Background: an optimization exercise with open tools, aiming at small area. Do not read the settings as production practice. Only simulation tests tie the RTL to the original design; equivalence was not proved. The series may have gaps, and a smaller design here may also do less where the tests do not look. Power is estimated from default activity; no workload was simulated.

### design.v
module Register_sync_rw #(
     parameter WIDTH=8)
    (
	  input  clk, reset,we,
	  input	[WIDTH-1:0] DATA,
	  output reg [WIDTH-1:0] OUT
    );
always@(posedge clk) begin
	if (reset == 1'b1)
		OUT<={WIDTH{1'b0}};
	else if(we==1'b1)	
		OUT<=DATA;
end
endmodule	 
module Decoder_4to16
    (
	  input [3:0] IN,
      output reg [15:0] OUT
    );
always @(*) begin
	case(IN)
		4'h0:OUT=16'h0001;
		4'h1:OUT=16'h0002;
		4'h2:OUT=16'h0004;
		4'h3:OUT=16'h0008;
		4'h4:OUT=16'h0010;
		4'h5:OUT=16'h0020;
		4'h6:OUT=16'h0040;
		4'h7:OUT=16'h0080;
		4'h8:OUT=16'h0100;
		4'h9:OUT=16'h0200;
		4'ha:OUT=16'h0400;
		4'hb:OUT=16'h0800;
		4'hc:OUT=16'h1000;
		4'hd:OUT=16'h2000;
		4'he:OUT=16'h4000;
		4'hf:OUT=16'h8000;
	endcase
end
endmodule
module Mux_16to1 #(parameter WIDTH=4)
    (
	  input [3:0] select,
	  input [WIDTH-1:0] input_0, input_1, input_2, input_3, input_4, input_5, input_6, input_7, input_8, input_9, input_10, input_11, input_12, input_13, input_14, input_15,
      output reg [WIDTH-1:0] output_value
    );
always@(*) begin
	case(select)
		4'b0000:output_value = input_0;
		4'b0001:output_value = input_1;
		4'b0010:output_value = input_2;
		4'b0011:output_value = input_3;
		4'b0100:output_value = input_4;
		4'b0101:output_value = input_5;
		4'b0110:output_value = input_6;
		4'b0111:output_value = input_7;
		4'b1000:output_value = input_8;
		4'b1001:output_value = input_9;
		4'b1010:output_value = input_10;
		4'b1011:output_value = input_11;
		4'b1100:output_value = input_12;
		4'b1101:output_value = input_13;
		4'b1110:output_value = input_14;
		4'b1111:output_value = input_15;
		default: output_value = {WIDTH{1'b0}};
	endcase
end
endmodule
module Register_file #(parameter WIDTH=32)
    (
	  input clk, write_enable, reset,
	  input [3:0] Source_select_0, Source_select_1, Destination_select,
	  input	[WIDTH-1:0] DATA, Reg_15,
	  output reg [WIDTH-1:0] out_0, out_1
    );
wire [WIDTH-1:0] Reg_Out [14:0];
wire [14:0] Reg_enable;
genvar i;
generate
    for (i = 0 ; i < 15 ; i = i + 1) begin : registers
        Register_sync_rw #(WIDTH) Reg (.clk(clk),.reset(reset),.we(Reg_enable[i]& write_enable),.DATA(DATA),.OUT(Reg_Out[i]));
    end
endgenerate
Decoder_4to16 dec (.IN(Destination_select),.OUT(Reg_enable));
Mux_16to1 #(WIDTH) mux_0 (.select(Source_select_0),
	.input_0 (Reg_Out[0]),
	.input_1 (Reg_Out[1]),
	.input_2 (Reg_Out[2]),
	.input_3 (Reg_Out[3]),
	.input_4 (Reg_Out[4]),
	.input_5 (Reg_Out[5]),
	.input_6 (Reg_Out[6]),
	.input_7 (Reg_Out[7]),
	.input_8 (Reg_Out[8]),
	.input_9 (Reg_Out[9]),
	.input_10(Reg_Out[10]),
	.input_11(Reg_Out[11]),
	.input_12(Reg_Out[12]),
	.input_13(Reg_Out[13]),
	.input_14(Reg_Out[14]),
	.input_15(Reg_15),
	.output_value(out_0)
    );
Mux_16to1 #(WIDTH) mux_1 (.select(Source_select_1),
	.input_0 (Reg_Out[0]),
	.input_1 (Reg_Out[1]),
	.input_2 (Reg_Out[2]),
	.input_3 (Reg_Out[3]),
	.input_4 (Reg_Out[4]),
	.input_5 (Reg_Out[5]),
	.input_6 (Reg_Out[6]),
	.input_7 (Reg_Out[7]),
	.input_8 (Reg_Out[8]),
	.input_9 (Reg_Out[9]),
	.input_10(Reg_Out[10]),
	.input_11(Reg_Out[11]),
	.input_12(Reg_Out[12]),
	.input_13(Reg_Out[13]),
	.input_14(Reg_Out[14]),
	.input_15(Reg_15),
	.output_value(out_1)
    );
endmodule
### constraint.sdc
create_clock -name core_clock -period 8.0 [get_ports {clk}]
set_input_delay 1.6000 -clock core_clock [delete_from_list [all_inputs] [get_ports {clk}]]
set_output_delay 1.6000 -clock core_clock [all_outputs]
set_load 0.01 [all_outputs]
### run.sh
#!/bin/bash
# synth_recipe.tcl (not shown) runs the flow's synth.tcl, then flattens the netlist and writes it again
# the make line also repeats each setting of config.mk as NAME=value (left out here)
make -C /OpenROAD-flow-scripts/flow DESIGN_CONFIG=/design/flow/config.mk WORK_HOME=/design/flow/orfs CLKGATE_MAP_FILE= SYNTH_SCRIPT=/design/flow/synth_recipe.tcl finish
### config.mk
export PLATFORM = sky130hd
export DESIGN_NAME = Register_file
export DESIGN_NICKNAME = Register_file
export VERILOG_FILES = /design/flow/design.v
export SDC_FILE = /design/flow/constraint.sdc
export NUM_CORES = 4
export LEC_CHECK = 0
export CAP_MARGIN = 20
export CORE_MARGIN = 2
export CORE_UTILIZATION = 25
export PLACE_DENSITY = 0.5
export SLEW_MARGIN = 20
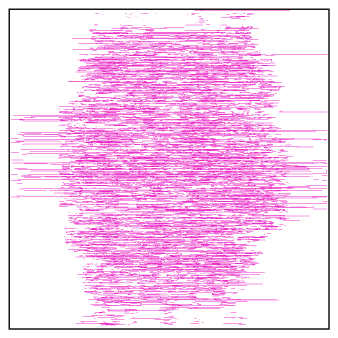
(run_1/m1.png)
Drawn at 1 px/um.
The wires run mostly horizontal. The longest straight run is 72.0 um. 3154 nets have wire on it. The layer holds 40% of the routed length. The layer carries 54.1 mm of wire.
via count of the routed design: 26959
Routed WL: 136 mm
GR Layer Usage met1: 33.7%

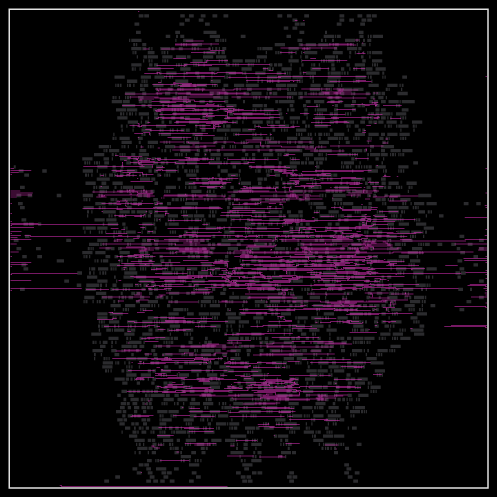
(run_1/m3.png)
Drawn at 1.5 px/um. Cells faint in the background.
The longest straight run is 122 um. The wires run mostly horizontal.
met3 Track Usage GR: 5.28%

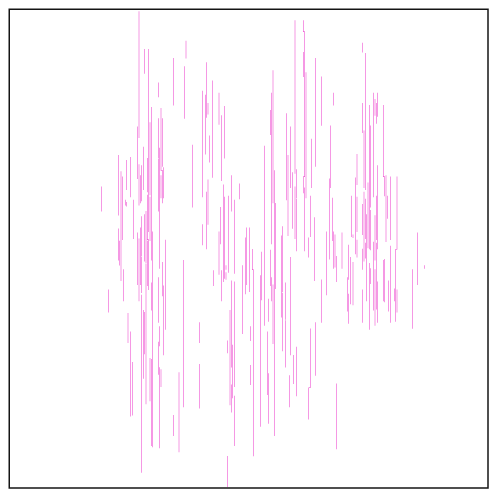
(run_1/m4.png)
Drawn at 1.5 px/um.
The layer holds 6.2% of the routed length. The layer carries 8340 um of wire.

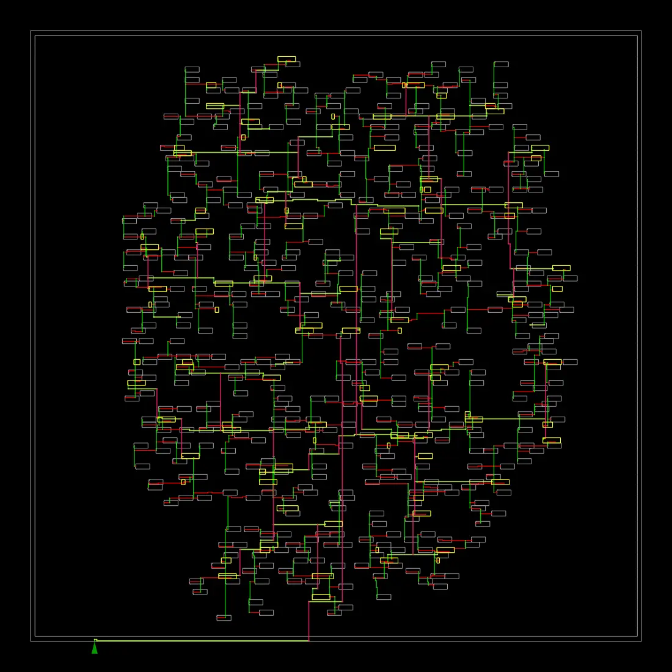
(run_1/clock_nets.png)
FF+latch count: 480
count of clock tree sinks: 480

-- run 1: power groups by stage --
stage | logic, mW | registers, mW | clock network, mW
6_report | 0.742 | 2.45 | 2.66
4_1_cts | 0.714 | 2.45 | 2.66
5_1_grt | 0.753 | 2.45 | 2.76
3_5_place_dp | 0.712 | 2.50 | 0
2_1_floorplan | 0.353 | 2.49 | 0
3_3_place_gp | 0.709 | 2.50 | 0
-- run 1: synth_stat cells (all sizes together), types with 9 or more instances --
library cell / n / area, um^2
nand3: 17 / 85.1
a31oi: 9 / 56.3
o22a: 47 / 412
dfxtp: 480 / 9610
a22o: 79 / 692
nor3: 12 / 80.1
a222oi: 20 / 200
nor2b: 42 / 263
o221ai: 21 / 184
o2bb2ai: 27 / 236
o21ai: 44 / 220
mux2: 30 / 338
a221oi: 129 / 1130
a22oi: 113 / 848
o32ai: 25 / 219
o22ai: 44 / 275
mux2i: 72 / 721
a21o: 20 / 150
clkbuf: 235 / 882
a21oi: 508 / 2540
nor2: 66 / 253
buf: 101 / 563
nand2: 1039 / 3900
nand2b: 34 / 213
a32oi: 10 / 87.6
a211oi: 10 / 75.1
-- run 1: metal layers --
layer / share of wire, % / vias up / global-route usage (%)
met3: 11 / 492 / 5.28
met2: 43 / 1922 / 38.9
met4: 6.2 / 4 / 13.5
li1: - / 11671 / -
met1: 40 / 12870 / 33.7
met5: 0.020 / - / 0
-- run 1: layout make-up --
type | instances | area share, %
diodes | 3 | 0.0257
clock buffers | 80 | 5.48
clock inverters | 17 | 0.820
inverters | 5 | 0.0644
multi-input cells | 2472 | 47.6
flip-flops and latches | 480 | 33.0
well taps | 1287 | 5.52
repair buffers | 239 | 7.58
-- run 1: logic make-up after synthesis --
kind of cell    synth area share, %
simple gates                   20.3
compound gates                 30.5
flops                          38.9
buf+inv                        5.93
mux                            4.29
-- run 1: critical path: cells and delay by family --
kind / cells / cell delay [ns]
simple gates: 2 / 1.53
buf+inv: 2 / 1.30
compound gates: 2 / 0.58
==> impl_metrics.py, run 1 <==
metrics = {
    "timing": {
        "setup-tns-final_ns": 0,
        "period_share_pct": 83.1,
        "finalWorstSetupSlack_ns": 1.35,
        "relSlewSlack_pct": 13.9,
        "clock-skew-final_ns": 0,
        "slew_viol_final": 0,
        "achievable-frequency_ghz": 0.150,
        "grt_setup_unrepaired": "false",
        "finalSetupViolations": 0,
    },
    "place": {
        "place.port_buffers": 142,
        "post-dp-hpwl_mm": 80.8,
        "placedCellCount": 4482,
        "dp_worst_setup_slack_ns": 1.51,
    },
    "final_layout": {
        "final_layout_size_suffix_gt1_share_pct": 8.56,
        "final_common_cell": "nand2_1",
        "largest-register": "registers.Reg.OUT",
        "multi_input_area_mm2": 0.0139,
        "n_fill_cell": 10558,
        "final_design_area_no_fill_mm2": 0.0292,
        "utilization_after_layout_pct": 29.7,
        "post_layout_nonfiller_instances": 4583,
    },
    "floorplan": {
        "floorplan.initialDensity_pct": 25.1,
        "num_rows": 115,
        "io_pins": 143,
    },
    "clock_network": {
        "cts-resized-gates": 0,
        "tritoncts": "built",
        "post-cts-setup-buffers": 0,
        "cts_inserted_buffers": 53,
        "htreeDepth": 2,
        "cts_root_buf": "clkbuf_16",
        "clockBufferDepth": 3,
    },
    "yosys": {
        "seq_area_frac_synth_pct": 38.9,
        "synth_register_bits": 480,
        "syn-cell-area_mm2": 0.0247,
    },
    "setup_path": {
        "crit_path_top_delay_cell": "nand3_1",
        "class_of_the_most_critical_setup_path": "primary input to output pin",
        "setup.worst_path.start_class": "primary input",
        "arr_time_crit_path_ns": 5.05,
        "required_ns": 6.40,
    },
    "worst_hold_path": {
        "hold_class": "register to register",
        "worst_hold_startpoint": "registers[8].Reg.OUT[27]$_SDFFE_PP0P_",
        "hold_path_end": "registers[8].Reg.OUT[27]$_SDFFE_PP0P_",
    },
    "power_and_ir_drop": {
        "power.share.sequential_pct": 41.9,
        "clock_share_of_power_pct": 45.4,
        "worst_ir_drop_vdd_uv": 157,
        "p_leak_nw": 9.36,
    },
    "routing": {
        "drt-pass1-iter-count": 9,
        "viasPerCell": 5.88,
        "number_of_design_rule_violations_left_by_the_first_detailed_router_iteration": 4041,
    },
    "run_status": {
        "outcome": "complete, no violations",
    },
    "global_route": {
        "global_route_wire_length_before_repair_mm": 189,
        "grt_start_max_net_pins": 165,
        "grt-ovfl-total": 0,
        "antenna_found_initial": 5,
    },
}
==> run_1/layers.png <==
Drawn at 2 px/um.
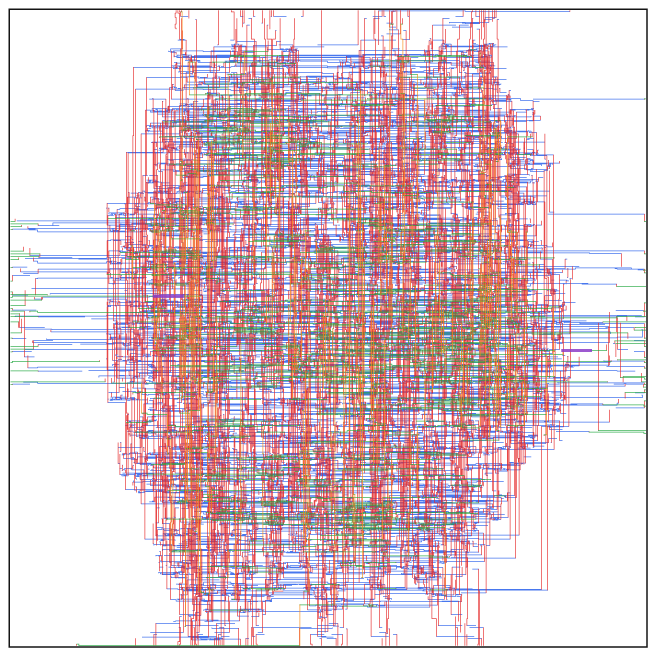

==> run 1 -> run 2 <==
==> design.v (replaced) <==
module Aoi222 (input a0, b0, a1, b1, a2, b2, output y);
assign y = ~((a0 & b0) | (a1 & b1) | (a2 & b2));
endmodule
module Oai21 (input a0, a1, b, output y);
assign y = ~((a0 | a1) & b);
endmodule
module Inv (input a, output y);
assign y = ~a;
endmodule
module Nand2 (input a, b, output y);
assign y = ~(a & b);
endmodule
module Nor2 (input a, b, output y);
assign y = ~(a | b);
endmodule
module Nand3 (input a, b, c, output y);
assign y = ~(a & b & c);
endmodule
module And3 (input a, b, c, output y);
assign y = a & b & c;
endmodule
module Nand4 (input a, b, c, d, output y);
assign y = ~(a & b & c & d);
endmodule
module Decoder_4to16 #(parameter HAS_EN=0, HAS_RST=0)
    (
	  input [3:0] IN,
	  input EN, RST_N,
      output [15:0] OUT
    );
wire [3:0] inv;
wire [3:0] lo_n, hi_n;    
genvar j, k;
generate
    for (j = 0; j < 4; j = j + 1) begin : iv
        Inv u (.a(IN[j]), .y(inv[j]));
    end
    for (j = 0; j < 4; j = j + 1) begin : pre
        Nand2 ul (.a(j & 1 ? IN[0] : inv[0]), .b(j & 2 ? IN[1] : inv[1]), .y(lo_n[j]));
        if (HAS_EN) begin : e
            Nand3 uh (.a(j & 1 ? IN[2] : inv[2]), .b(j & 2 ? IN[3] : inv[3]), .c(EN), .y(hi_n[j]));
        end else begin : ne
            Nand2 uh (.a(j & 1 ? IN[2] : inv[2]), .b(j & 2 ? IN[3] : inv[3]), .y(hi_n[j]));
        end
    end
    for (k = 0; k < 16; k = k + 1) begin : o
        if (HAS_RST) begin : r
            Oai21 u (.a0(lo_n[k % 4]), .a1(hi_n[k / 4]), .b(RST_N), .y(OUT[k]));
        end else begin : nr
            Nor2 u (.a(lo_n[k % 4]), .b(hi_n[k / 4]), .y(OUT[k]));
        end
    end
endgenerate
endmodule
module Mux_16to1 #(parameter WIDTH=4)
    (
	  input [15:0] sel,
	  input [16*WIDTH-1:0] in,
      output [WIDTH-1:0] out
    );
genvar b, g;
generate
    for (b = 0; b < WIDTH; b = b + 1) begin : bits
        wire [5:0] t;
        for (g = 0; g < 5; g = g + 1) begin : grp
            Aoi222 u (.a0(sel[3*g]),   .b0(in[(3*g)*WIDTH + b]),
                      .a1(sel[3*g+1]), .b1(in[(3*g+1)*WIDTH + b]),
                      .a2(sel[3*g+2]), .b2(in[(3*g+2)*WIDTH + b]), .y(t[g]));
        end
        Nand2 u15 (.a(sel[15]), .b(in[15*WIDTH + b]), .y(t[5]));
        wire t012;
        And3  ua (.a(t[0]), .b(t[1]), .c(t[2]), .y(t012));
        Nand4 uo (.a(t012), .b(t[3]), .c(t[4]), .d(t[5]), .y(out[b]));
    end
endgenerate
endmodule
module Register_file #(parameter WIDTH=32)
    (
	  input clk, write_enable, reset,
	  input [3:0] Source_select_0, Source_select_1, Destination_select,
	  input	[WIDTH-1:0] DATA, Reg_15,
	  output [WIDTH-1:0] out_0, out_1
    );
wire [WIDTH-1:0] wdata = DATA & {WIDTH{~reset}};
wire [15:0] dest, sel0, sel1;
Decoder_4to16 #(0, 0) dsel0 (.IN(Source_select_0), .EN(1'b1), .RST_N(1'b1), .OUT(sel0));
Decoder_4to16 #(0, 0) dsel1 (.IN(Source_select_1), .EN(1'b1), .RST_N(1'b1), .OUT(sel1));
wire reset_n;
Inv urn (.a(reset), .y(reset_n));
Decoder_4to16 #(1, 1) dec (.IN(Destination_select), .EN(write_enable), .RST_N(reset_n), .OUT(dest));
wire [16*WIDTH-1:0] rd;    
assign rd[15*WIDTH +: WIDTH] = Reg_15;
genvar i;
generate
    for (i = 0 ; i < 15 ; i = i + 1) begin : registers
        wire we = dest[i];
        reg [WIDTH-1:0] OUT;
        always @(posedge clk)
            if (we) OUT <= wdata;
        assign rd[i*WIDTH +: WIDTH] = OUT;
    end
endgenerate
Mux_16to1 #(WIDTH) mux_0 (.sel(sel0), .in(rd), .out(out_0));
Mux_16to1 #(WIDTH) mux_1 (.sel(sel1), .in(rd), .out(out_1));
endmodule
--- a/config.mk
+++ b/config.mk
@@ -7,6 +7,8 @@
 export LEC_CHECK = 0
 export CAP_MARGIN = 20
 export CORE_MARGIN = 2
-export CORE_UTILIZATION = 25
-export PLACE_DENSITY = 0.5
+export CORE_UTILIZATION = 50
+export PLACE_DENSITY = 0.65
 export SLEW_MARGIN = 20
+export SYNTH_HIERARCHICAL = 1
+export SYNTH_MINIMUM_KEEP_SIZE = 0
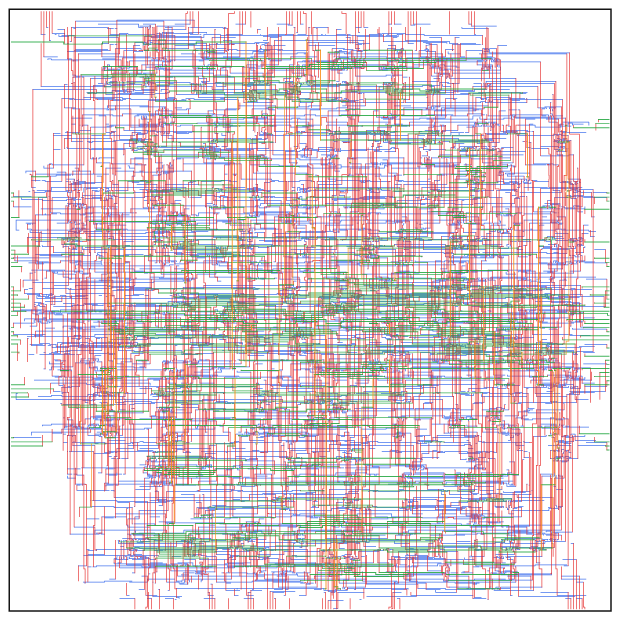
(run_2/layers.png)
Drawn at 3 px/um.
Blue shows M1, wire length 23.6 mm. Orange shows M4, wire length 1960 um. Red shows M2, wire length 28.2 mm. Green shows M3, wire length 10600 um.
global-route usage over all layers: 31.9%
via count of the routed design: 14583
Routed WL: 64.3 mm
drt wl/cell: 33.8 um

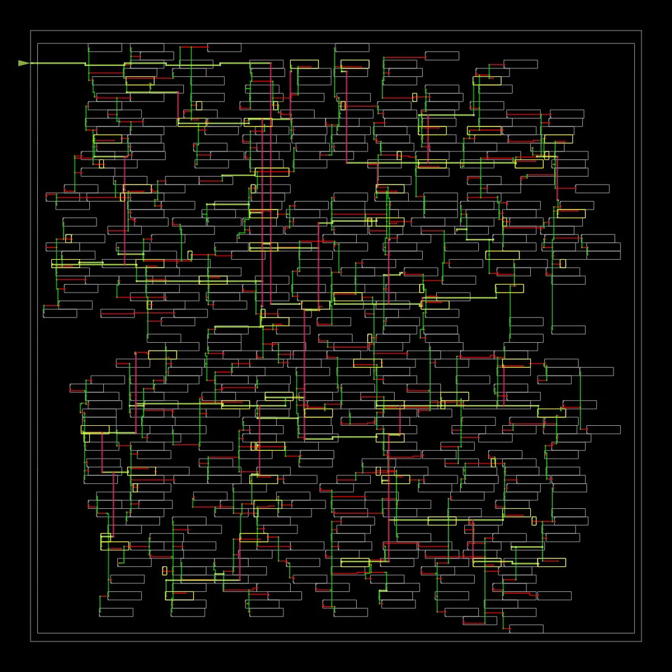
(run_2/clock_nets.png)
power drawn by the clock network: 2.09 mW
count of clock-net buffers in the final layout: 57

==> impl_metrics.py, run 2 <==
metrics = {
    "final_layout": {
        "largest-register": "registers.OUT",
        "final_layout_size_suffix_gt1_share_pct": 12.0,
        "num_antenna_cells": 0,
        "n_fill_cell": 2789,
    },
    "clock_network": {
        "cts-resized-gates": 0,
        "count_of_clock_tree_sinks": 480,
    },
    "yosys": {
        "syn-cell-area_mm2": 0.0192,
    },
    "routing": {
        "viasPerCell": 7.67,
    },
    "timing": {
        "relSlewSlack_pct": 26.4,
        "achievable-frequency_ghz": 0.157,
        "period_share_pct": 79.8,
        "setup-tns-final_ns": 0,
        "slew_viol_final": 0,
    },
    "global_route": {
        "global_route_wire_length_before_repair_mm": 91.6,
        "grt-ovfl-total": 0,
        "grt_start_max_net_pins": 34,
        "antenna_found_initial": 1,
    },
    "setup_path": {
        "class_of_the_most_critical_setup_path": "primary input to output pin",
        "crit_path_top_delay_cell": "nor2_2",
    },
    "worst_hold_path": {
        "hold_class": "primary input to register",
    },
    "floorplan": {
        "num_rows": 71,
        "floorplan.initialDensity_pct": 50.9,
    },
    "power_and_ir_drop": {
        "p_leak_nw": 7.40,
        "worst_ir_drop_vdd_uv": 206,
    },
    "run_status": {
        "outcome": "complete, no violations",
    },
    "place": {
        "post-dp-hpwl_mm": 37.1,
    },
}
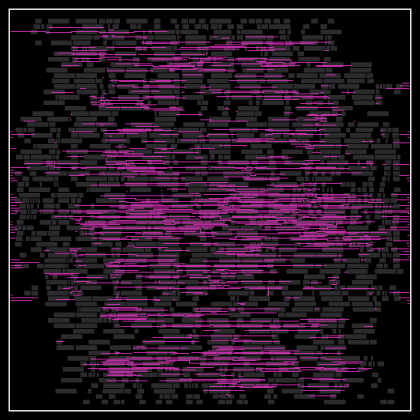
(run_2/m3.png)
Drawn at 2 px/um. Cells faint in the background.
The layer carries 10600 um of wire. The layer holds 17% of the routed length. The wires run mostly horizontal. 279 nets have wire on it.
met3 Track Usage GR: 8.25%

-- run 2: layout make-up --
class / count / share of cell area [%]
clock buffer: 57 / 5.36
timing repair buffer: 202 / 8.02
multi-input combinational: 615 / 21.4
tap: 511 / 2.73
clock inverter: 23 / 0.748
sequential: 480 / 61.5
inverter: 13 / 0.208
-- run 2: where the power goes --
group          internal, mW  switching [mW]  leakage (nW)
sequential             3.02           0.110          4.65
combinational         0.249           0.353          2.05
clock                  1.20           0.888         0.699
-- run 2: stage by stage --
stage	area [um^2]	hold slack [ns]	setup slack, ns	total power, mW	cells
CTS	23400	1.91	1.72	5.82	1901
global route	23400	1.92	1.56	5.97	1901
floorplan	19200	1.91	3.04	3.41	1111
finish	23400	1.90	1.61	5.83	1901
detailed placement	22000	2.48	1.72	3.77	1821
global placement	22000	2.47	1.76	3.74	1821
-- run 2: path summary, 6_finish.rpt --
check,from,to,slack (ns),depth (start not counted)
max,Source_select_0[2],out_0[21],1.61,9
min,DATA[9],registers[9].OUT[9]$_DFFE_PP_,1.90,2
-- run 2: worst max-delay path: cells and delay by family --
kind	cells	cell delay [ns]
AOI/OAI and AO/OA	1	0.12
buffers and inverters	4	1.50
and+or+nand+nor	4	1.56
-- run 2: layer usage --
| layer | track usage [%] | up-vias | share of wire [%] |
|---|---|---|---|
| met1 | 46.6 | 7195 | 37 |
| met4 | 9.96 | 0 | 3.0 |
| met2 | 47.2 | 1369 | 44 |
| met5 | 0 | - | 0 |
| met3 | 8.25 | 168 | 17 |
| li1 | - | 5851 | - |
==> run_2/m1.png <==
Drawn at 2 px/um.
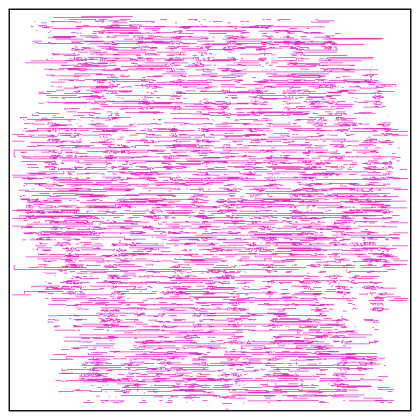

--- run 3 (changed files replaced; the others as in run 2) ---
removed: run.sh
==> design.v <==
module Aoi222 (input a0, b0, a1, b1, a2, b2, output y);
assign y = ~((a0 & b0) | (a1 & b1) | (a2 & b2));
endmodule
module Inv (input a, output y);
assign y = ~a;
endmodule
module And2 (input a, b, output y);
assign y = a & b;
endmodule
module Nand2 (input a, b, output y);
assign y = ~(a & b);
endmodule
module Nor2 (input a, b, output y);
assign y = ~(a | b);
endmodule
module Nand3 (input a, b, c, output y);
assign y = ~(a & b & c);
endmodule
module And3 (input a, b, c, output y);
assign y = a & b & c;
endmodule
module Nand4 (input a, b, c, d, output y);
assign y = ~(a & b & c & d);
endmodule
module Decoder_4to16 #(parameter HAS_EN=0)
    (
	  input [3:0] IN,
	  input EN, RST_N,
      output [15:0] OUT
    );
wire [3:0] inv;
wire [3:0] lo, hi;    
genvar j, k;
generate
    for (j = 0; j < 4; j = j + 1) begin : iv
        Inv u (.a(IN[j]), .y(inv[j]));
    end
    for (j = 0; j < 4; j = j + 1) begin : pre
        Nor2 ul (.a(j & 1 ? inv[0] : IN[0]), .b(j & 2 ? inv[1] : IN[1]), .y(lo[j]));
        Nor2 uh (.a(j & 1 ? inv[2] : IN[2]), .b(j & 2 ? inv[3] : IN[3]), .y(hi[j]));
    end
    for (k = 0; k < 16; k = k + 1) begin : o
        wire n;
        if (HAS_EN) begin : e
            Nand3 u  (.a(lo[k % 4]), .b(hi[k / 4]), .c(EN), .y(n));
            Nand2 ud (.a(n), .b(RST_N), .y(OUT[k]));
        end else begin : ne
            Nand2 u  (.a(lo[k % 4]), .b(hi[k / 4]), .y(n));
            Inv   ud (.a(n), .y(OUT[k]));
        end
    end
endgenerate
endmodule
module Mux_16to1 #(parameter WIDTH=4)
    (
	  input [15:0] sel,
	  input [16*WIDTH-1:0] in,
      output [WIDTH-1:0] out
    );
genvar b, g;
generate
    for (b = 0; b < WIDTH; b = b + 1) begin : bits
        wire [5:0] t;
        for (g = 0; g < 5; g = g + 1) begin : grp
            Aoi222 u (.a0(sel[3*g]),   .b0(in[(3*g)*WIDTH + b]),
                      .a1(sel[3*g+1]), .b1(in[(3*g+1)*WIDTH + b]),
                      .a2(sel[3*g+2]), .b2(in[(3*g+2)*WIDTH + b]), .y(t[g]));
        end
        Nand2 u15 (.a(sel[15]), .b(in[15*WIDTH + b]), .y(t[5]));
        wire t012;
        And3  ua (.a(t[0]), .b(t[1]), .c(t[2]), .y(t012));
        Nand4 uo (.a(t012), .b(t[3]), .c(t[4]), .d(t[5]), .y(out[b]));
    end
endgenerate
endmodule
module Register_file #(parameter WIDTH=32)
    (
	  input clk, write_enable, reset,
	  input [3:0] Source_select_0, Source_select_1, Destination_select,
	  input	[WIDTH-1:0] DATA, Reg_15,
	  output [WIDTH-1:0] out_0, out_1
    );
wire [WIDTH-1:0] wdata;
wire [14:0] we;
wire [15:0] dest, sel0, sel1;
wire reset_n;
Inv urn (.a(reset), .y(reset_n));
genvar i;
generate
    for (i = 0; i < WIDTH; i = i + 1) begin : wd
        And2 u (.a(DATA[i]), .b(reset_n), .y(wdata[i]));
    end
endgenerate
Decoder_4to16 #(0) dsel0 (.IN(Source_select_0), .EN(1'b1), .RST_N(1'b1), .OUT(sel0));
Decoder_4to16 #(0) dsel1 (.IN(Source_select_1), .EN(1'b1), .RST_N(1'b1), .OUT(sel1));
Decoder_4to16 #(1) dec (.IN(Destination_select), .EN(write_enable), .RST_N(reset_n), .OUT(dest));
assign we = dest[14:0];
wire [16*WIDTH-1:0] rd;    
assign rd[15*WIDTH +: WIDTH] = Reg_15;
generate
    for (i = 0 ; i < 15 ; i = i + 1) begin : registers
        reg [WIDTH-1:0] OUT;
        always @(posedge clk)
            if (we[i]) OUT <= wdata;
        assign rd[i*WIDTH +: WIDTH] = OUT;
    end
endgenerate
Mux_16to1 #(WIDTH) mux_0 (.sel(sel0), .in(rd), .out(out_0));
Mux_16to1 #(WIDTH) mux_1 (.sel(sel1), .in(rd), .out(out_1));
endmodule
==> flow/run.sh <==
#!/bin/bash
# The standard layout (standard.sh, standard synthesis included), with three changes:
#  - port buffers are the smallest buffer, buf_1, instead of the delay buffer buffer_ports picks;
#  - clock tree synthesis uses clkbuf_8 with larger sink clusters and no dummy loads;
#  - everything else is the ORFS default.
# Each make run's full output goes to a log file in the work folder; ORFS's own per-step logs
# are under orfs/logs/.
set -euo pipefail
CTS="-sink_clustering_enable -repair_clock_nets -dont_use_dummy_load -buf_list sky130_fd_sc_hd__clkbuf_8 -sink_clustering_size 16 -sink_clustering_max_diameter 60"
bash standard.sh \
  "BUFFER_PORTS_ARGS=-buffer_cell sky130_fd_sc_hd__buf_1" \
  "CTS_ARGS=$CTS" \
  finish > standard_flow.log 2>&1
==> standard.sh <==
#!/bin/bash
# synth_recipe.tcl (not shown) runs the flow's synth.tcl, then flattens the netlist and writes it again
# the make line also repeats each setting of config.mk as NAME=value (left out here)
make -C /OpenROAD-flow-scripts/flow DESIGN_CONFIG=/design/flow/config.mk WORK_HOME=/design/flow/orfs CLKGATE_MAP_FILE= SYNTH_SCRIPT=/design/flow/synth_recipe.tcl "${@:-finish}"
==> config.mk <==
export PLATFORM = sky130hd
export DESIGN_NAME = Register_file
export DESIGN_NICKNAME = Register_file
export VERILOG_FILES = /design/flow/design.v
export SDC_FILE = /design/flow/constraint.sdc
export NUM_CORES = 4
export LEC_CHECK = 0
export CAP_MARGIN = 20
export CORE_MARGIN = 2
export CORE_UTILIZATION = 70
export PLACE_DENSITY = 0.8
export SLEW_MARGIN = 20
export SYNTH_HIERARCHICAL = 1
export SYNTH_MINIMUM_KEEP_SIZE = 0
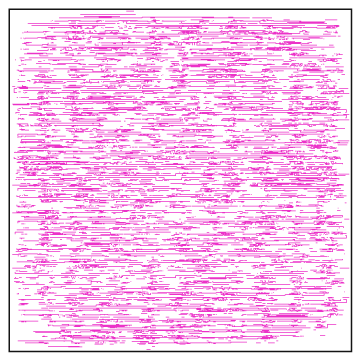
(run_3/m1.png)
Drawn at 2 px/um.
The wires run mostly horizontal. The layer holds 32% of the routed length. 1326 nets have wire on it. The longest straight run is 84.6 um. The layer carries 19500 um of wire.
GR Layer Usage met1: 57.7%
via count of the routed design: 14899
Routed WL: 61.8 mm

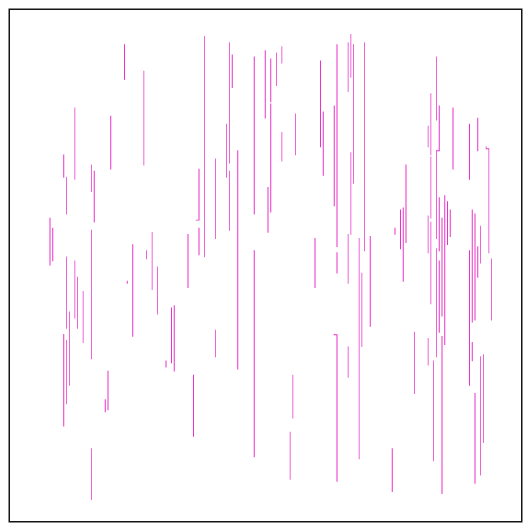
(run_3/m4.png)
Drawn at 3 px/um.
The longest straight run is 73.4 um. The layer carries 2540 um of wire.

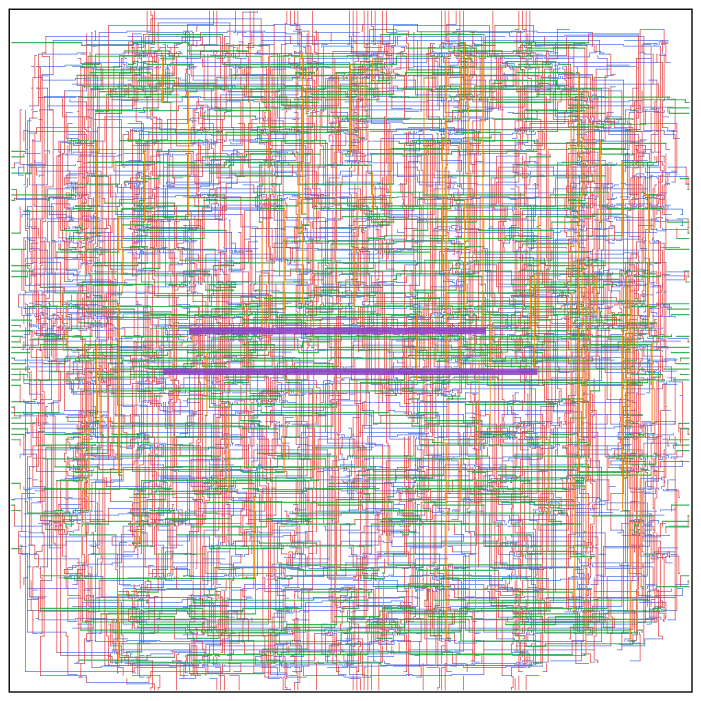
(run_3/layers.png)
Drawn at 4 px/um.
Blue shows M1, wire length 19500 um. Orange shows M4, wire length 2540 um. Red shows M2, wire length 27.5 mm. Purple shows M5, wire length 165 um. Green shows M3, wire length 12100 um.
drt wl/cell: 36.7 um
global-route usage over all layers: 42.3%

==> impl_metrics.py, run 3 <==
metrics = {
    "run_status": {
        "outcome": "complete, no violations",
    },
    "routing": {
        "drt-pass1-iter-count": 11,
        "ant_nets": 0,
        "viasPerCell": 8.84,
    },
    "global_route": {
        "antenna_found_initial": 0,
        "grt_start_max_net_pins": 48,
        "grt_pass1_vias": 14385,
        "global_route_wire_length_before_repair_mm": 88.0,
        "grt-ovfl-total": 0,
    },
    "clock_network": {
        "count_of_clock_tree_sinks": 480,
        "cts-resized-gates": 0,
        "clockBufferDepth": 3,
        "hold_buffer_count_at_cts": 0,
        "htreeDepth": 2,
    },
    "yosys": {
        "syn_inst": 1155,
        "syn-cell-area_mm2": 0.0194,
    },
    "power_and_ir_drop": {
        "p_leak_nw": 6.57,
        "totalPowerFinal_mw": 4.74,
        "pwrdens_mw_per_mm2": 226,
        "worst_ir_drop_vdd_uv": 192,
    },
    "timing": {
        "setup-tns-final_ns": 0,
        "fin_worst_hold_slack_ns": 1.59,
        "achievable-frequency_ghz": 0.187,
        "slew_viol_final": 0,
        "period_share_pct": 66.9,
        "relSlewSlack_pct": 17.1,
    },
    "setup_path": {
        "timing.critical_path.to_type": "output pin",
        "class_of_the_most_critical_setup_path": "primary input to output pin",
        "arr_time_crit_path_ns": 3.75,
        "setup.worst_path.start_class": "primary input",
    },
    "place": {
        "place.port_buffers": 142,
        "post-dp-hpwl_mm": 29.9,
    },
    "final_layout": {
        "final_layout_size_suffix_gt1_share_pct": 6.47,
        "max_reg_flops": 480,
        "num_antenna_cells": 0,
        "largest-register": "registers.OUT",
        "n_fill_cell": 1539,
    },
    "floorplan": {
        "fp.coreArea_mm2": 0.0270,
        "num_rows": 60,
        "floorplan.initialDensity_pct": 71.7,
    },
    "worst_hold_path": {
        "hold_class": "primary input to register",
    },
}
[run 3: cell type report]
| type | count | area, um^2 | share of cell area (%) |
|---|---|---|---|
| Clock buffer | 36 | 495 | 2.36 |
| Inverter | 45 | 170 | 0.810 |
| Multi-Input combinational cell | 630 | 4840 | 23.0 |
| Sequential cell | 480 | 14400 | 68.7 |
| Tap cell | 341 | 427 | 2.03 |
| Timing Repair Buffer | 153 | 653 | 3.11 |
[run 3: power by group]
group	total [mW]	internal (mW)	switching, mW
clock	1.12	0.406	0.715
combinational	0.483	0.143	0.341
sequential	3.13	3.02	0.115
total	4.74	3.57	1.17
[run 3: final timing paths]
kind / start / endpoint / slack (ns) / depth (start not counted)
setup / recovery: Source_select_0[0] / out_0[6] / 2.65 / 8
hold / removal: DATA[16] / registers[14].OUT[16]$_DFFE_PP_ / 1.59 / 2
[run 3: layer usage]
layer,vias to the layer above,routed length [um],global-route usage [%]
met5,-,164,4.52
met4,5,2540,18.2
met3,234,12100,14.8
met2,1858,27500,62.5
met1,7015,19500,57.7
li1,5787,-,-
[run 3: worst max-delay path, cell delays in order]
cell      delay [ns]
buf_1           0.12
nor2_1          0.10
nand2_1         0.08
clkinv_1        0.52
buf_4           0.52
a222oi_1        0.46
nand4_1         0.16
buf_1           0.17
[run 3: metrics by stage]
stage,setup WS [ns],util (%),std cells,cell area [um^2]
2_1_floorplan,3.52,-,1155,19400
3_3_place_gp,2.88,75.6,1646,20400
3_5_place_dp,2.82,75.7,1648,20500
4_1_cts,2.81,77.6,1684,21000
5_1_grt,2.60,77.7,1685,21000
6_report,2.65,77.7,1685,21000
==> run_3/clock_nets.png <==
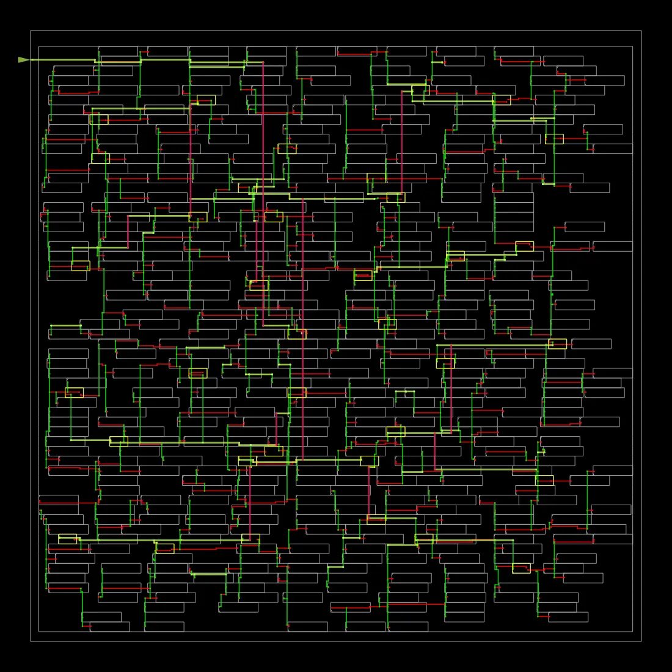

==> run 3 -> run 4 <==
--- a/config.mk
+++ b/config.mk
@@ -5,10 +5,10 @@
 export SDC_FILE = /design/flow/constraint.sdc
 export NUM_CORES = 4
 export LEC_CHECK = 0
-export CAP_MARGIN = 20
+export CAP_MARGIN = 10
 export CORE_MARGIN = 2
 export CORE_UTILIZATION = 70
 export PLACE_DENSITY = 0.8
-export SLEW_MARGIN = 20
+export SLEW_MARGIN = 10
 export SYNTH_HIERARCHICAL = 1
 export SYNTH_MINIMUM_KEEP_SIZE = 0
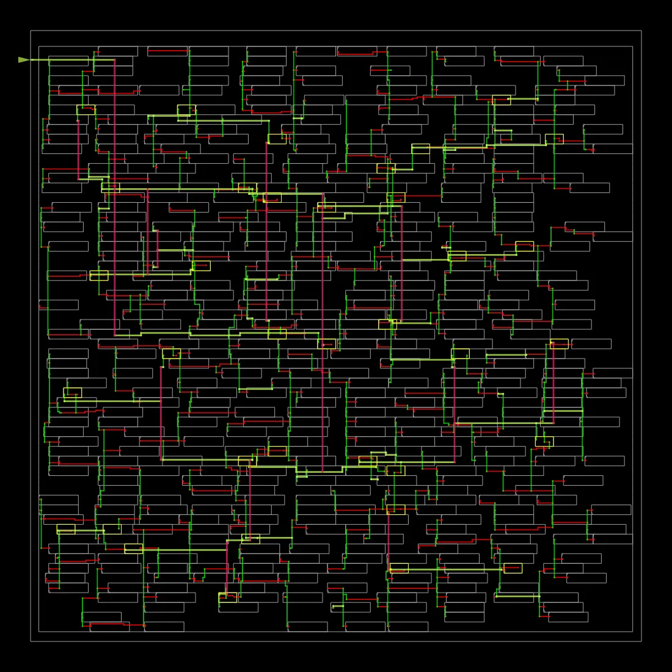
(run_4/clock_nets.png)
count of clock-net buffers in the final layout: 36
power drawn by the clock network: 1.12 mW
cts bufs inserted: 36

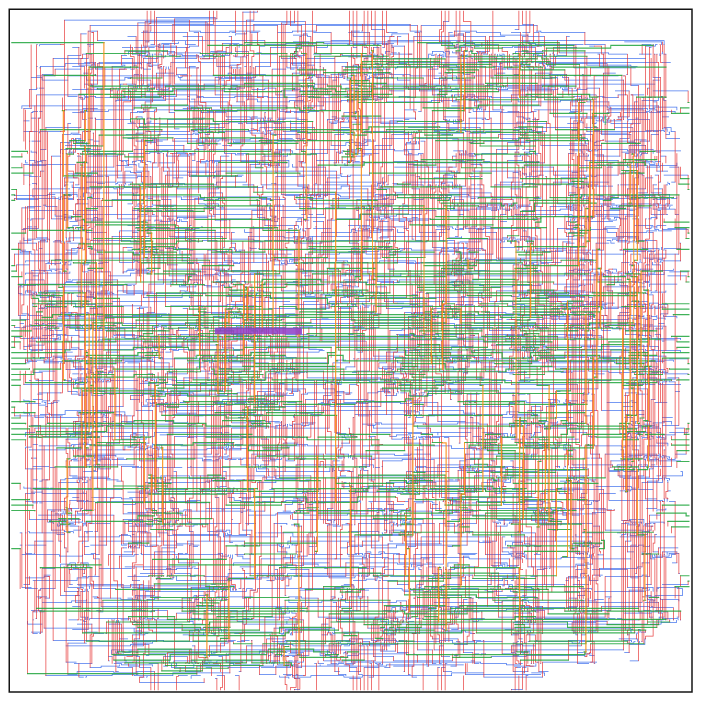
(run_4/layers.png)
Drawn at 4 px/um.
Blue shows M1, wire length 19600 um. Red shows M2, wire length 26.9 mm. Green shows M3, wire length 12000 um. Orange shows M4, wire length 2460 um. Purple shows M5, wire length 20.2 um.
drt wl/cell: 36.3 um
global-route usage over all layers: 42.0%
via count of the routed design: 14834
Routed WL: 61.0 mm

==> impl_metrics.py, run 4 <==
metrics = {
    "run_status": {
        "outcome": "complete, no violations",
    },
    "clock_network": {
        "hold_buffer_count_at_cts": 0,
        "cts-resized-gates": 0,
        "htreeDepth": 2,
        "clockBufferDepth": 3,
        "tritoncts": "built",
        "count_of_clock_tree_sinks": 480,
    },
    "setup_path": {
        "setup.worst_path.start_class": "primary input",
        "crit_path_top_delay_cell": "inv_2",
        "arr_time_crit_path_ns": 3.73,
        "timing.critical_path.to_type": "output pin",
        "worstPathCellList": "buf_1 > inv_1 > nor2_1 > nand2_1 > inv_2 > a222oi_1 > and3_1 > nand4_1 > buf_1",
        "path_delay_family": "buffers and inverters",
        "critical_path.max_stage_delay_ns": 0.71,
        "class_of_the_most_critical_setup_path": "primary input to output pin",
        "sum_of_buffers_and_inverters_on_the_critical_path": 4,
    },
    "floorplan": {
        "io_pins": 143,
        "floorplan.initialDensity_pct": 71.7,
        "die-area_mm2": 0.0290,
        "fp.coreArea_mm2": 0.0270,
        "num_rows": 60,
        "die_height_um": 170,
    },
    "timing": {
        "setup-tns-final_ns": 0,
        "relSlewSlack_pct": 13.2,
        "slew_viol_final": 0,
        "grt_setup_unrepaired": "false",
        "period_share_pct": 66.6,
        "achievable-frequency_ghz": 0.188,
        "fin_worst_hold_slack_ns": 1.59,
        "hold_viol": 0,
    },
    "global_route": {
        "antenna_found_initial": 0,
        "grt_start_max_net_pins": 48,
        "grt_pass1_vias": 14390,
        "global_route_wire_length_before_repair_mm": 87.2,
        "grt-ovfl-total": 0,
    },
    "place": {
        "place.port_buffers": 142,
        "post-dp-hpwl_mm": 29.6,
    },
    "yosys": {
        "syn-cell-area_mm2": 0.0194,
        "syn_inst": 1155,
    },
    "final_layout": {
        "largest-register": "registers.OUT",
        "num_antenna_cells": 0,
        "final_layout_size_suffix_gt1_share_pct": 6.26,
    },
    "routing": {
        "number_of_design_rule_violations_left_by_the_first_detailed_router_iteration": 4459,
        "ant_nets": 0,
        "drt-pass1-iter-count": 14,
        "viasPerCell": 8.82,
    },
    "power_and_ir_drop": {
        "worst_ir_drop_vdd_uv": 197,
        "p_leak_nw": 6.54,
        "pwrdens_mw_per_mm2": 226,
    },
    "worst_hold_path": {
        "hold_class": "primary input to register",
    },
    "job": {
        "cap_viol_max_count": 0,
    },
}
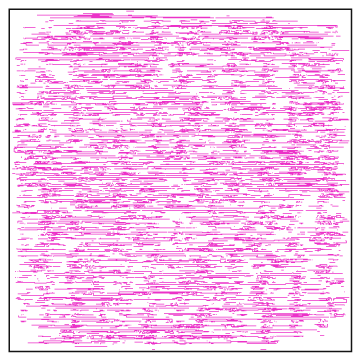
(run_4/m1.png)
Drawn at 2 px/um.
The layer holds 32% of the routed length. The layer carries 19600 um of wire. The wires run mostly horizontal. 1333 nets have wire on it.
GR Layer Usage met1: 58.6%

## run 4: changes by cell type in the layout (fill, tap and decap cells not counted)
cell	previous run	this run
buf_12	3	0
clkinv_2	1	0
inv_2	27	28
nand2_2	8	11
nand2_4	4	1
## run 4: routing by layer
metal | vias to the layer above | wire, um | track usage (%)
li1 | 5778 | - | -
met1 | 7000 | 19600 | 58.6
met2 | 1803 | 26900 | 61.7
met3 | 251 | 12000 | 14.0
met4 | 2 | 2460 | 17.8
met5 | - | 20 | 0
## run 4: cell type report
type / instances / area [um^2]
Clock buffer: 36 / 495
Multi-Input combinational cell: 630 / 4820
Timing Repair Buffer: 150 / 593
Inverter: 45 / 169
Fill cell: 1553 / 6110
Tap cell: 341 / 427
Sequential cell: 480 / 14400
## run 4: power breakdown
part,internal (mW),switching (mW),total [mW]
clock network,0.406,0.718,1.12
logic,0.139,0.338,0.477
registers,3.02,0.114,3.13
## run 4: final timing paths
check / startpoint / slack [ns] / cells past startpoint / end
worst max-delay path: Source_select_0[1] / 2.67 / 9 / out_0[21]
worst min-delay path: DATA[9] / 1.59 / 2 / registers[11].OUT[9]$_DFFE_PP_
## run 4: through the flow
stage	setup WS, ns	power (mW)	cell area [um^2]	util (%)	std cells
after global placement	2.88	3.60	20400	75.6	1646
final	2.67	4.73	20900	77.4	1682
after CTS	2.81	4.69	20900	77.4	1682
after global routing	2.61	4.84	20900	77.4	1682
after detailed placement	2.82	3.64	20400	75.6	1646
after floorplan	3.52	3.41	19400	-	1155
==> run_4/m3.png <==
Drawn at 3 px/um. Cells faint in the background.
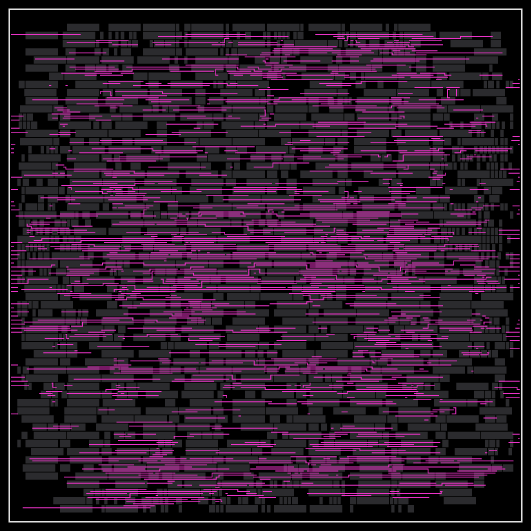

==> run 4 -> run 5 <==
==> flow/run.sh (replaced) <==
#!/bin/bash
# The standard layout (standard.sh, standard synthesis included), with three changes:
#  - port buffers are the smallest buffer, buf_1, instead of the delay buffer buffer_ports picks;
#  - clock tree synthesis uses clkbuf_8 with larger sink clusters (18 sinks, 70 um) and no dummy loads;
#  - everything else is the ORFS default.
# Each make run's full output goes to a log file in the work folder; ORFS's own per-step logs
# are under orfs/logs/.
set -euo pipefail
CTS="-sink_clustering_enable -repair_clock_nets -dont_use_dummy_load -buf_list sky130_fd_sc_hd__clkbuf_8 -sink_clustering_size 18 -sink_clustering_max_diameter 70"
bash standard.sh \
  "BUFFER_PORTS_ARGS=-buffer_cell sky130_fd_sc_hd__buf_1" \
  "CTS_ARGS=$CTS" \
  finish > standard_flow.log 2>&1
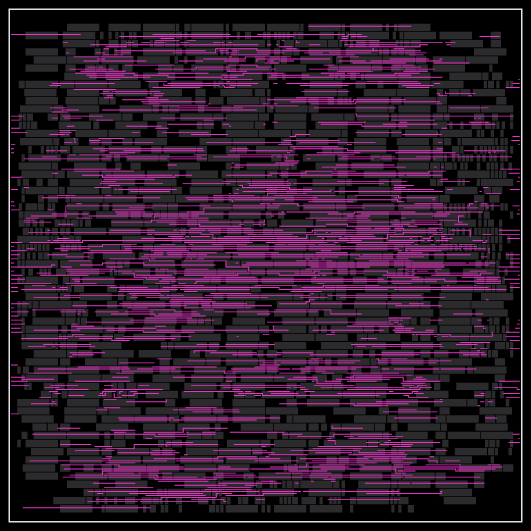
(run_5/m3.png)
Drawn at 3 px/um. Cells faint in the background.
The layer carries 12300 um of wire. The longest straight run is 118 um.
via count of the routed design: 14888
met3 Track Usage GR: 13.8%
Routed WL: 60.9 mm

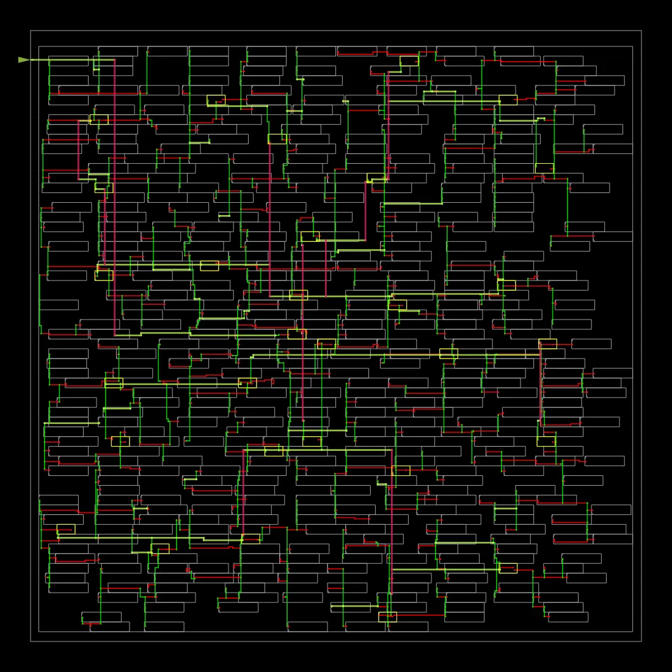
(run_5/clock_nets.png)
cts bufs inserted: 30
power drawn by the clock network: 1.04 mW
count of clock-net buffers in the final layout: 30

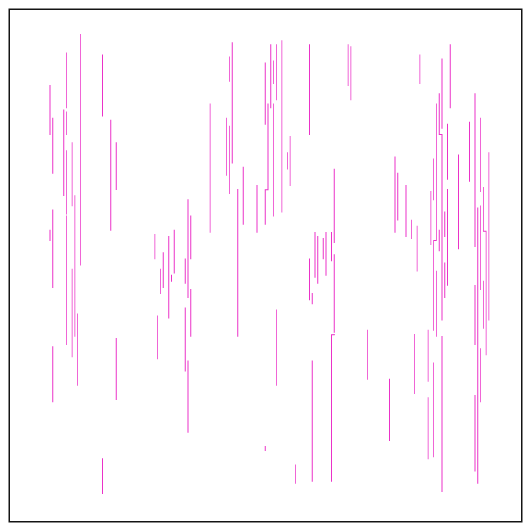
(run_5/m4.png)
Drawn at 3 px/um.
60 nets have wire on it. The wires run mostly vertical. The longest straight run is 91.8 um. The layer holds 4.1% of the routed length.

==> impl_metrics.py, run 5 <==
metrics = {
    "global_route": {
        "grt_start_max_net_pins": 48,
        "antenna_found_initial": 0,
        "grt_use_total_pct": 41.6,
    },
    "setup_path": {
        "crit_start": "Source_select_0[3]",
        "setup.worst_path.start_class": "primary input",
        "class_of_the_most_critical_setup_path": "primary input to output pin",
        "arr_time_crit_path_ns": 3.77,
        "timing.critical_path.to_type": "output pin",
    },
    "timing": {
        "setup-tns-final_ns": 0,
        "slew_viol_final": 0,
        "period_share_pct": 67.2,
        "achievable-frequency_ghz": 0.186,
        "relSlewSlack_pct": 15.1,
    },
    "routing": {
        "post_drt_wl_per_cell_um": 36.3,
        "viasPerCell": 8.88,
        "drt-pass1-iter-count": 10,
        "ant_nets": 0,
        "number_of_design_rule_violations_left_by_the_first_detailed_router_iteration": 4462,
    },
    "clock_network": {
        "count_of_clock_tree_sinks": 480,
        "htreeDepth": 1,
        "cts-resized-gates": 0,
        "hold_buffer_count_at_cts": 0,
    },
    "floorplan": {
        "num_rows": 60,
        "die-area_mm2": 0.0290,
        "die_height_um": 170,
        "floorplan.initialDensity_pct": 71.7,
        "io_pins": 143,
    },
    "place": {
        "post-dp-hpwl_mm": 29.6,
    },
    "run_status": {
        "outcome": "complete, no violations",
    },
    "power_and_ir_drop": {
        "pwrdens_mw_per_mm2": 223,
        "power.share.combinational_pct": 10.3,
        "clock_share_of_power_pct": 22.4,
        "power.switching_fraction_pct": 24.9,
        "power.switching_mw": 1.16,
        "worst_ir_drop_vdd_uv": 195,
        "p_int_mw": 3.49,
    },
    "job": {
        "cap_viol_max_count": 0,
    },
    "final_layout": {
        "num_antenna_cells": 0,
        "multi_input_area_mm2": 0.00482,
        "largest-register": "registers.OUT",
        "final_design_area_no_fill_mm2": 0.0208,
        "final-seq-area_mm2": 0.0144,
        "n_fill_cell": 1554,
    },
    "worst_hold_path": {
        "worst_hold_path.num_cells": 2,
        "hold_class": "primary input to register",
        "worst_hold_startpoint": "DATA[9]",
    },
    "yosys": {
        "syn_inst": 1155,
        "syn-cell-area_mm2": 0.0194,
    },
}
[run 5: cell types whose count changed in the layout (fill, tap and decap cells not counted), sizes merged]
cell	previous run	this run
clkbuf	36	30
[run 5: area by class of cell]
type | instances | share of cell area [%]
clock buffers | 30 | 1.98
inverters | 45 | 0.811
multi-input cells | 630 | 23.1
flip-flops and latches | 480 | 69.2
well taps | 341 | 2.05
repair buffers | 150 | 2.85
[run 5: stage by stage]
stage	power [mW]	hold WS, ns	cells	setup slack (ns)	utilization [%]
after floorplan	3.41	2.04	1155	3.52	-
after global placement	3.60	2.16	1646	2.88	75.6
after CTS	4.60	1.51	1676	2.81	77.1
after detailed placement	3.64	2.17	1646	2.82	75.6
final	4.65	1.50	1676	2.63	77.1
after global routing	4.75	1.55	1676	2.61	77.1
[run 5: metal layers]
metal | vias up | wire, um | global-route usage (%)
li1 | 5765 | - | -
met1 | 7033 | 19500 | 58.1
met2 | 1844 | 26700 | 61.5
met3 | 246 | 12300 | 13.8
met4 | 0 | 2490 | 16.8
met5 | - | 0 | 0
[run 5: power groups by stage]
| stage | Clock (mW) | Combinational, mW | Sequential, mW |
|---|---|---|---|
| 2_1_floorplan | 0 | 0.261 | 3.15 |
| 3_3_place_gp | 0 | 0.446 | 3.16 |
| 3_5_place_dp | 0 | 0.454 | 3.18 |
| 4_1_cts | 1.02 | 0.456 | 3.12 |
| 5_1_grt | 1.11 | 0.495 | 3.15 |
| 6_report | 1.04 | 0.477 | 3.13 |
[run 5: final timing paths]
path,to,slack [ns]
worst min-delay path,registers[3].OUT[9]$_DFFE_PP_,1.50
worst max-delay path,out_0[6],2.63
[run 5: worst max-delay path, stage by stage]
cell and delay (ns):
buf_1 0.10, inv_1 0.07, nor2_1 0.07, nand2_1 0.07, clkinv_1 0.52, buf_4 0.52
a222oi_1 0.48, nand4_1 0.15, buf_1 0.16
==> run_5/layers.png <==
Drawn at 4 px/um.
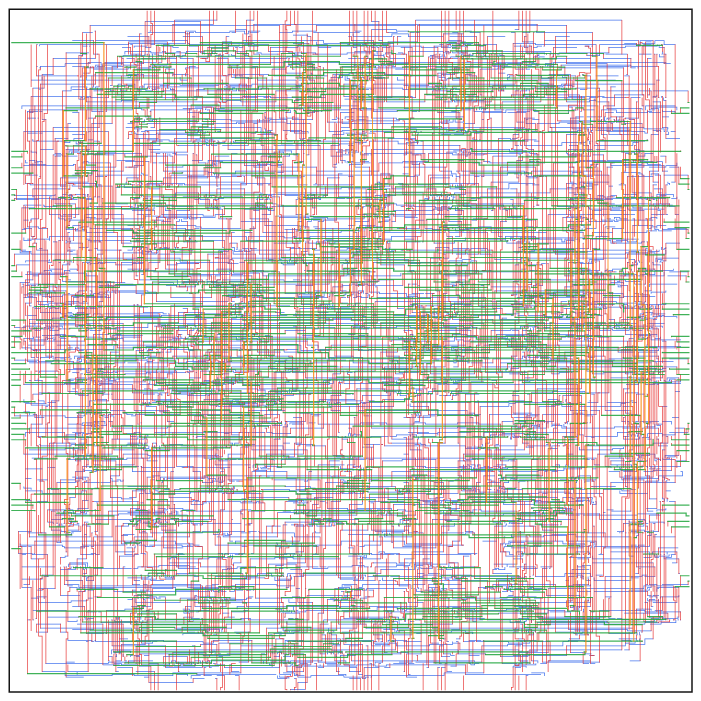

==> run 5 -> run 6 <==
--- a/config.mk
+++ b/config.mk
@@ -5,10 +5,10 @@
 export SDC_FILE = /design/flow/constraint.sdc
 export NUM_CORES = 4
 export LEC_CHECK = 0
-export CAP_MARGIN = 10
+export CAP_MARGIN = 20
 export CORE_MARGIN = 2
 export CORE_UTILIZATION = 70
 export PLACE_DENSITY = 0.8
-export SLEW_MARGIN = 10
+export SLEW_MARGIN = 20
 export SYNTH_HIERARCHICAL = 1
 export SYNTH_MINIMUM_KEEP_SIZE = 0
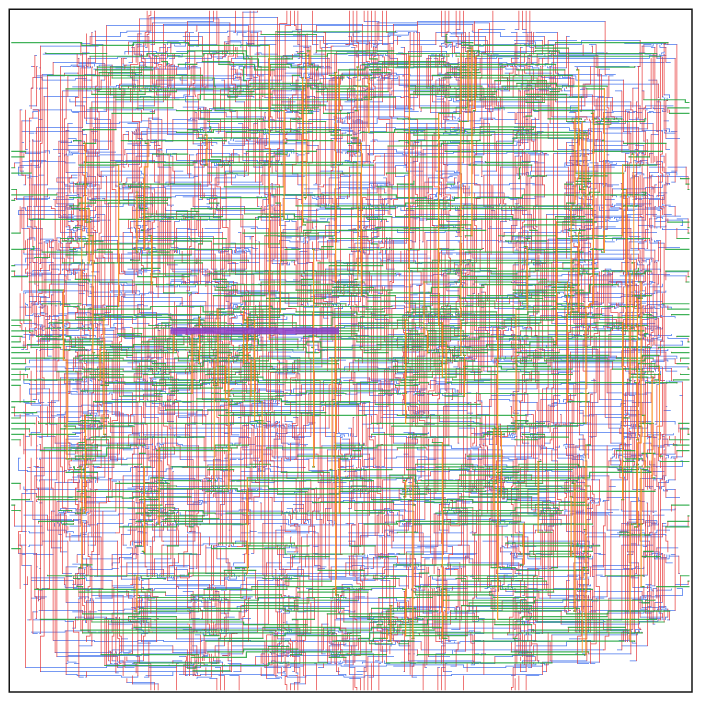
(run_6/layers.png)
Drawn at 4 px/um.
Red shows M2, wire length 27.0 mm. Blue shows M1, wire length 19500 um. Green shows M3, wire length 12000 um. Purple shows M5, wire length 40.5 um. Orange shows M4, wire length 2580 um.
via count of the routed design: 14763
drt wl/cell: 36.3 um
global-route usage over all layers: 41.8%

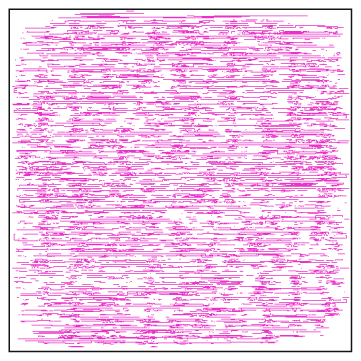
(run_6/m1.png)
Drawn at 2 px/um.
1333 nets have wire on it. The layer holds 32% of the routed length. The layer carries 19500 um of wire. The longest straight run is 67.6 um. The wires run mostly horizontal.
Routed WL: 61.1 mm
GR Layer Usage met1: 57.9%

==> impl_metrics.py, run 6 <==
metrics = {
    "power_and_ir_drop": {
        "pwrdens_mw_per_mm2": 222,
        "totalPowerFinal_mw": 4.65,
        "worst_ir_drop_vdd_uv": 151,
    },
    "global_route": {
        "antenna_found_initial": 0,
        "grt_start_max_net_pins": 48,
    },
    "yosys": {
        "syn_inst": 1155,
        "syn-cell-area_mm2": 0.0194,
        "synth-warning-count": 7,
    },
    "routing": {
        "ant_nets": 0,
        "viasPerCell": 8.78,
        "number_of_design_rule_violations_left_by_the_first_detailed_router_iteration": 4312,
        "drt-pass1-iter-count": 14,
    },
    "floorplan": {
        "floorplan.initialDensity_pct": 71.7,
        "io_pins": 143,
        "num_rows": 60,
    },
    "setup_path": {
        "path_delay_family": "buffers and inverters",
        "crit_path_top_delay_cell": "buf_4",
        "worstPathCellList": "buf_1 > inv_1 > nor2_1 > nand2_1 > clkinv_1 > buf_4 > a222oi_1 > nand4_1 > buf_1",
        "timing.critical_path.fanout_max": 20,
        "worst_path_most_repeated_cell": "buf_1",
        "arr_time_crit_path_ns": 3.71,
        "sum_of_buffers_and_inverters_on_the_critical_path": 5,
        "setup.worst_path.start_class": "primary input",
        "critical_path.max_stage_delay_ns": 0.51,
        "timing.critical_path.to_type": "output pin",
    },
    "final_layout": {
        "num_antenna_cells": 0,
        "number_of_nets_in_the_layout": 1422,
        "post_layout_nonfiller_instances": 1682,
        "final_design_area_no_fill_mm2": 0.0210,
        "utilization_after_layout_pct": 77.6,
    },
    "timing": {
        "finalWorstSetupSlack_ns": 2.69,
        "relSlewSlack_pct": 21.2,
        "achievable-frequency_ghz": 0.188,
        "setup-tns-final_ns": 0,
        "slew_viol_final": 0,
        "period_share_pct": 66.4,
        "period_needed_ns": 5.31,
        "fin_worst_hold_slack_ns": 1.52,
    },
    "worst_hold_path": {
        "worst_hold_path.num_cells": 2,
        "hold_path_end": "registers[1].OUT[16]$_DFFE_PP_",
        "hold_class": "primary input to register",
        "worst_hold_startpoint": "DATA[16]",
    },
    "clock_network": {
        "clockBufferDepth": 3,
        "hold_buffer_count_at_cts": 0,
        "htreeDepth": 1,
        "count_of_clock_tree_sinks": 480,
        "cts_inserted_buffers": 30,
        "cts-resized-gates": 0,
    },
    "place": {
        "dp_worst_setup_slack_ns": 2.82,
        "placedCellCount": 1648,
        "post-dp-hpwl_mm": 29.9,
    },
    "run_status": {
        "outcome": "complete, no violations",
    },
    "job": {
        "cap_viol_max_count": 0,
    },
}
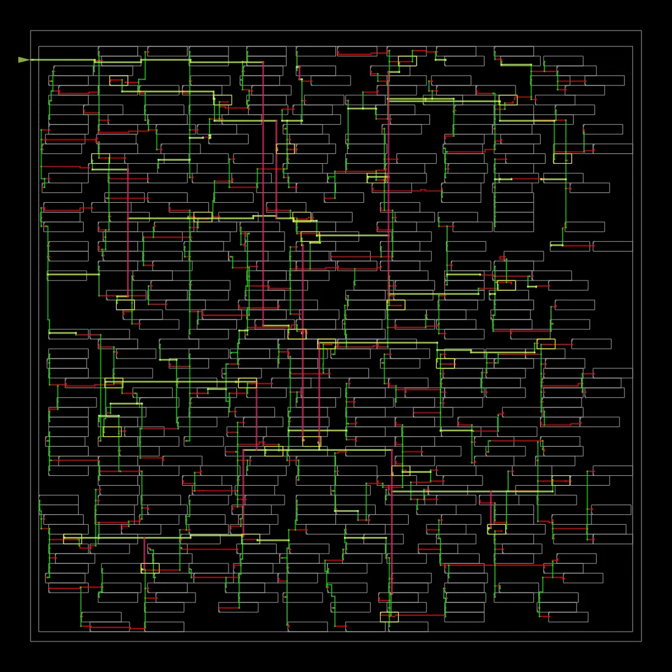
(run_6/clock_nets.png)
power drawn by the clock network: 1.03 mW

## run 6: power by group
group	total [mW]	internal (mW)	leakage, nW	switching (mW)
combinational	0.485	0.147	1.69	0.339
sequential	3.13	3.02	4.65	0.114
clock	1.03	0.335	0.216	0.697
## run 6: final cells by class
cell class                 count  area (um^2)
fill                        1530         6050
timing repair buffer         156          721
multi-input combinational    630         4840
sequential                   480        14400
tap                          341          427
inverter                      45          170
clock buffer                  30          413
## run 6: worst max path at each step
| stage | start | to | slack, ns |
|---|---|---|---|
| after global routing | Source_select_1[1] | out_1[15] | 2.62 |
| after floorplan | Source_select_0[1] | out_0[0] | 3.52 |
| after detailed placement | Source_select_0[2] | out_0[26] | 2.82 |
| after global placement | Source_select_1[3] | out_1[15] | 2.88 |
| final | Source_select_0[2] | out_0[26] | 2.69 |
| after CTS | Source_select_1[1] | out_1[31] | 2.81 |
## run 6: per-layer routing
layer,up-vias,GRT usage [%],routed length (um)
met3,236,13.4,12000
li1,5781,-,-
met2,1772,61.9,27000
met1,6972,57.9,19500
met5,-,4.17,40
met4,2,18.0,2580
==> run_6/m4.png <==
Drawn at 3 px/um.
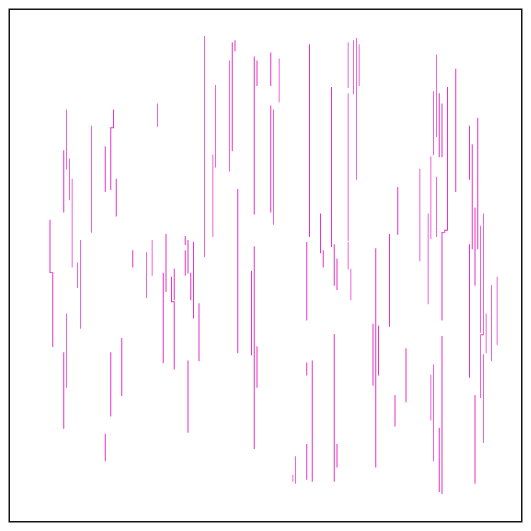

==> run 6 -> run 7 <==
--- a/config.mk
+++ b/config.mk
@@ -5,10 +5,10 @@
 export SDC_FILE = /design/flow/constraint.sdc
 export NUM_CORES = 4
 export LEC_CHECK = 0
-export CAP_MARGIN = 20
+export CAP_MARGIN = 3
 export CORE_MARGIN = 2
 export CORE_UTILIZATION = 70
 export PLACE_DENSITY = 0.8
-export SLEW_MARGIN = 20
+export SLEW_MARGIN = 3
 export SYNTH_HIERARCHICAL = 1
 export SYNTH_MINIMUM_KEEP_SIZE = 0
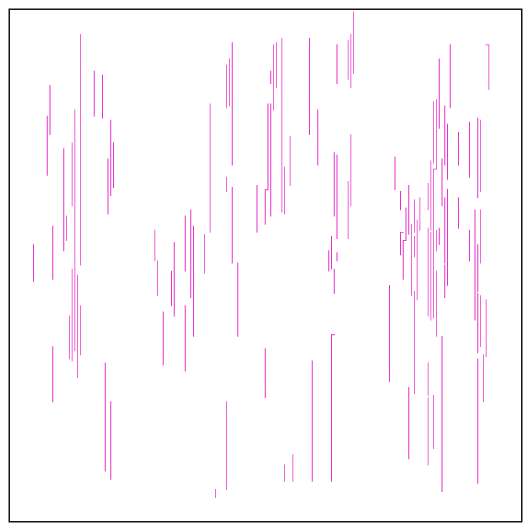
(run_7/m4.png)
Drawn at 3 px/um.
The layer carries 2540 um of wire. The layer holds 4.2% of the routed length.
Routed WL: 61.0 mm
via count of the routed design: 14931

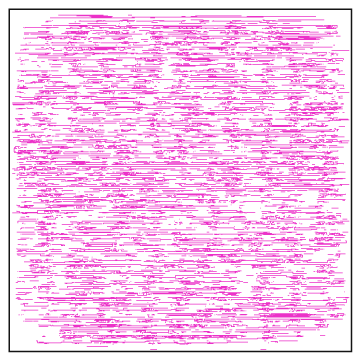
(run_7/m1.png)
Drawn at 2 px/um.
The layer holds 32% of the routed length. 1323 nets have wire on it. The layer carries 19700 um of wire.
GR Layer Usage met1: 58.1%

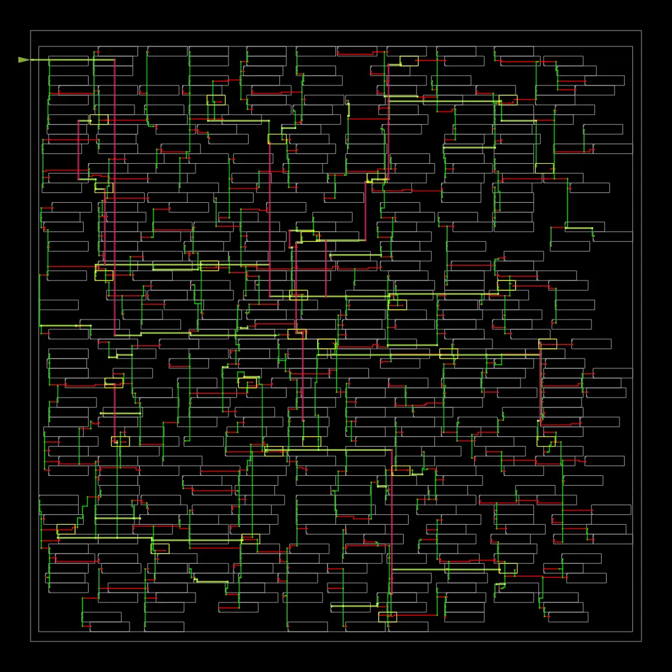
(run_7/clock_nets.png)
power drawn by the clock network: 1.04 mW

==> impl_metrics.py, run 7 <==
metrics = {
    "setup_path": {
        "arr_time_crit_path_ns": 3.73,
        "timing.critical_path.to_type": "output pin",
        "sum_of_buffers_and_inverters_on_the_critical_path": 5,
        "path_delay_family": "buffers and inverters",
        "setup.worst_path.start_class": "primary input",
        "worstPathCellList": "buf_1 > inv_1 > nor2_1 > nand2_1 > clkinv_1 > buf_4 > a222oi_1 > nand4_1 > buf_1",
        "worst_path_most_repeated_cell": "buf_1",
        "crit_start": "Source_select_0[3]",
        "critical_path.max_stage_delay_ns": 0.51,
        "crit_path_top_delay_cell": "buf_4",
        "timing.critical_path.fanout_max": 21,
    },
    "final_layout": {
        "number_of_nets_in_the_layout": 1416,
    },
    "routing": {
        "number_of_design_rule_violations_left_by_the_first_detailed_router_iteration": 4392,
        "viasPerCell": 8.90,
        "dr_wl_met3_mm": 11.9,
        "met2WireLength_mm": 26.9,
        "met1_length_mm": 19.7,
        "post_drt_wl_per_cell_um": 36.4,
        "dr.max_layer_used": "met4",
        "ant_nets": 0,
    },
    "timing": {
        "relSlewSlack_pct": 8.53,
        "period_share_pct": 66.6,
        "finalWorstSetupSlack_ns": 2.67,
        "slew_viol_final": 0,
        "setup-tns-final_ns": 0,
        "period_needed_ns": 5.33,
    },
    "clock_network": {
        "cts-resized-gates": 0,
        "clockBufferDepth": 3,
        "hold_buffer_count_at_cts": 0,
        "count_of_clock_tree_sinks": 480,
    },
    "job": {
        "cap_viol_max_count": 0,
    },
    "global_route": {
        "antenna_found_initial": 0,
        "grt_start_max_net_pins": 48,
    },
    "yosys": {
        "syn_inst": 1155,
        "synth-warning-count": 7,
    },
    "worst_hold_path": {
        "worst_hold_startpoint": "DATA[9]",
        "hold_class": "primary input to register",
    },
    "floorplan": {
        "io_pins": 143,
        "num_rows": 60,
    },
    "run_status": {
        "outcome": "complete, no violations",
    },
    "power_and_ir_drop": {
        "worst_ir_drop_vdd_uv": 202,
        "pwrdens_mw_per_mm2": 223,
    },
    "place": {
        "dp_worst_setup_slack_ns": 2.82,
    },
}
run 7: routing by layer:
metal  vias up  global-route usage [%]
li1       5768                       -
met1      7144                    58.1
met2      1757                    61.5
met3       262                    13.8
met4         0                    16.8
met5         -                       0
run 7: final timing paths:
kind | endpoint | slack [ns] | cells after the start
worst max-delay path | out_0[26] | 2.67 | 9
worst min-delay path | registers[3].OUT[9]$_DFFE_PP_ | 1.52 | 2
run 7: cell type report:
type	instances	area, um^2
Timing Repair Buffer	150	593
Inverter	45	169
Tap cell	341	427
Fill cell	1554	6190
Clock buffer	30	413
Sequential cell	480	14400
Antenna cell	1	2.50
Multi-Input combinational cell	630	4820
run 7: report_power, final:
part           internal [mW]  total (mW)  switching, mW
Sequential              3.02        3.13          0.113
Combinational          0.139       0.477          0.338
Clock                  0.335        1.04          0.703
run 7: through the flow:
stage	util, %	cells	hold slack [ns]	cell area [um^2]	power, mW
floorplan	-	1155	2.04	19400	3.41
global placement	75.6	1646	2.16	20400	3.60
detailed placement	75.6	1646	2.17	20400	3.64
CTS	77.1	1676	1.51	20800	4.60
global route	77.1	1676	1.55	20800	4.75
finish	77.1	1677	1.52	20800	4.65
==> run_7/layers.png <==
Drawn at 4 px/um.
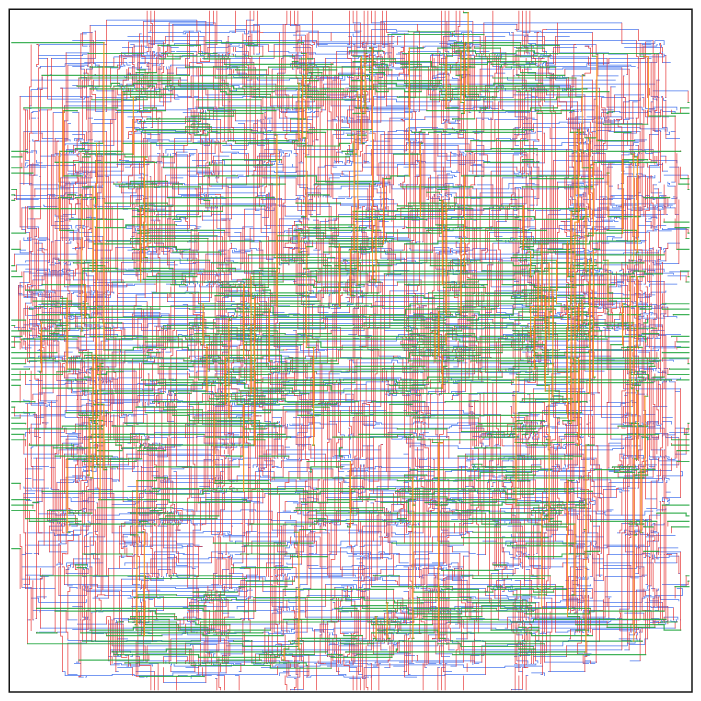

==> run 7 -> run 8 <==
--- a/design.v
+++ b/design.v
@@ -1,5 +1,8 @@
 module Aoi222 (input a0, b0, a1, b1, a2, b2, output y);
 assign y = ~((a0 & b0) | (a1 & b1) | (a2 & b2));
+endmodule
+module Aoi31 (input a0, a1, a2, b, output y);
+assign y = ~((a0 & a1 & a2) | b);
 endmodule
 module Inv (input a, output y);
 assign y = ~a;
@@ -22,15 +25,9 @@
 module Nand4 (input a, b, c, d, output y);
 assign y = ~(a & b & c & d);
 endmodule
-module Decoder_4to16 #(parameter HAS_EN=0)
-    (
-	  input [3:0] IN,
-	  input EN, RST_N,
-      output [15:0] OUT
-    );
+module Predecode_4 (input [3:0] IN, output [3:0] lo, hi);    
 wire [3:0] inv;
-wire [3:0] lo, hi;    
-genvar j, k;
+genvar j;
 generate
     for (j = 0; j < 4; j = j + 1) begin : iv
         Inv u (.a(IN[j]), .y(inv[j]));
@@ -39,15 +36,38 @@
         Nor2 ul (.a(j & 1 ? inv[0] : IN[0]), .b(j & 2 ? inv[1] : IN[1]), .y(lo[j]));
         Nor2 uh (.a(j & 1 ? inv[2] : IN[2]), .b(j & 2 ? inv[3] : IN[3]), .y(hi[j]));
     end
+endgenerate
+endmodule
+module Decoder_4to16
+    (
+	  input [3:0] IN,
+      output [15:0] OUT
+    );
+wire [3:0] lo, hi;
+Predecode_4 pd (.IN(IN), .lo(lo), .hi(hi));
+genvar k;
+generate
     for (k = 0; k < 16; k = k + 1) begin : o
         wire n;
-        if (HAS_EN) begin : e
-            Nand3 u  (.a(lo[k % 4]), .b(hi[k / 4]), .c(EN), .y(n));
-            Nand2 ud (.a(n), .b(RST_N), .y(OUT[k]));
-        end else begin : ne
-            Nand2 u  (.a(lo[k % 4]), .b(hi[k / 4]), .y(n));
-            Inv   ud (.a(n), .y(OUT[k]));
-        end
+        Nand2 u  (.a(lo[k % 4]), .b(hi[k / 4]), .y(n));
+        Inv   ud (.a(n), .y(OUT[k]));
+    end
+endgenerate
+endmodule
+module Decoder_write
+    (
+	  input [3:0] IN,
+	  input EN, RST,
+      output [14:0] OUT
+    );
+wire [3:0] lo, hi;
+Predecode_4 pd (.IN(IN), .lo(lo), .hi(hi));
+genvar k;
+generate
+    for (k = 0; k < 15; k = k + 1) begin : o
+        wire n;
+        Aoi31 u  (.a0(lo[k % 4]), .a1(hi[k / 4]), .a2(EN), .b(RST), .y(n));
+        Inv   ud (.a(n), .y(OUT[k]));
     end
 endgenerate
 endmodule
@@ -82,7 +102,7 @@
     );
 wire [WIDTH-1:0] wdata;
 wire [14:0] we;
-wire [15:0] dest, sel0, sel1;
+wire [15:0] sel0, sel1;
 wire reset_n;
 Inv urn (.a(reset), .y(reset_n));
 genvar i;
@@ -91,10 +111,9 @@
         And2 u (.a(DATA[i]), .b(reset_n), .y(wdata[i]));
     end
 endgenerate
-Decoder_4to16 #(0) dsel0 (.IN(Source_select_0), .EN(1'b1), .RST_N(1'b1), .OUT(sel0));
-Decoder_4to16 #(0) dsel1 (.IN(Source_select_1), .EN(1'b1), .RST_N(1'b1), .OUT(sel1));
-Decoder_4to16 #(1) dec (.IN(Destination_select), .EN(write_enable), .RST_N(reset_n), .OUT(dest));
-assign we = dest[14:0];
+Decoder_4to16 dsel0 (.IN(Source_select_0), .OUT(sel0));
+Decoder_4to16 dsel1 (.IN(Source_select_1), .OUT(sel1));
+Decoder_write dec (.IN(Destination_select), .EN(write_enable), .RST(reset), .OUT(we));
 wire [16*WIDTH-1:0] rd;    
 assign rd[15*WIDTH +: WIDTH] = Reg_15;
 generate
==> flow/run.sh (replaced) <==
#!/bin/bash
# The standard layout (standard.sh, standard synthesis included), with these changes:
#  - port buffers are the smallest buffer, buf_1, instead of the delay buffer buffer_ports picks;
#  - clock tree synthesis uses clkbuf_8 with larger sink clusters and no dummy loads;
#  - after global routing, gates off the critical paths are downsized (RECOVER_POWER);
#  - everything else is the ORFS default.
# The make run's full output goes to standard_flow.log in the work folder; ORFS's own per-step
# logs are under orfs/logs/.
set -euo pipefail
CTS="-sink_clustering_enable -repair_clock_nets -dont_use_dummy_load -buf_list sky130_fd_sc_hd__clkbuf_8 -sink_clustering_size 16 -sink_clustering_max_diameter 60"
bash standard.sh \
  "BUFFER_PORTS_ARGS=-buffer_cell sky130_fd_sc_hd__buf_1" \
  "CTS_ARGS=$CTS" \
  "RECOVER_POWER=100" \
  finish > standard_flow.log 2>&1
--- a/config.mk
+++ b/config.mk
@@ -5,10 +5,10 @@
 export SDC_FILE = /design/flow/constraint.sdc
 export NUM_CORES = 4
 export LEC_CHECK = 0
-export CAP_MARGIN = 3
+export CAP_MARGIN = 20
 export CORE_MARGIN = 2
 export CORE_UTILIZATION = 70
 export PLACE_DENSITY = 0.8
-export SLEW_MARGIN = 3
+export SLEW_MARGIN = 20
 export SYNTH_HIERARCHICAL = 1
 export SYNTH_MINIMUM_KEEP_SIZE = 0
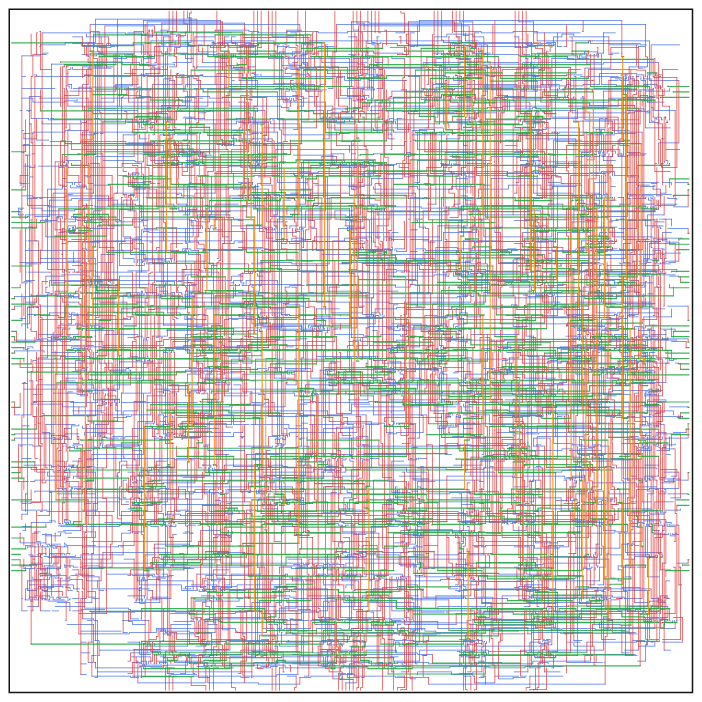
(run_8/layers.png)
Drawn at 4 px/um.
Red shows M2, wire length 27.1 mm. Orange shows M4, wire length 2790 um. Green shows M3, wire length 11600 um. Blue shows M1, wire length 19300 um.
via count of the routed design: 14843
Routed WL: 60.8 mm
drt wl/cell: 35.0 um
global-route usage over all layers: 41.8%

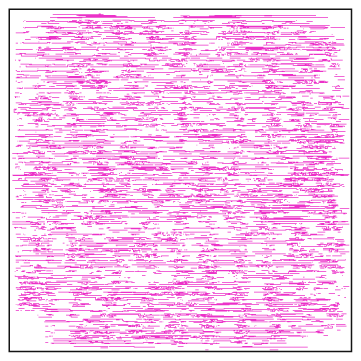
(run_8/m1.png)
Drawn at 2 px/um.
The longest straight run is 77.3 um. The wires run mostly horizontal.
GR Layer Usage met1: 58.7%

==> impl_metrics.py, run 8 <==
metrics = {
    "final_layout": {
        "final_design_area_no_fill_mm2": 0.0211,
        "number_of_nets_in_the_layout": 1449,
        "n_fill_cell": 1586,
        "utilization_after_layout_pct": 77.8,
        "multi_input_area_mm2": 0.00475,
        "num_antenna_cells": 0,
        "final-seq-area_mm2": 0.0144,
        "synthToLayoutAreaGrowth_pct": 8.75,
        "max_reg_flops": 480,
        "final_common_cell": "edfxtp_1",
    },
    "timing": {
        "slew_viol_final": 464,
        "finalWorstSetupSlack_ns": 2.03,
        "relSlewSlack_pct": -79.9,
        "setup-tns-final_ns": 0,
        "period_needed_ns": 5.97,
        "hold_viol": 0,
        "grt_setup_unrepaired": "false",
    },
    "setup_path": {
        "arr_time_crit_path_ns": 4.37,
        "timing.critical_path.to_type": "output pin",
        "timing.critical_path.fanout_max": 32,
        "setup.worst_path.start_class": "primary input",
    },
    "floorplan": {
        "io_pins": 143,
        "num_rows": 60,
    },
    "clock_network": {
        "count_of_clock_tree_sinks": 480,
        "clock_input_transition_at_the_sequential_cells_of_the_worst_setup_and_hold_paths_ns": 0.10,
        "hold_buffer_count_at_cts": 0,
        "clockBufferDepth": 3,
    },
    "place": {
        "placed_inst_area_mm2": 0.0206,
        "gp_routability_congestion": 0.833,
        "dp_worst_setup_slack_ns": 2.80,
    },
    "worst_hold_path": {
        "hold_class": "primary input to register",
    },
    "job": {
        "cap_viol_max_count": 15,
    },
    "global_route": {
        "antenna_found_initial": 1,
        "grt_start_max_net_pins": 33,
    },
    "routing": {
        "viasPerCell": 8.53,
        "ant_nets": 0,
        "number_of_design_rule_violations_left_by_the_first_detailed_router_iteration": 4437,
    },
    "run_status": {
        "outcome": "failed layout checks",
        "checkFailReasons": "max-capacitance violations, max-slew violations",
    },
    "power_and_ir_drop": {
        "worst_ir_drop_vdd_uv": 172,
        "pwrdens_mw_per_mm2": 225,
    },
    "yosys": {
        "syn_inst": 1155,
        "synth-warning-count": 7,
    },
}
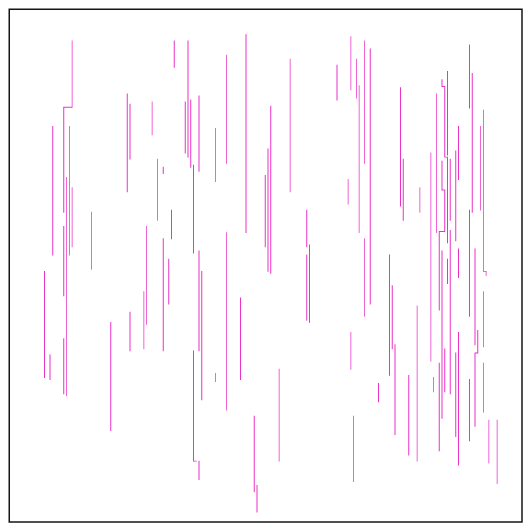
(run_8/m4.png)
Drawn at 3 px/um.
The layer carries 2790 um of wire. The wires run mostly vertical.

run 8: per-stage QoR:
| step | power [mW] | hold slack (ns) | instances |
|---|---|---|---|
| 6_report | 4.74 | 1.70 | 1740 |
| 3_5_place_dp | 3.64 | 2.17 | 1704 |
| 3_3_place_gp | 3.61 | 2.16 | 1704 |
| 2_1_floorplan | 3.41 | 2.04 | 1155 |
| 4_1_cts | 4.71 | 1.57 | 1740 |
| 5_1_grt | 4.85 | 1.75 | 1740 |
run 8: cell type report:
type / instances / area share (%)
clock buffers: 36 / 2.35
well taps: 372 / 2.21
flip-flops and latches: 480 / 68.4
inverters: 60 / 1.07
multi-input cells: 615 / 22.5
repair buffers: 177 / 3.49
run 8: per-module statistics from Yosys (local to each module, per instance), a selection:
module	cell area [um^2]	cells
Aoi31	6.26	1
Nor2	3.75	1
Aoi222	10.0	1
And2	6.26	1
And3	6.26	1
Register_file	14400	480
Inv	3.75	1
Nand4	6.26	1
Nand2	3.75	1
run 8: power by group:
part | switching (mW) | total, mW | internal (mW) | leakage (nW)
Combinational | 0.334 | 0.476 | 0.142 | 1.74
Clock | 0.725 | 1.13 | 0.406 | 0.259
Sequential | 0.114 | 3.14 | 3.02 | 4.65
Total | 1.17 | 4.74 | 3.57 | 6.65
run 8: critical path, cell delays in order:
cell	delay [ns]
buf_1	0.11
inv_1	0.07
nor2_1	0.28
nand2_1	0.09
inv_1	1.29
a222oi_1	0.31
and3_1	0.31
nand4_1	0.10
buf_1	0.17
run 8: cell families (layout without fill, tap and decap cells):
kind of cell           after synthesis  count (layout)  synth area share (%)
AOI/OAI and AO/OA                  335             335                  17.0
and+or+nand+nor                    280             280                  7.49
DFF                                480             480                  74.3
buffers and inverters               60             273                  1.16
run 8: metal layers:
layer	vias up	track usage [%]	part of all wire, %
met5	-	0	0
met4	0	19.1	4.6
met3	222	11.7	19
met2	1763	62.3	45
met1	7026	58.7	32
li1	5832	-	-
run 8: worst paths after layout:
path                from  cells after the start                             end  slack [ns]
max   Source_select_1[1]                      9                       out_1[12]        2.03
min              DATA[2]                      2  registers[14].OUT[2]$_DFFE_PP_        1.70

==> gallery <==
Metal 3.
Drawn at 3 px/um. Cells faint in the background.
shot_01.png
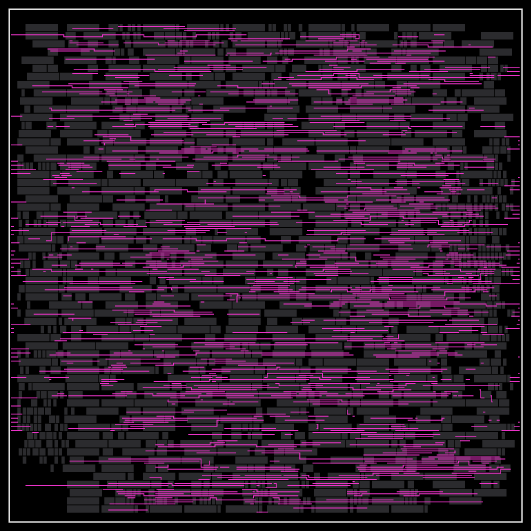
shot_02.png
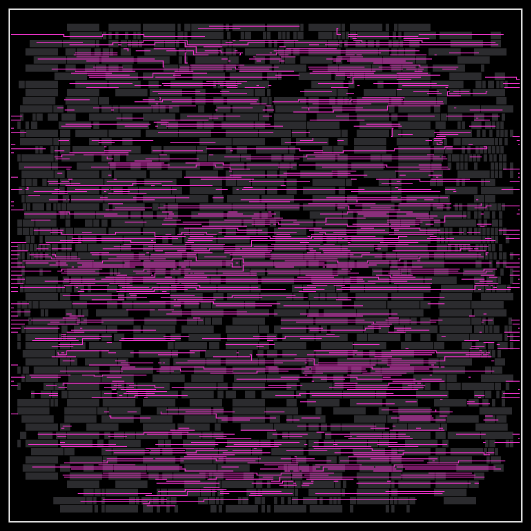
shot_03.png
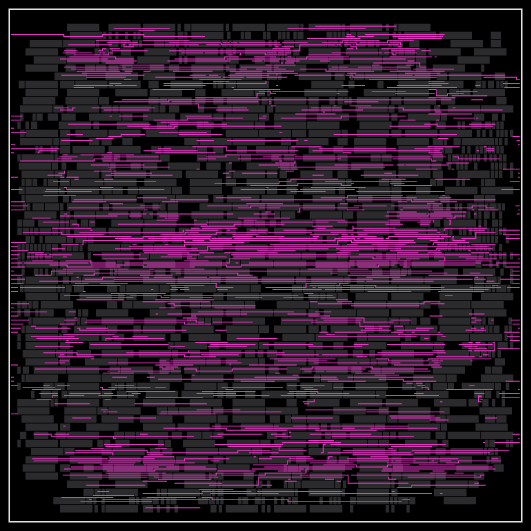
Run 3 is shot_03.png.
Run 6 is shot_02.png.
Run 8 is shot_01.png.

Key to shot_03.png:
The longest straight run is 108 um. The wires run mostly horizontal. The layer carries 12100 um of wire. 346 nets have wire on it.

afterwards: timing with drivers on the ports:
How much do the figures lean on ideal ports? The routed layouts below were timed once more, with nothing changed but the port constraints. Step 1 assumes that a clkbuf_16 drives the clock port and a buf_2 every other input. Step 2, shift: input delay + t, output delay - t, t = (earliest + latest rising clock arrival at the registers) / 2. This alone moves slack from input paths to output paths. Slacks: ideal ports / drivers / drivers and shift; pairs: ideal ports / drivers.
run	shift t [ns]	setup slack, ns	hold slack, ns	clock arrival spread, ns	slew at the worst register clock pin (ns)
run 1	0.698	1.355 / 1.305 / 1.305	0.465 / 0.465 / 0.465	0.035 / 0.035	0.07 / 0.07
run 2	0.593	1.612 / 1.588 / 1.588	1.903 / 1.876 / 2.468	0.022 / 0.021	0.06 / 0.06
run 3	0.597	2.646 / 2.623 / 2.623	1.593 / 1.565 / 2.162	0.035 / 0.035	0.11 / 0.11
run 4	0.601	2.670 / 2.644 / 2.644	1.592 / 1.563 / 2.163	0.053 / 0.053	0.10 / 0.10
run 5	0.677	2.626 / 2.606 / 2.606	1.503 / 1.476 / 2.153	0.032 / 0.033	0.11 / 0.11
run 6	0.674	2.689 / 2.666 / 2.666	1.515 / 1.487 / 2.162	0.035 / 0.035	0.12 / 0.12
run 7	0.670	2.672 / 2.652 / 2.652	1.516 / 1.489 / 2.159	0.034 / 0.034	0.11 / 0.11
run 8	0.613	2.034 / 2.011 / 2.011	1.696 / 1.673 / 2.230	0.033 / 0.034	0.10 / 0.10
For run 1, which loses most, drivers alone change the setup slack by -0.050 ns; drivers and shift together by -0.050 ns.
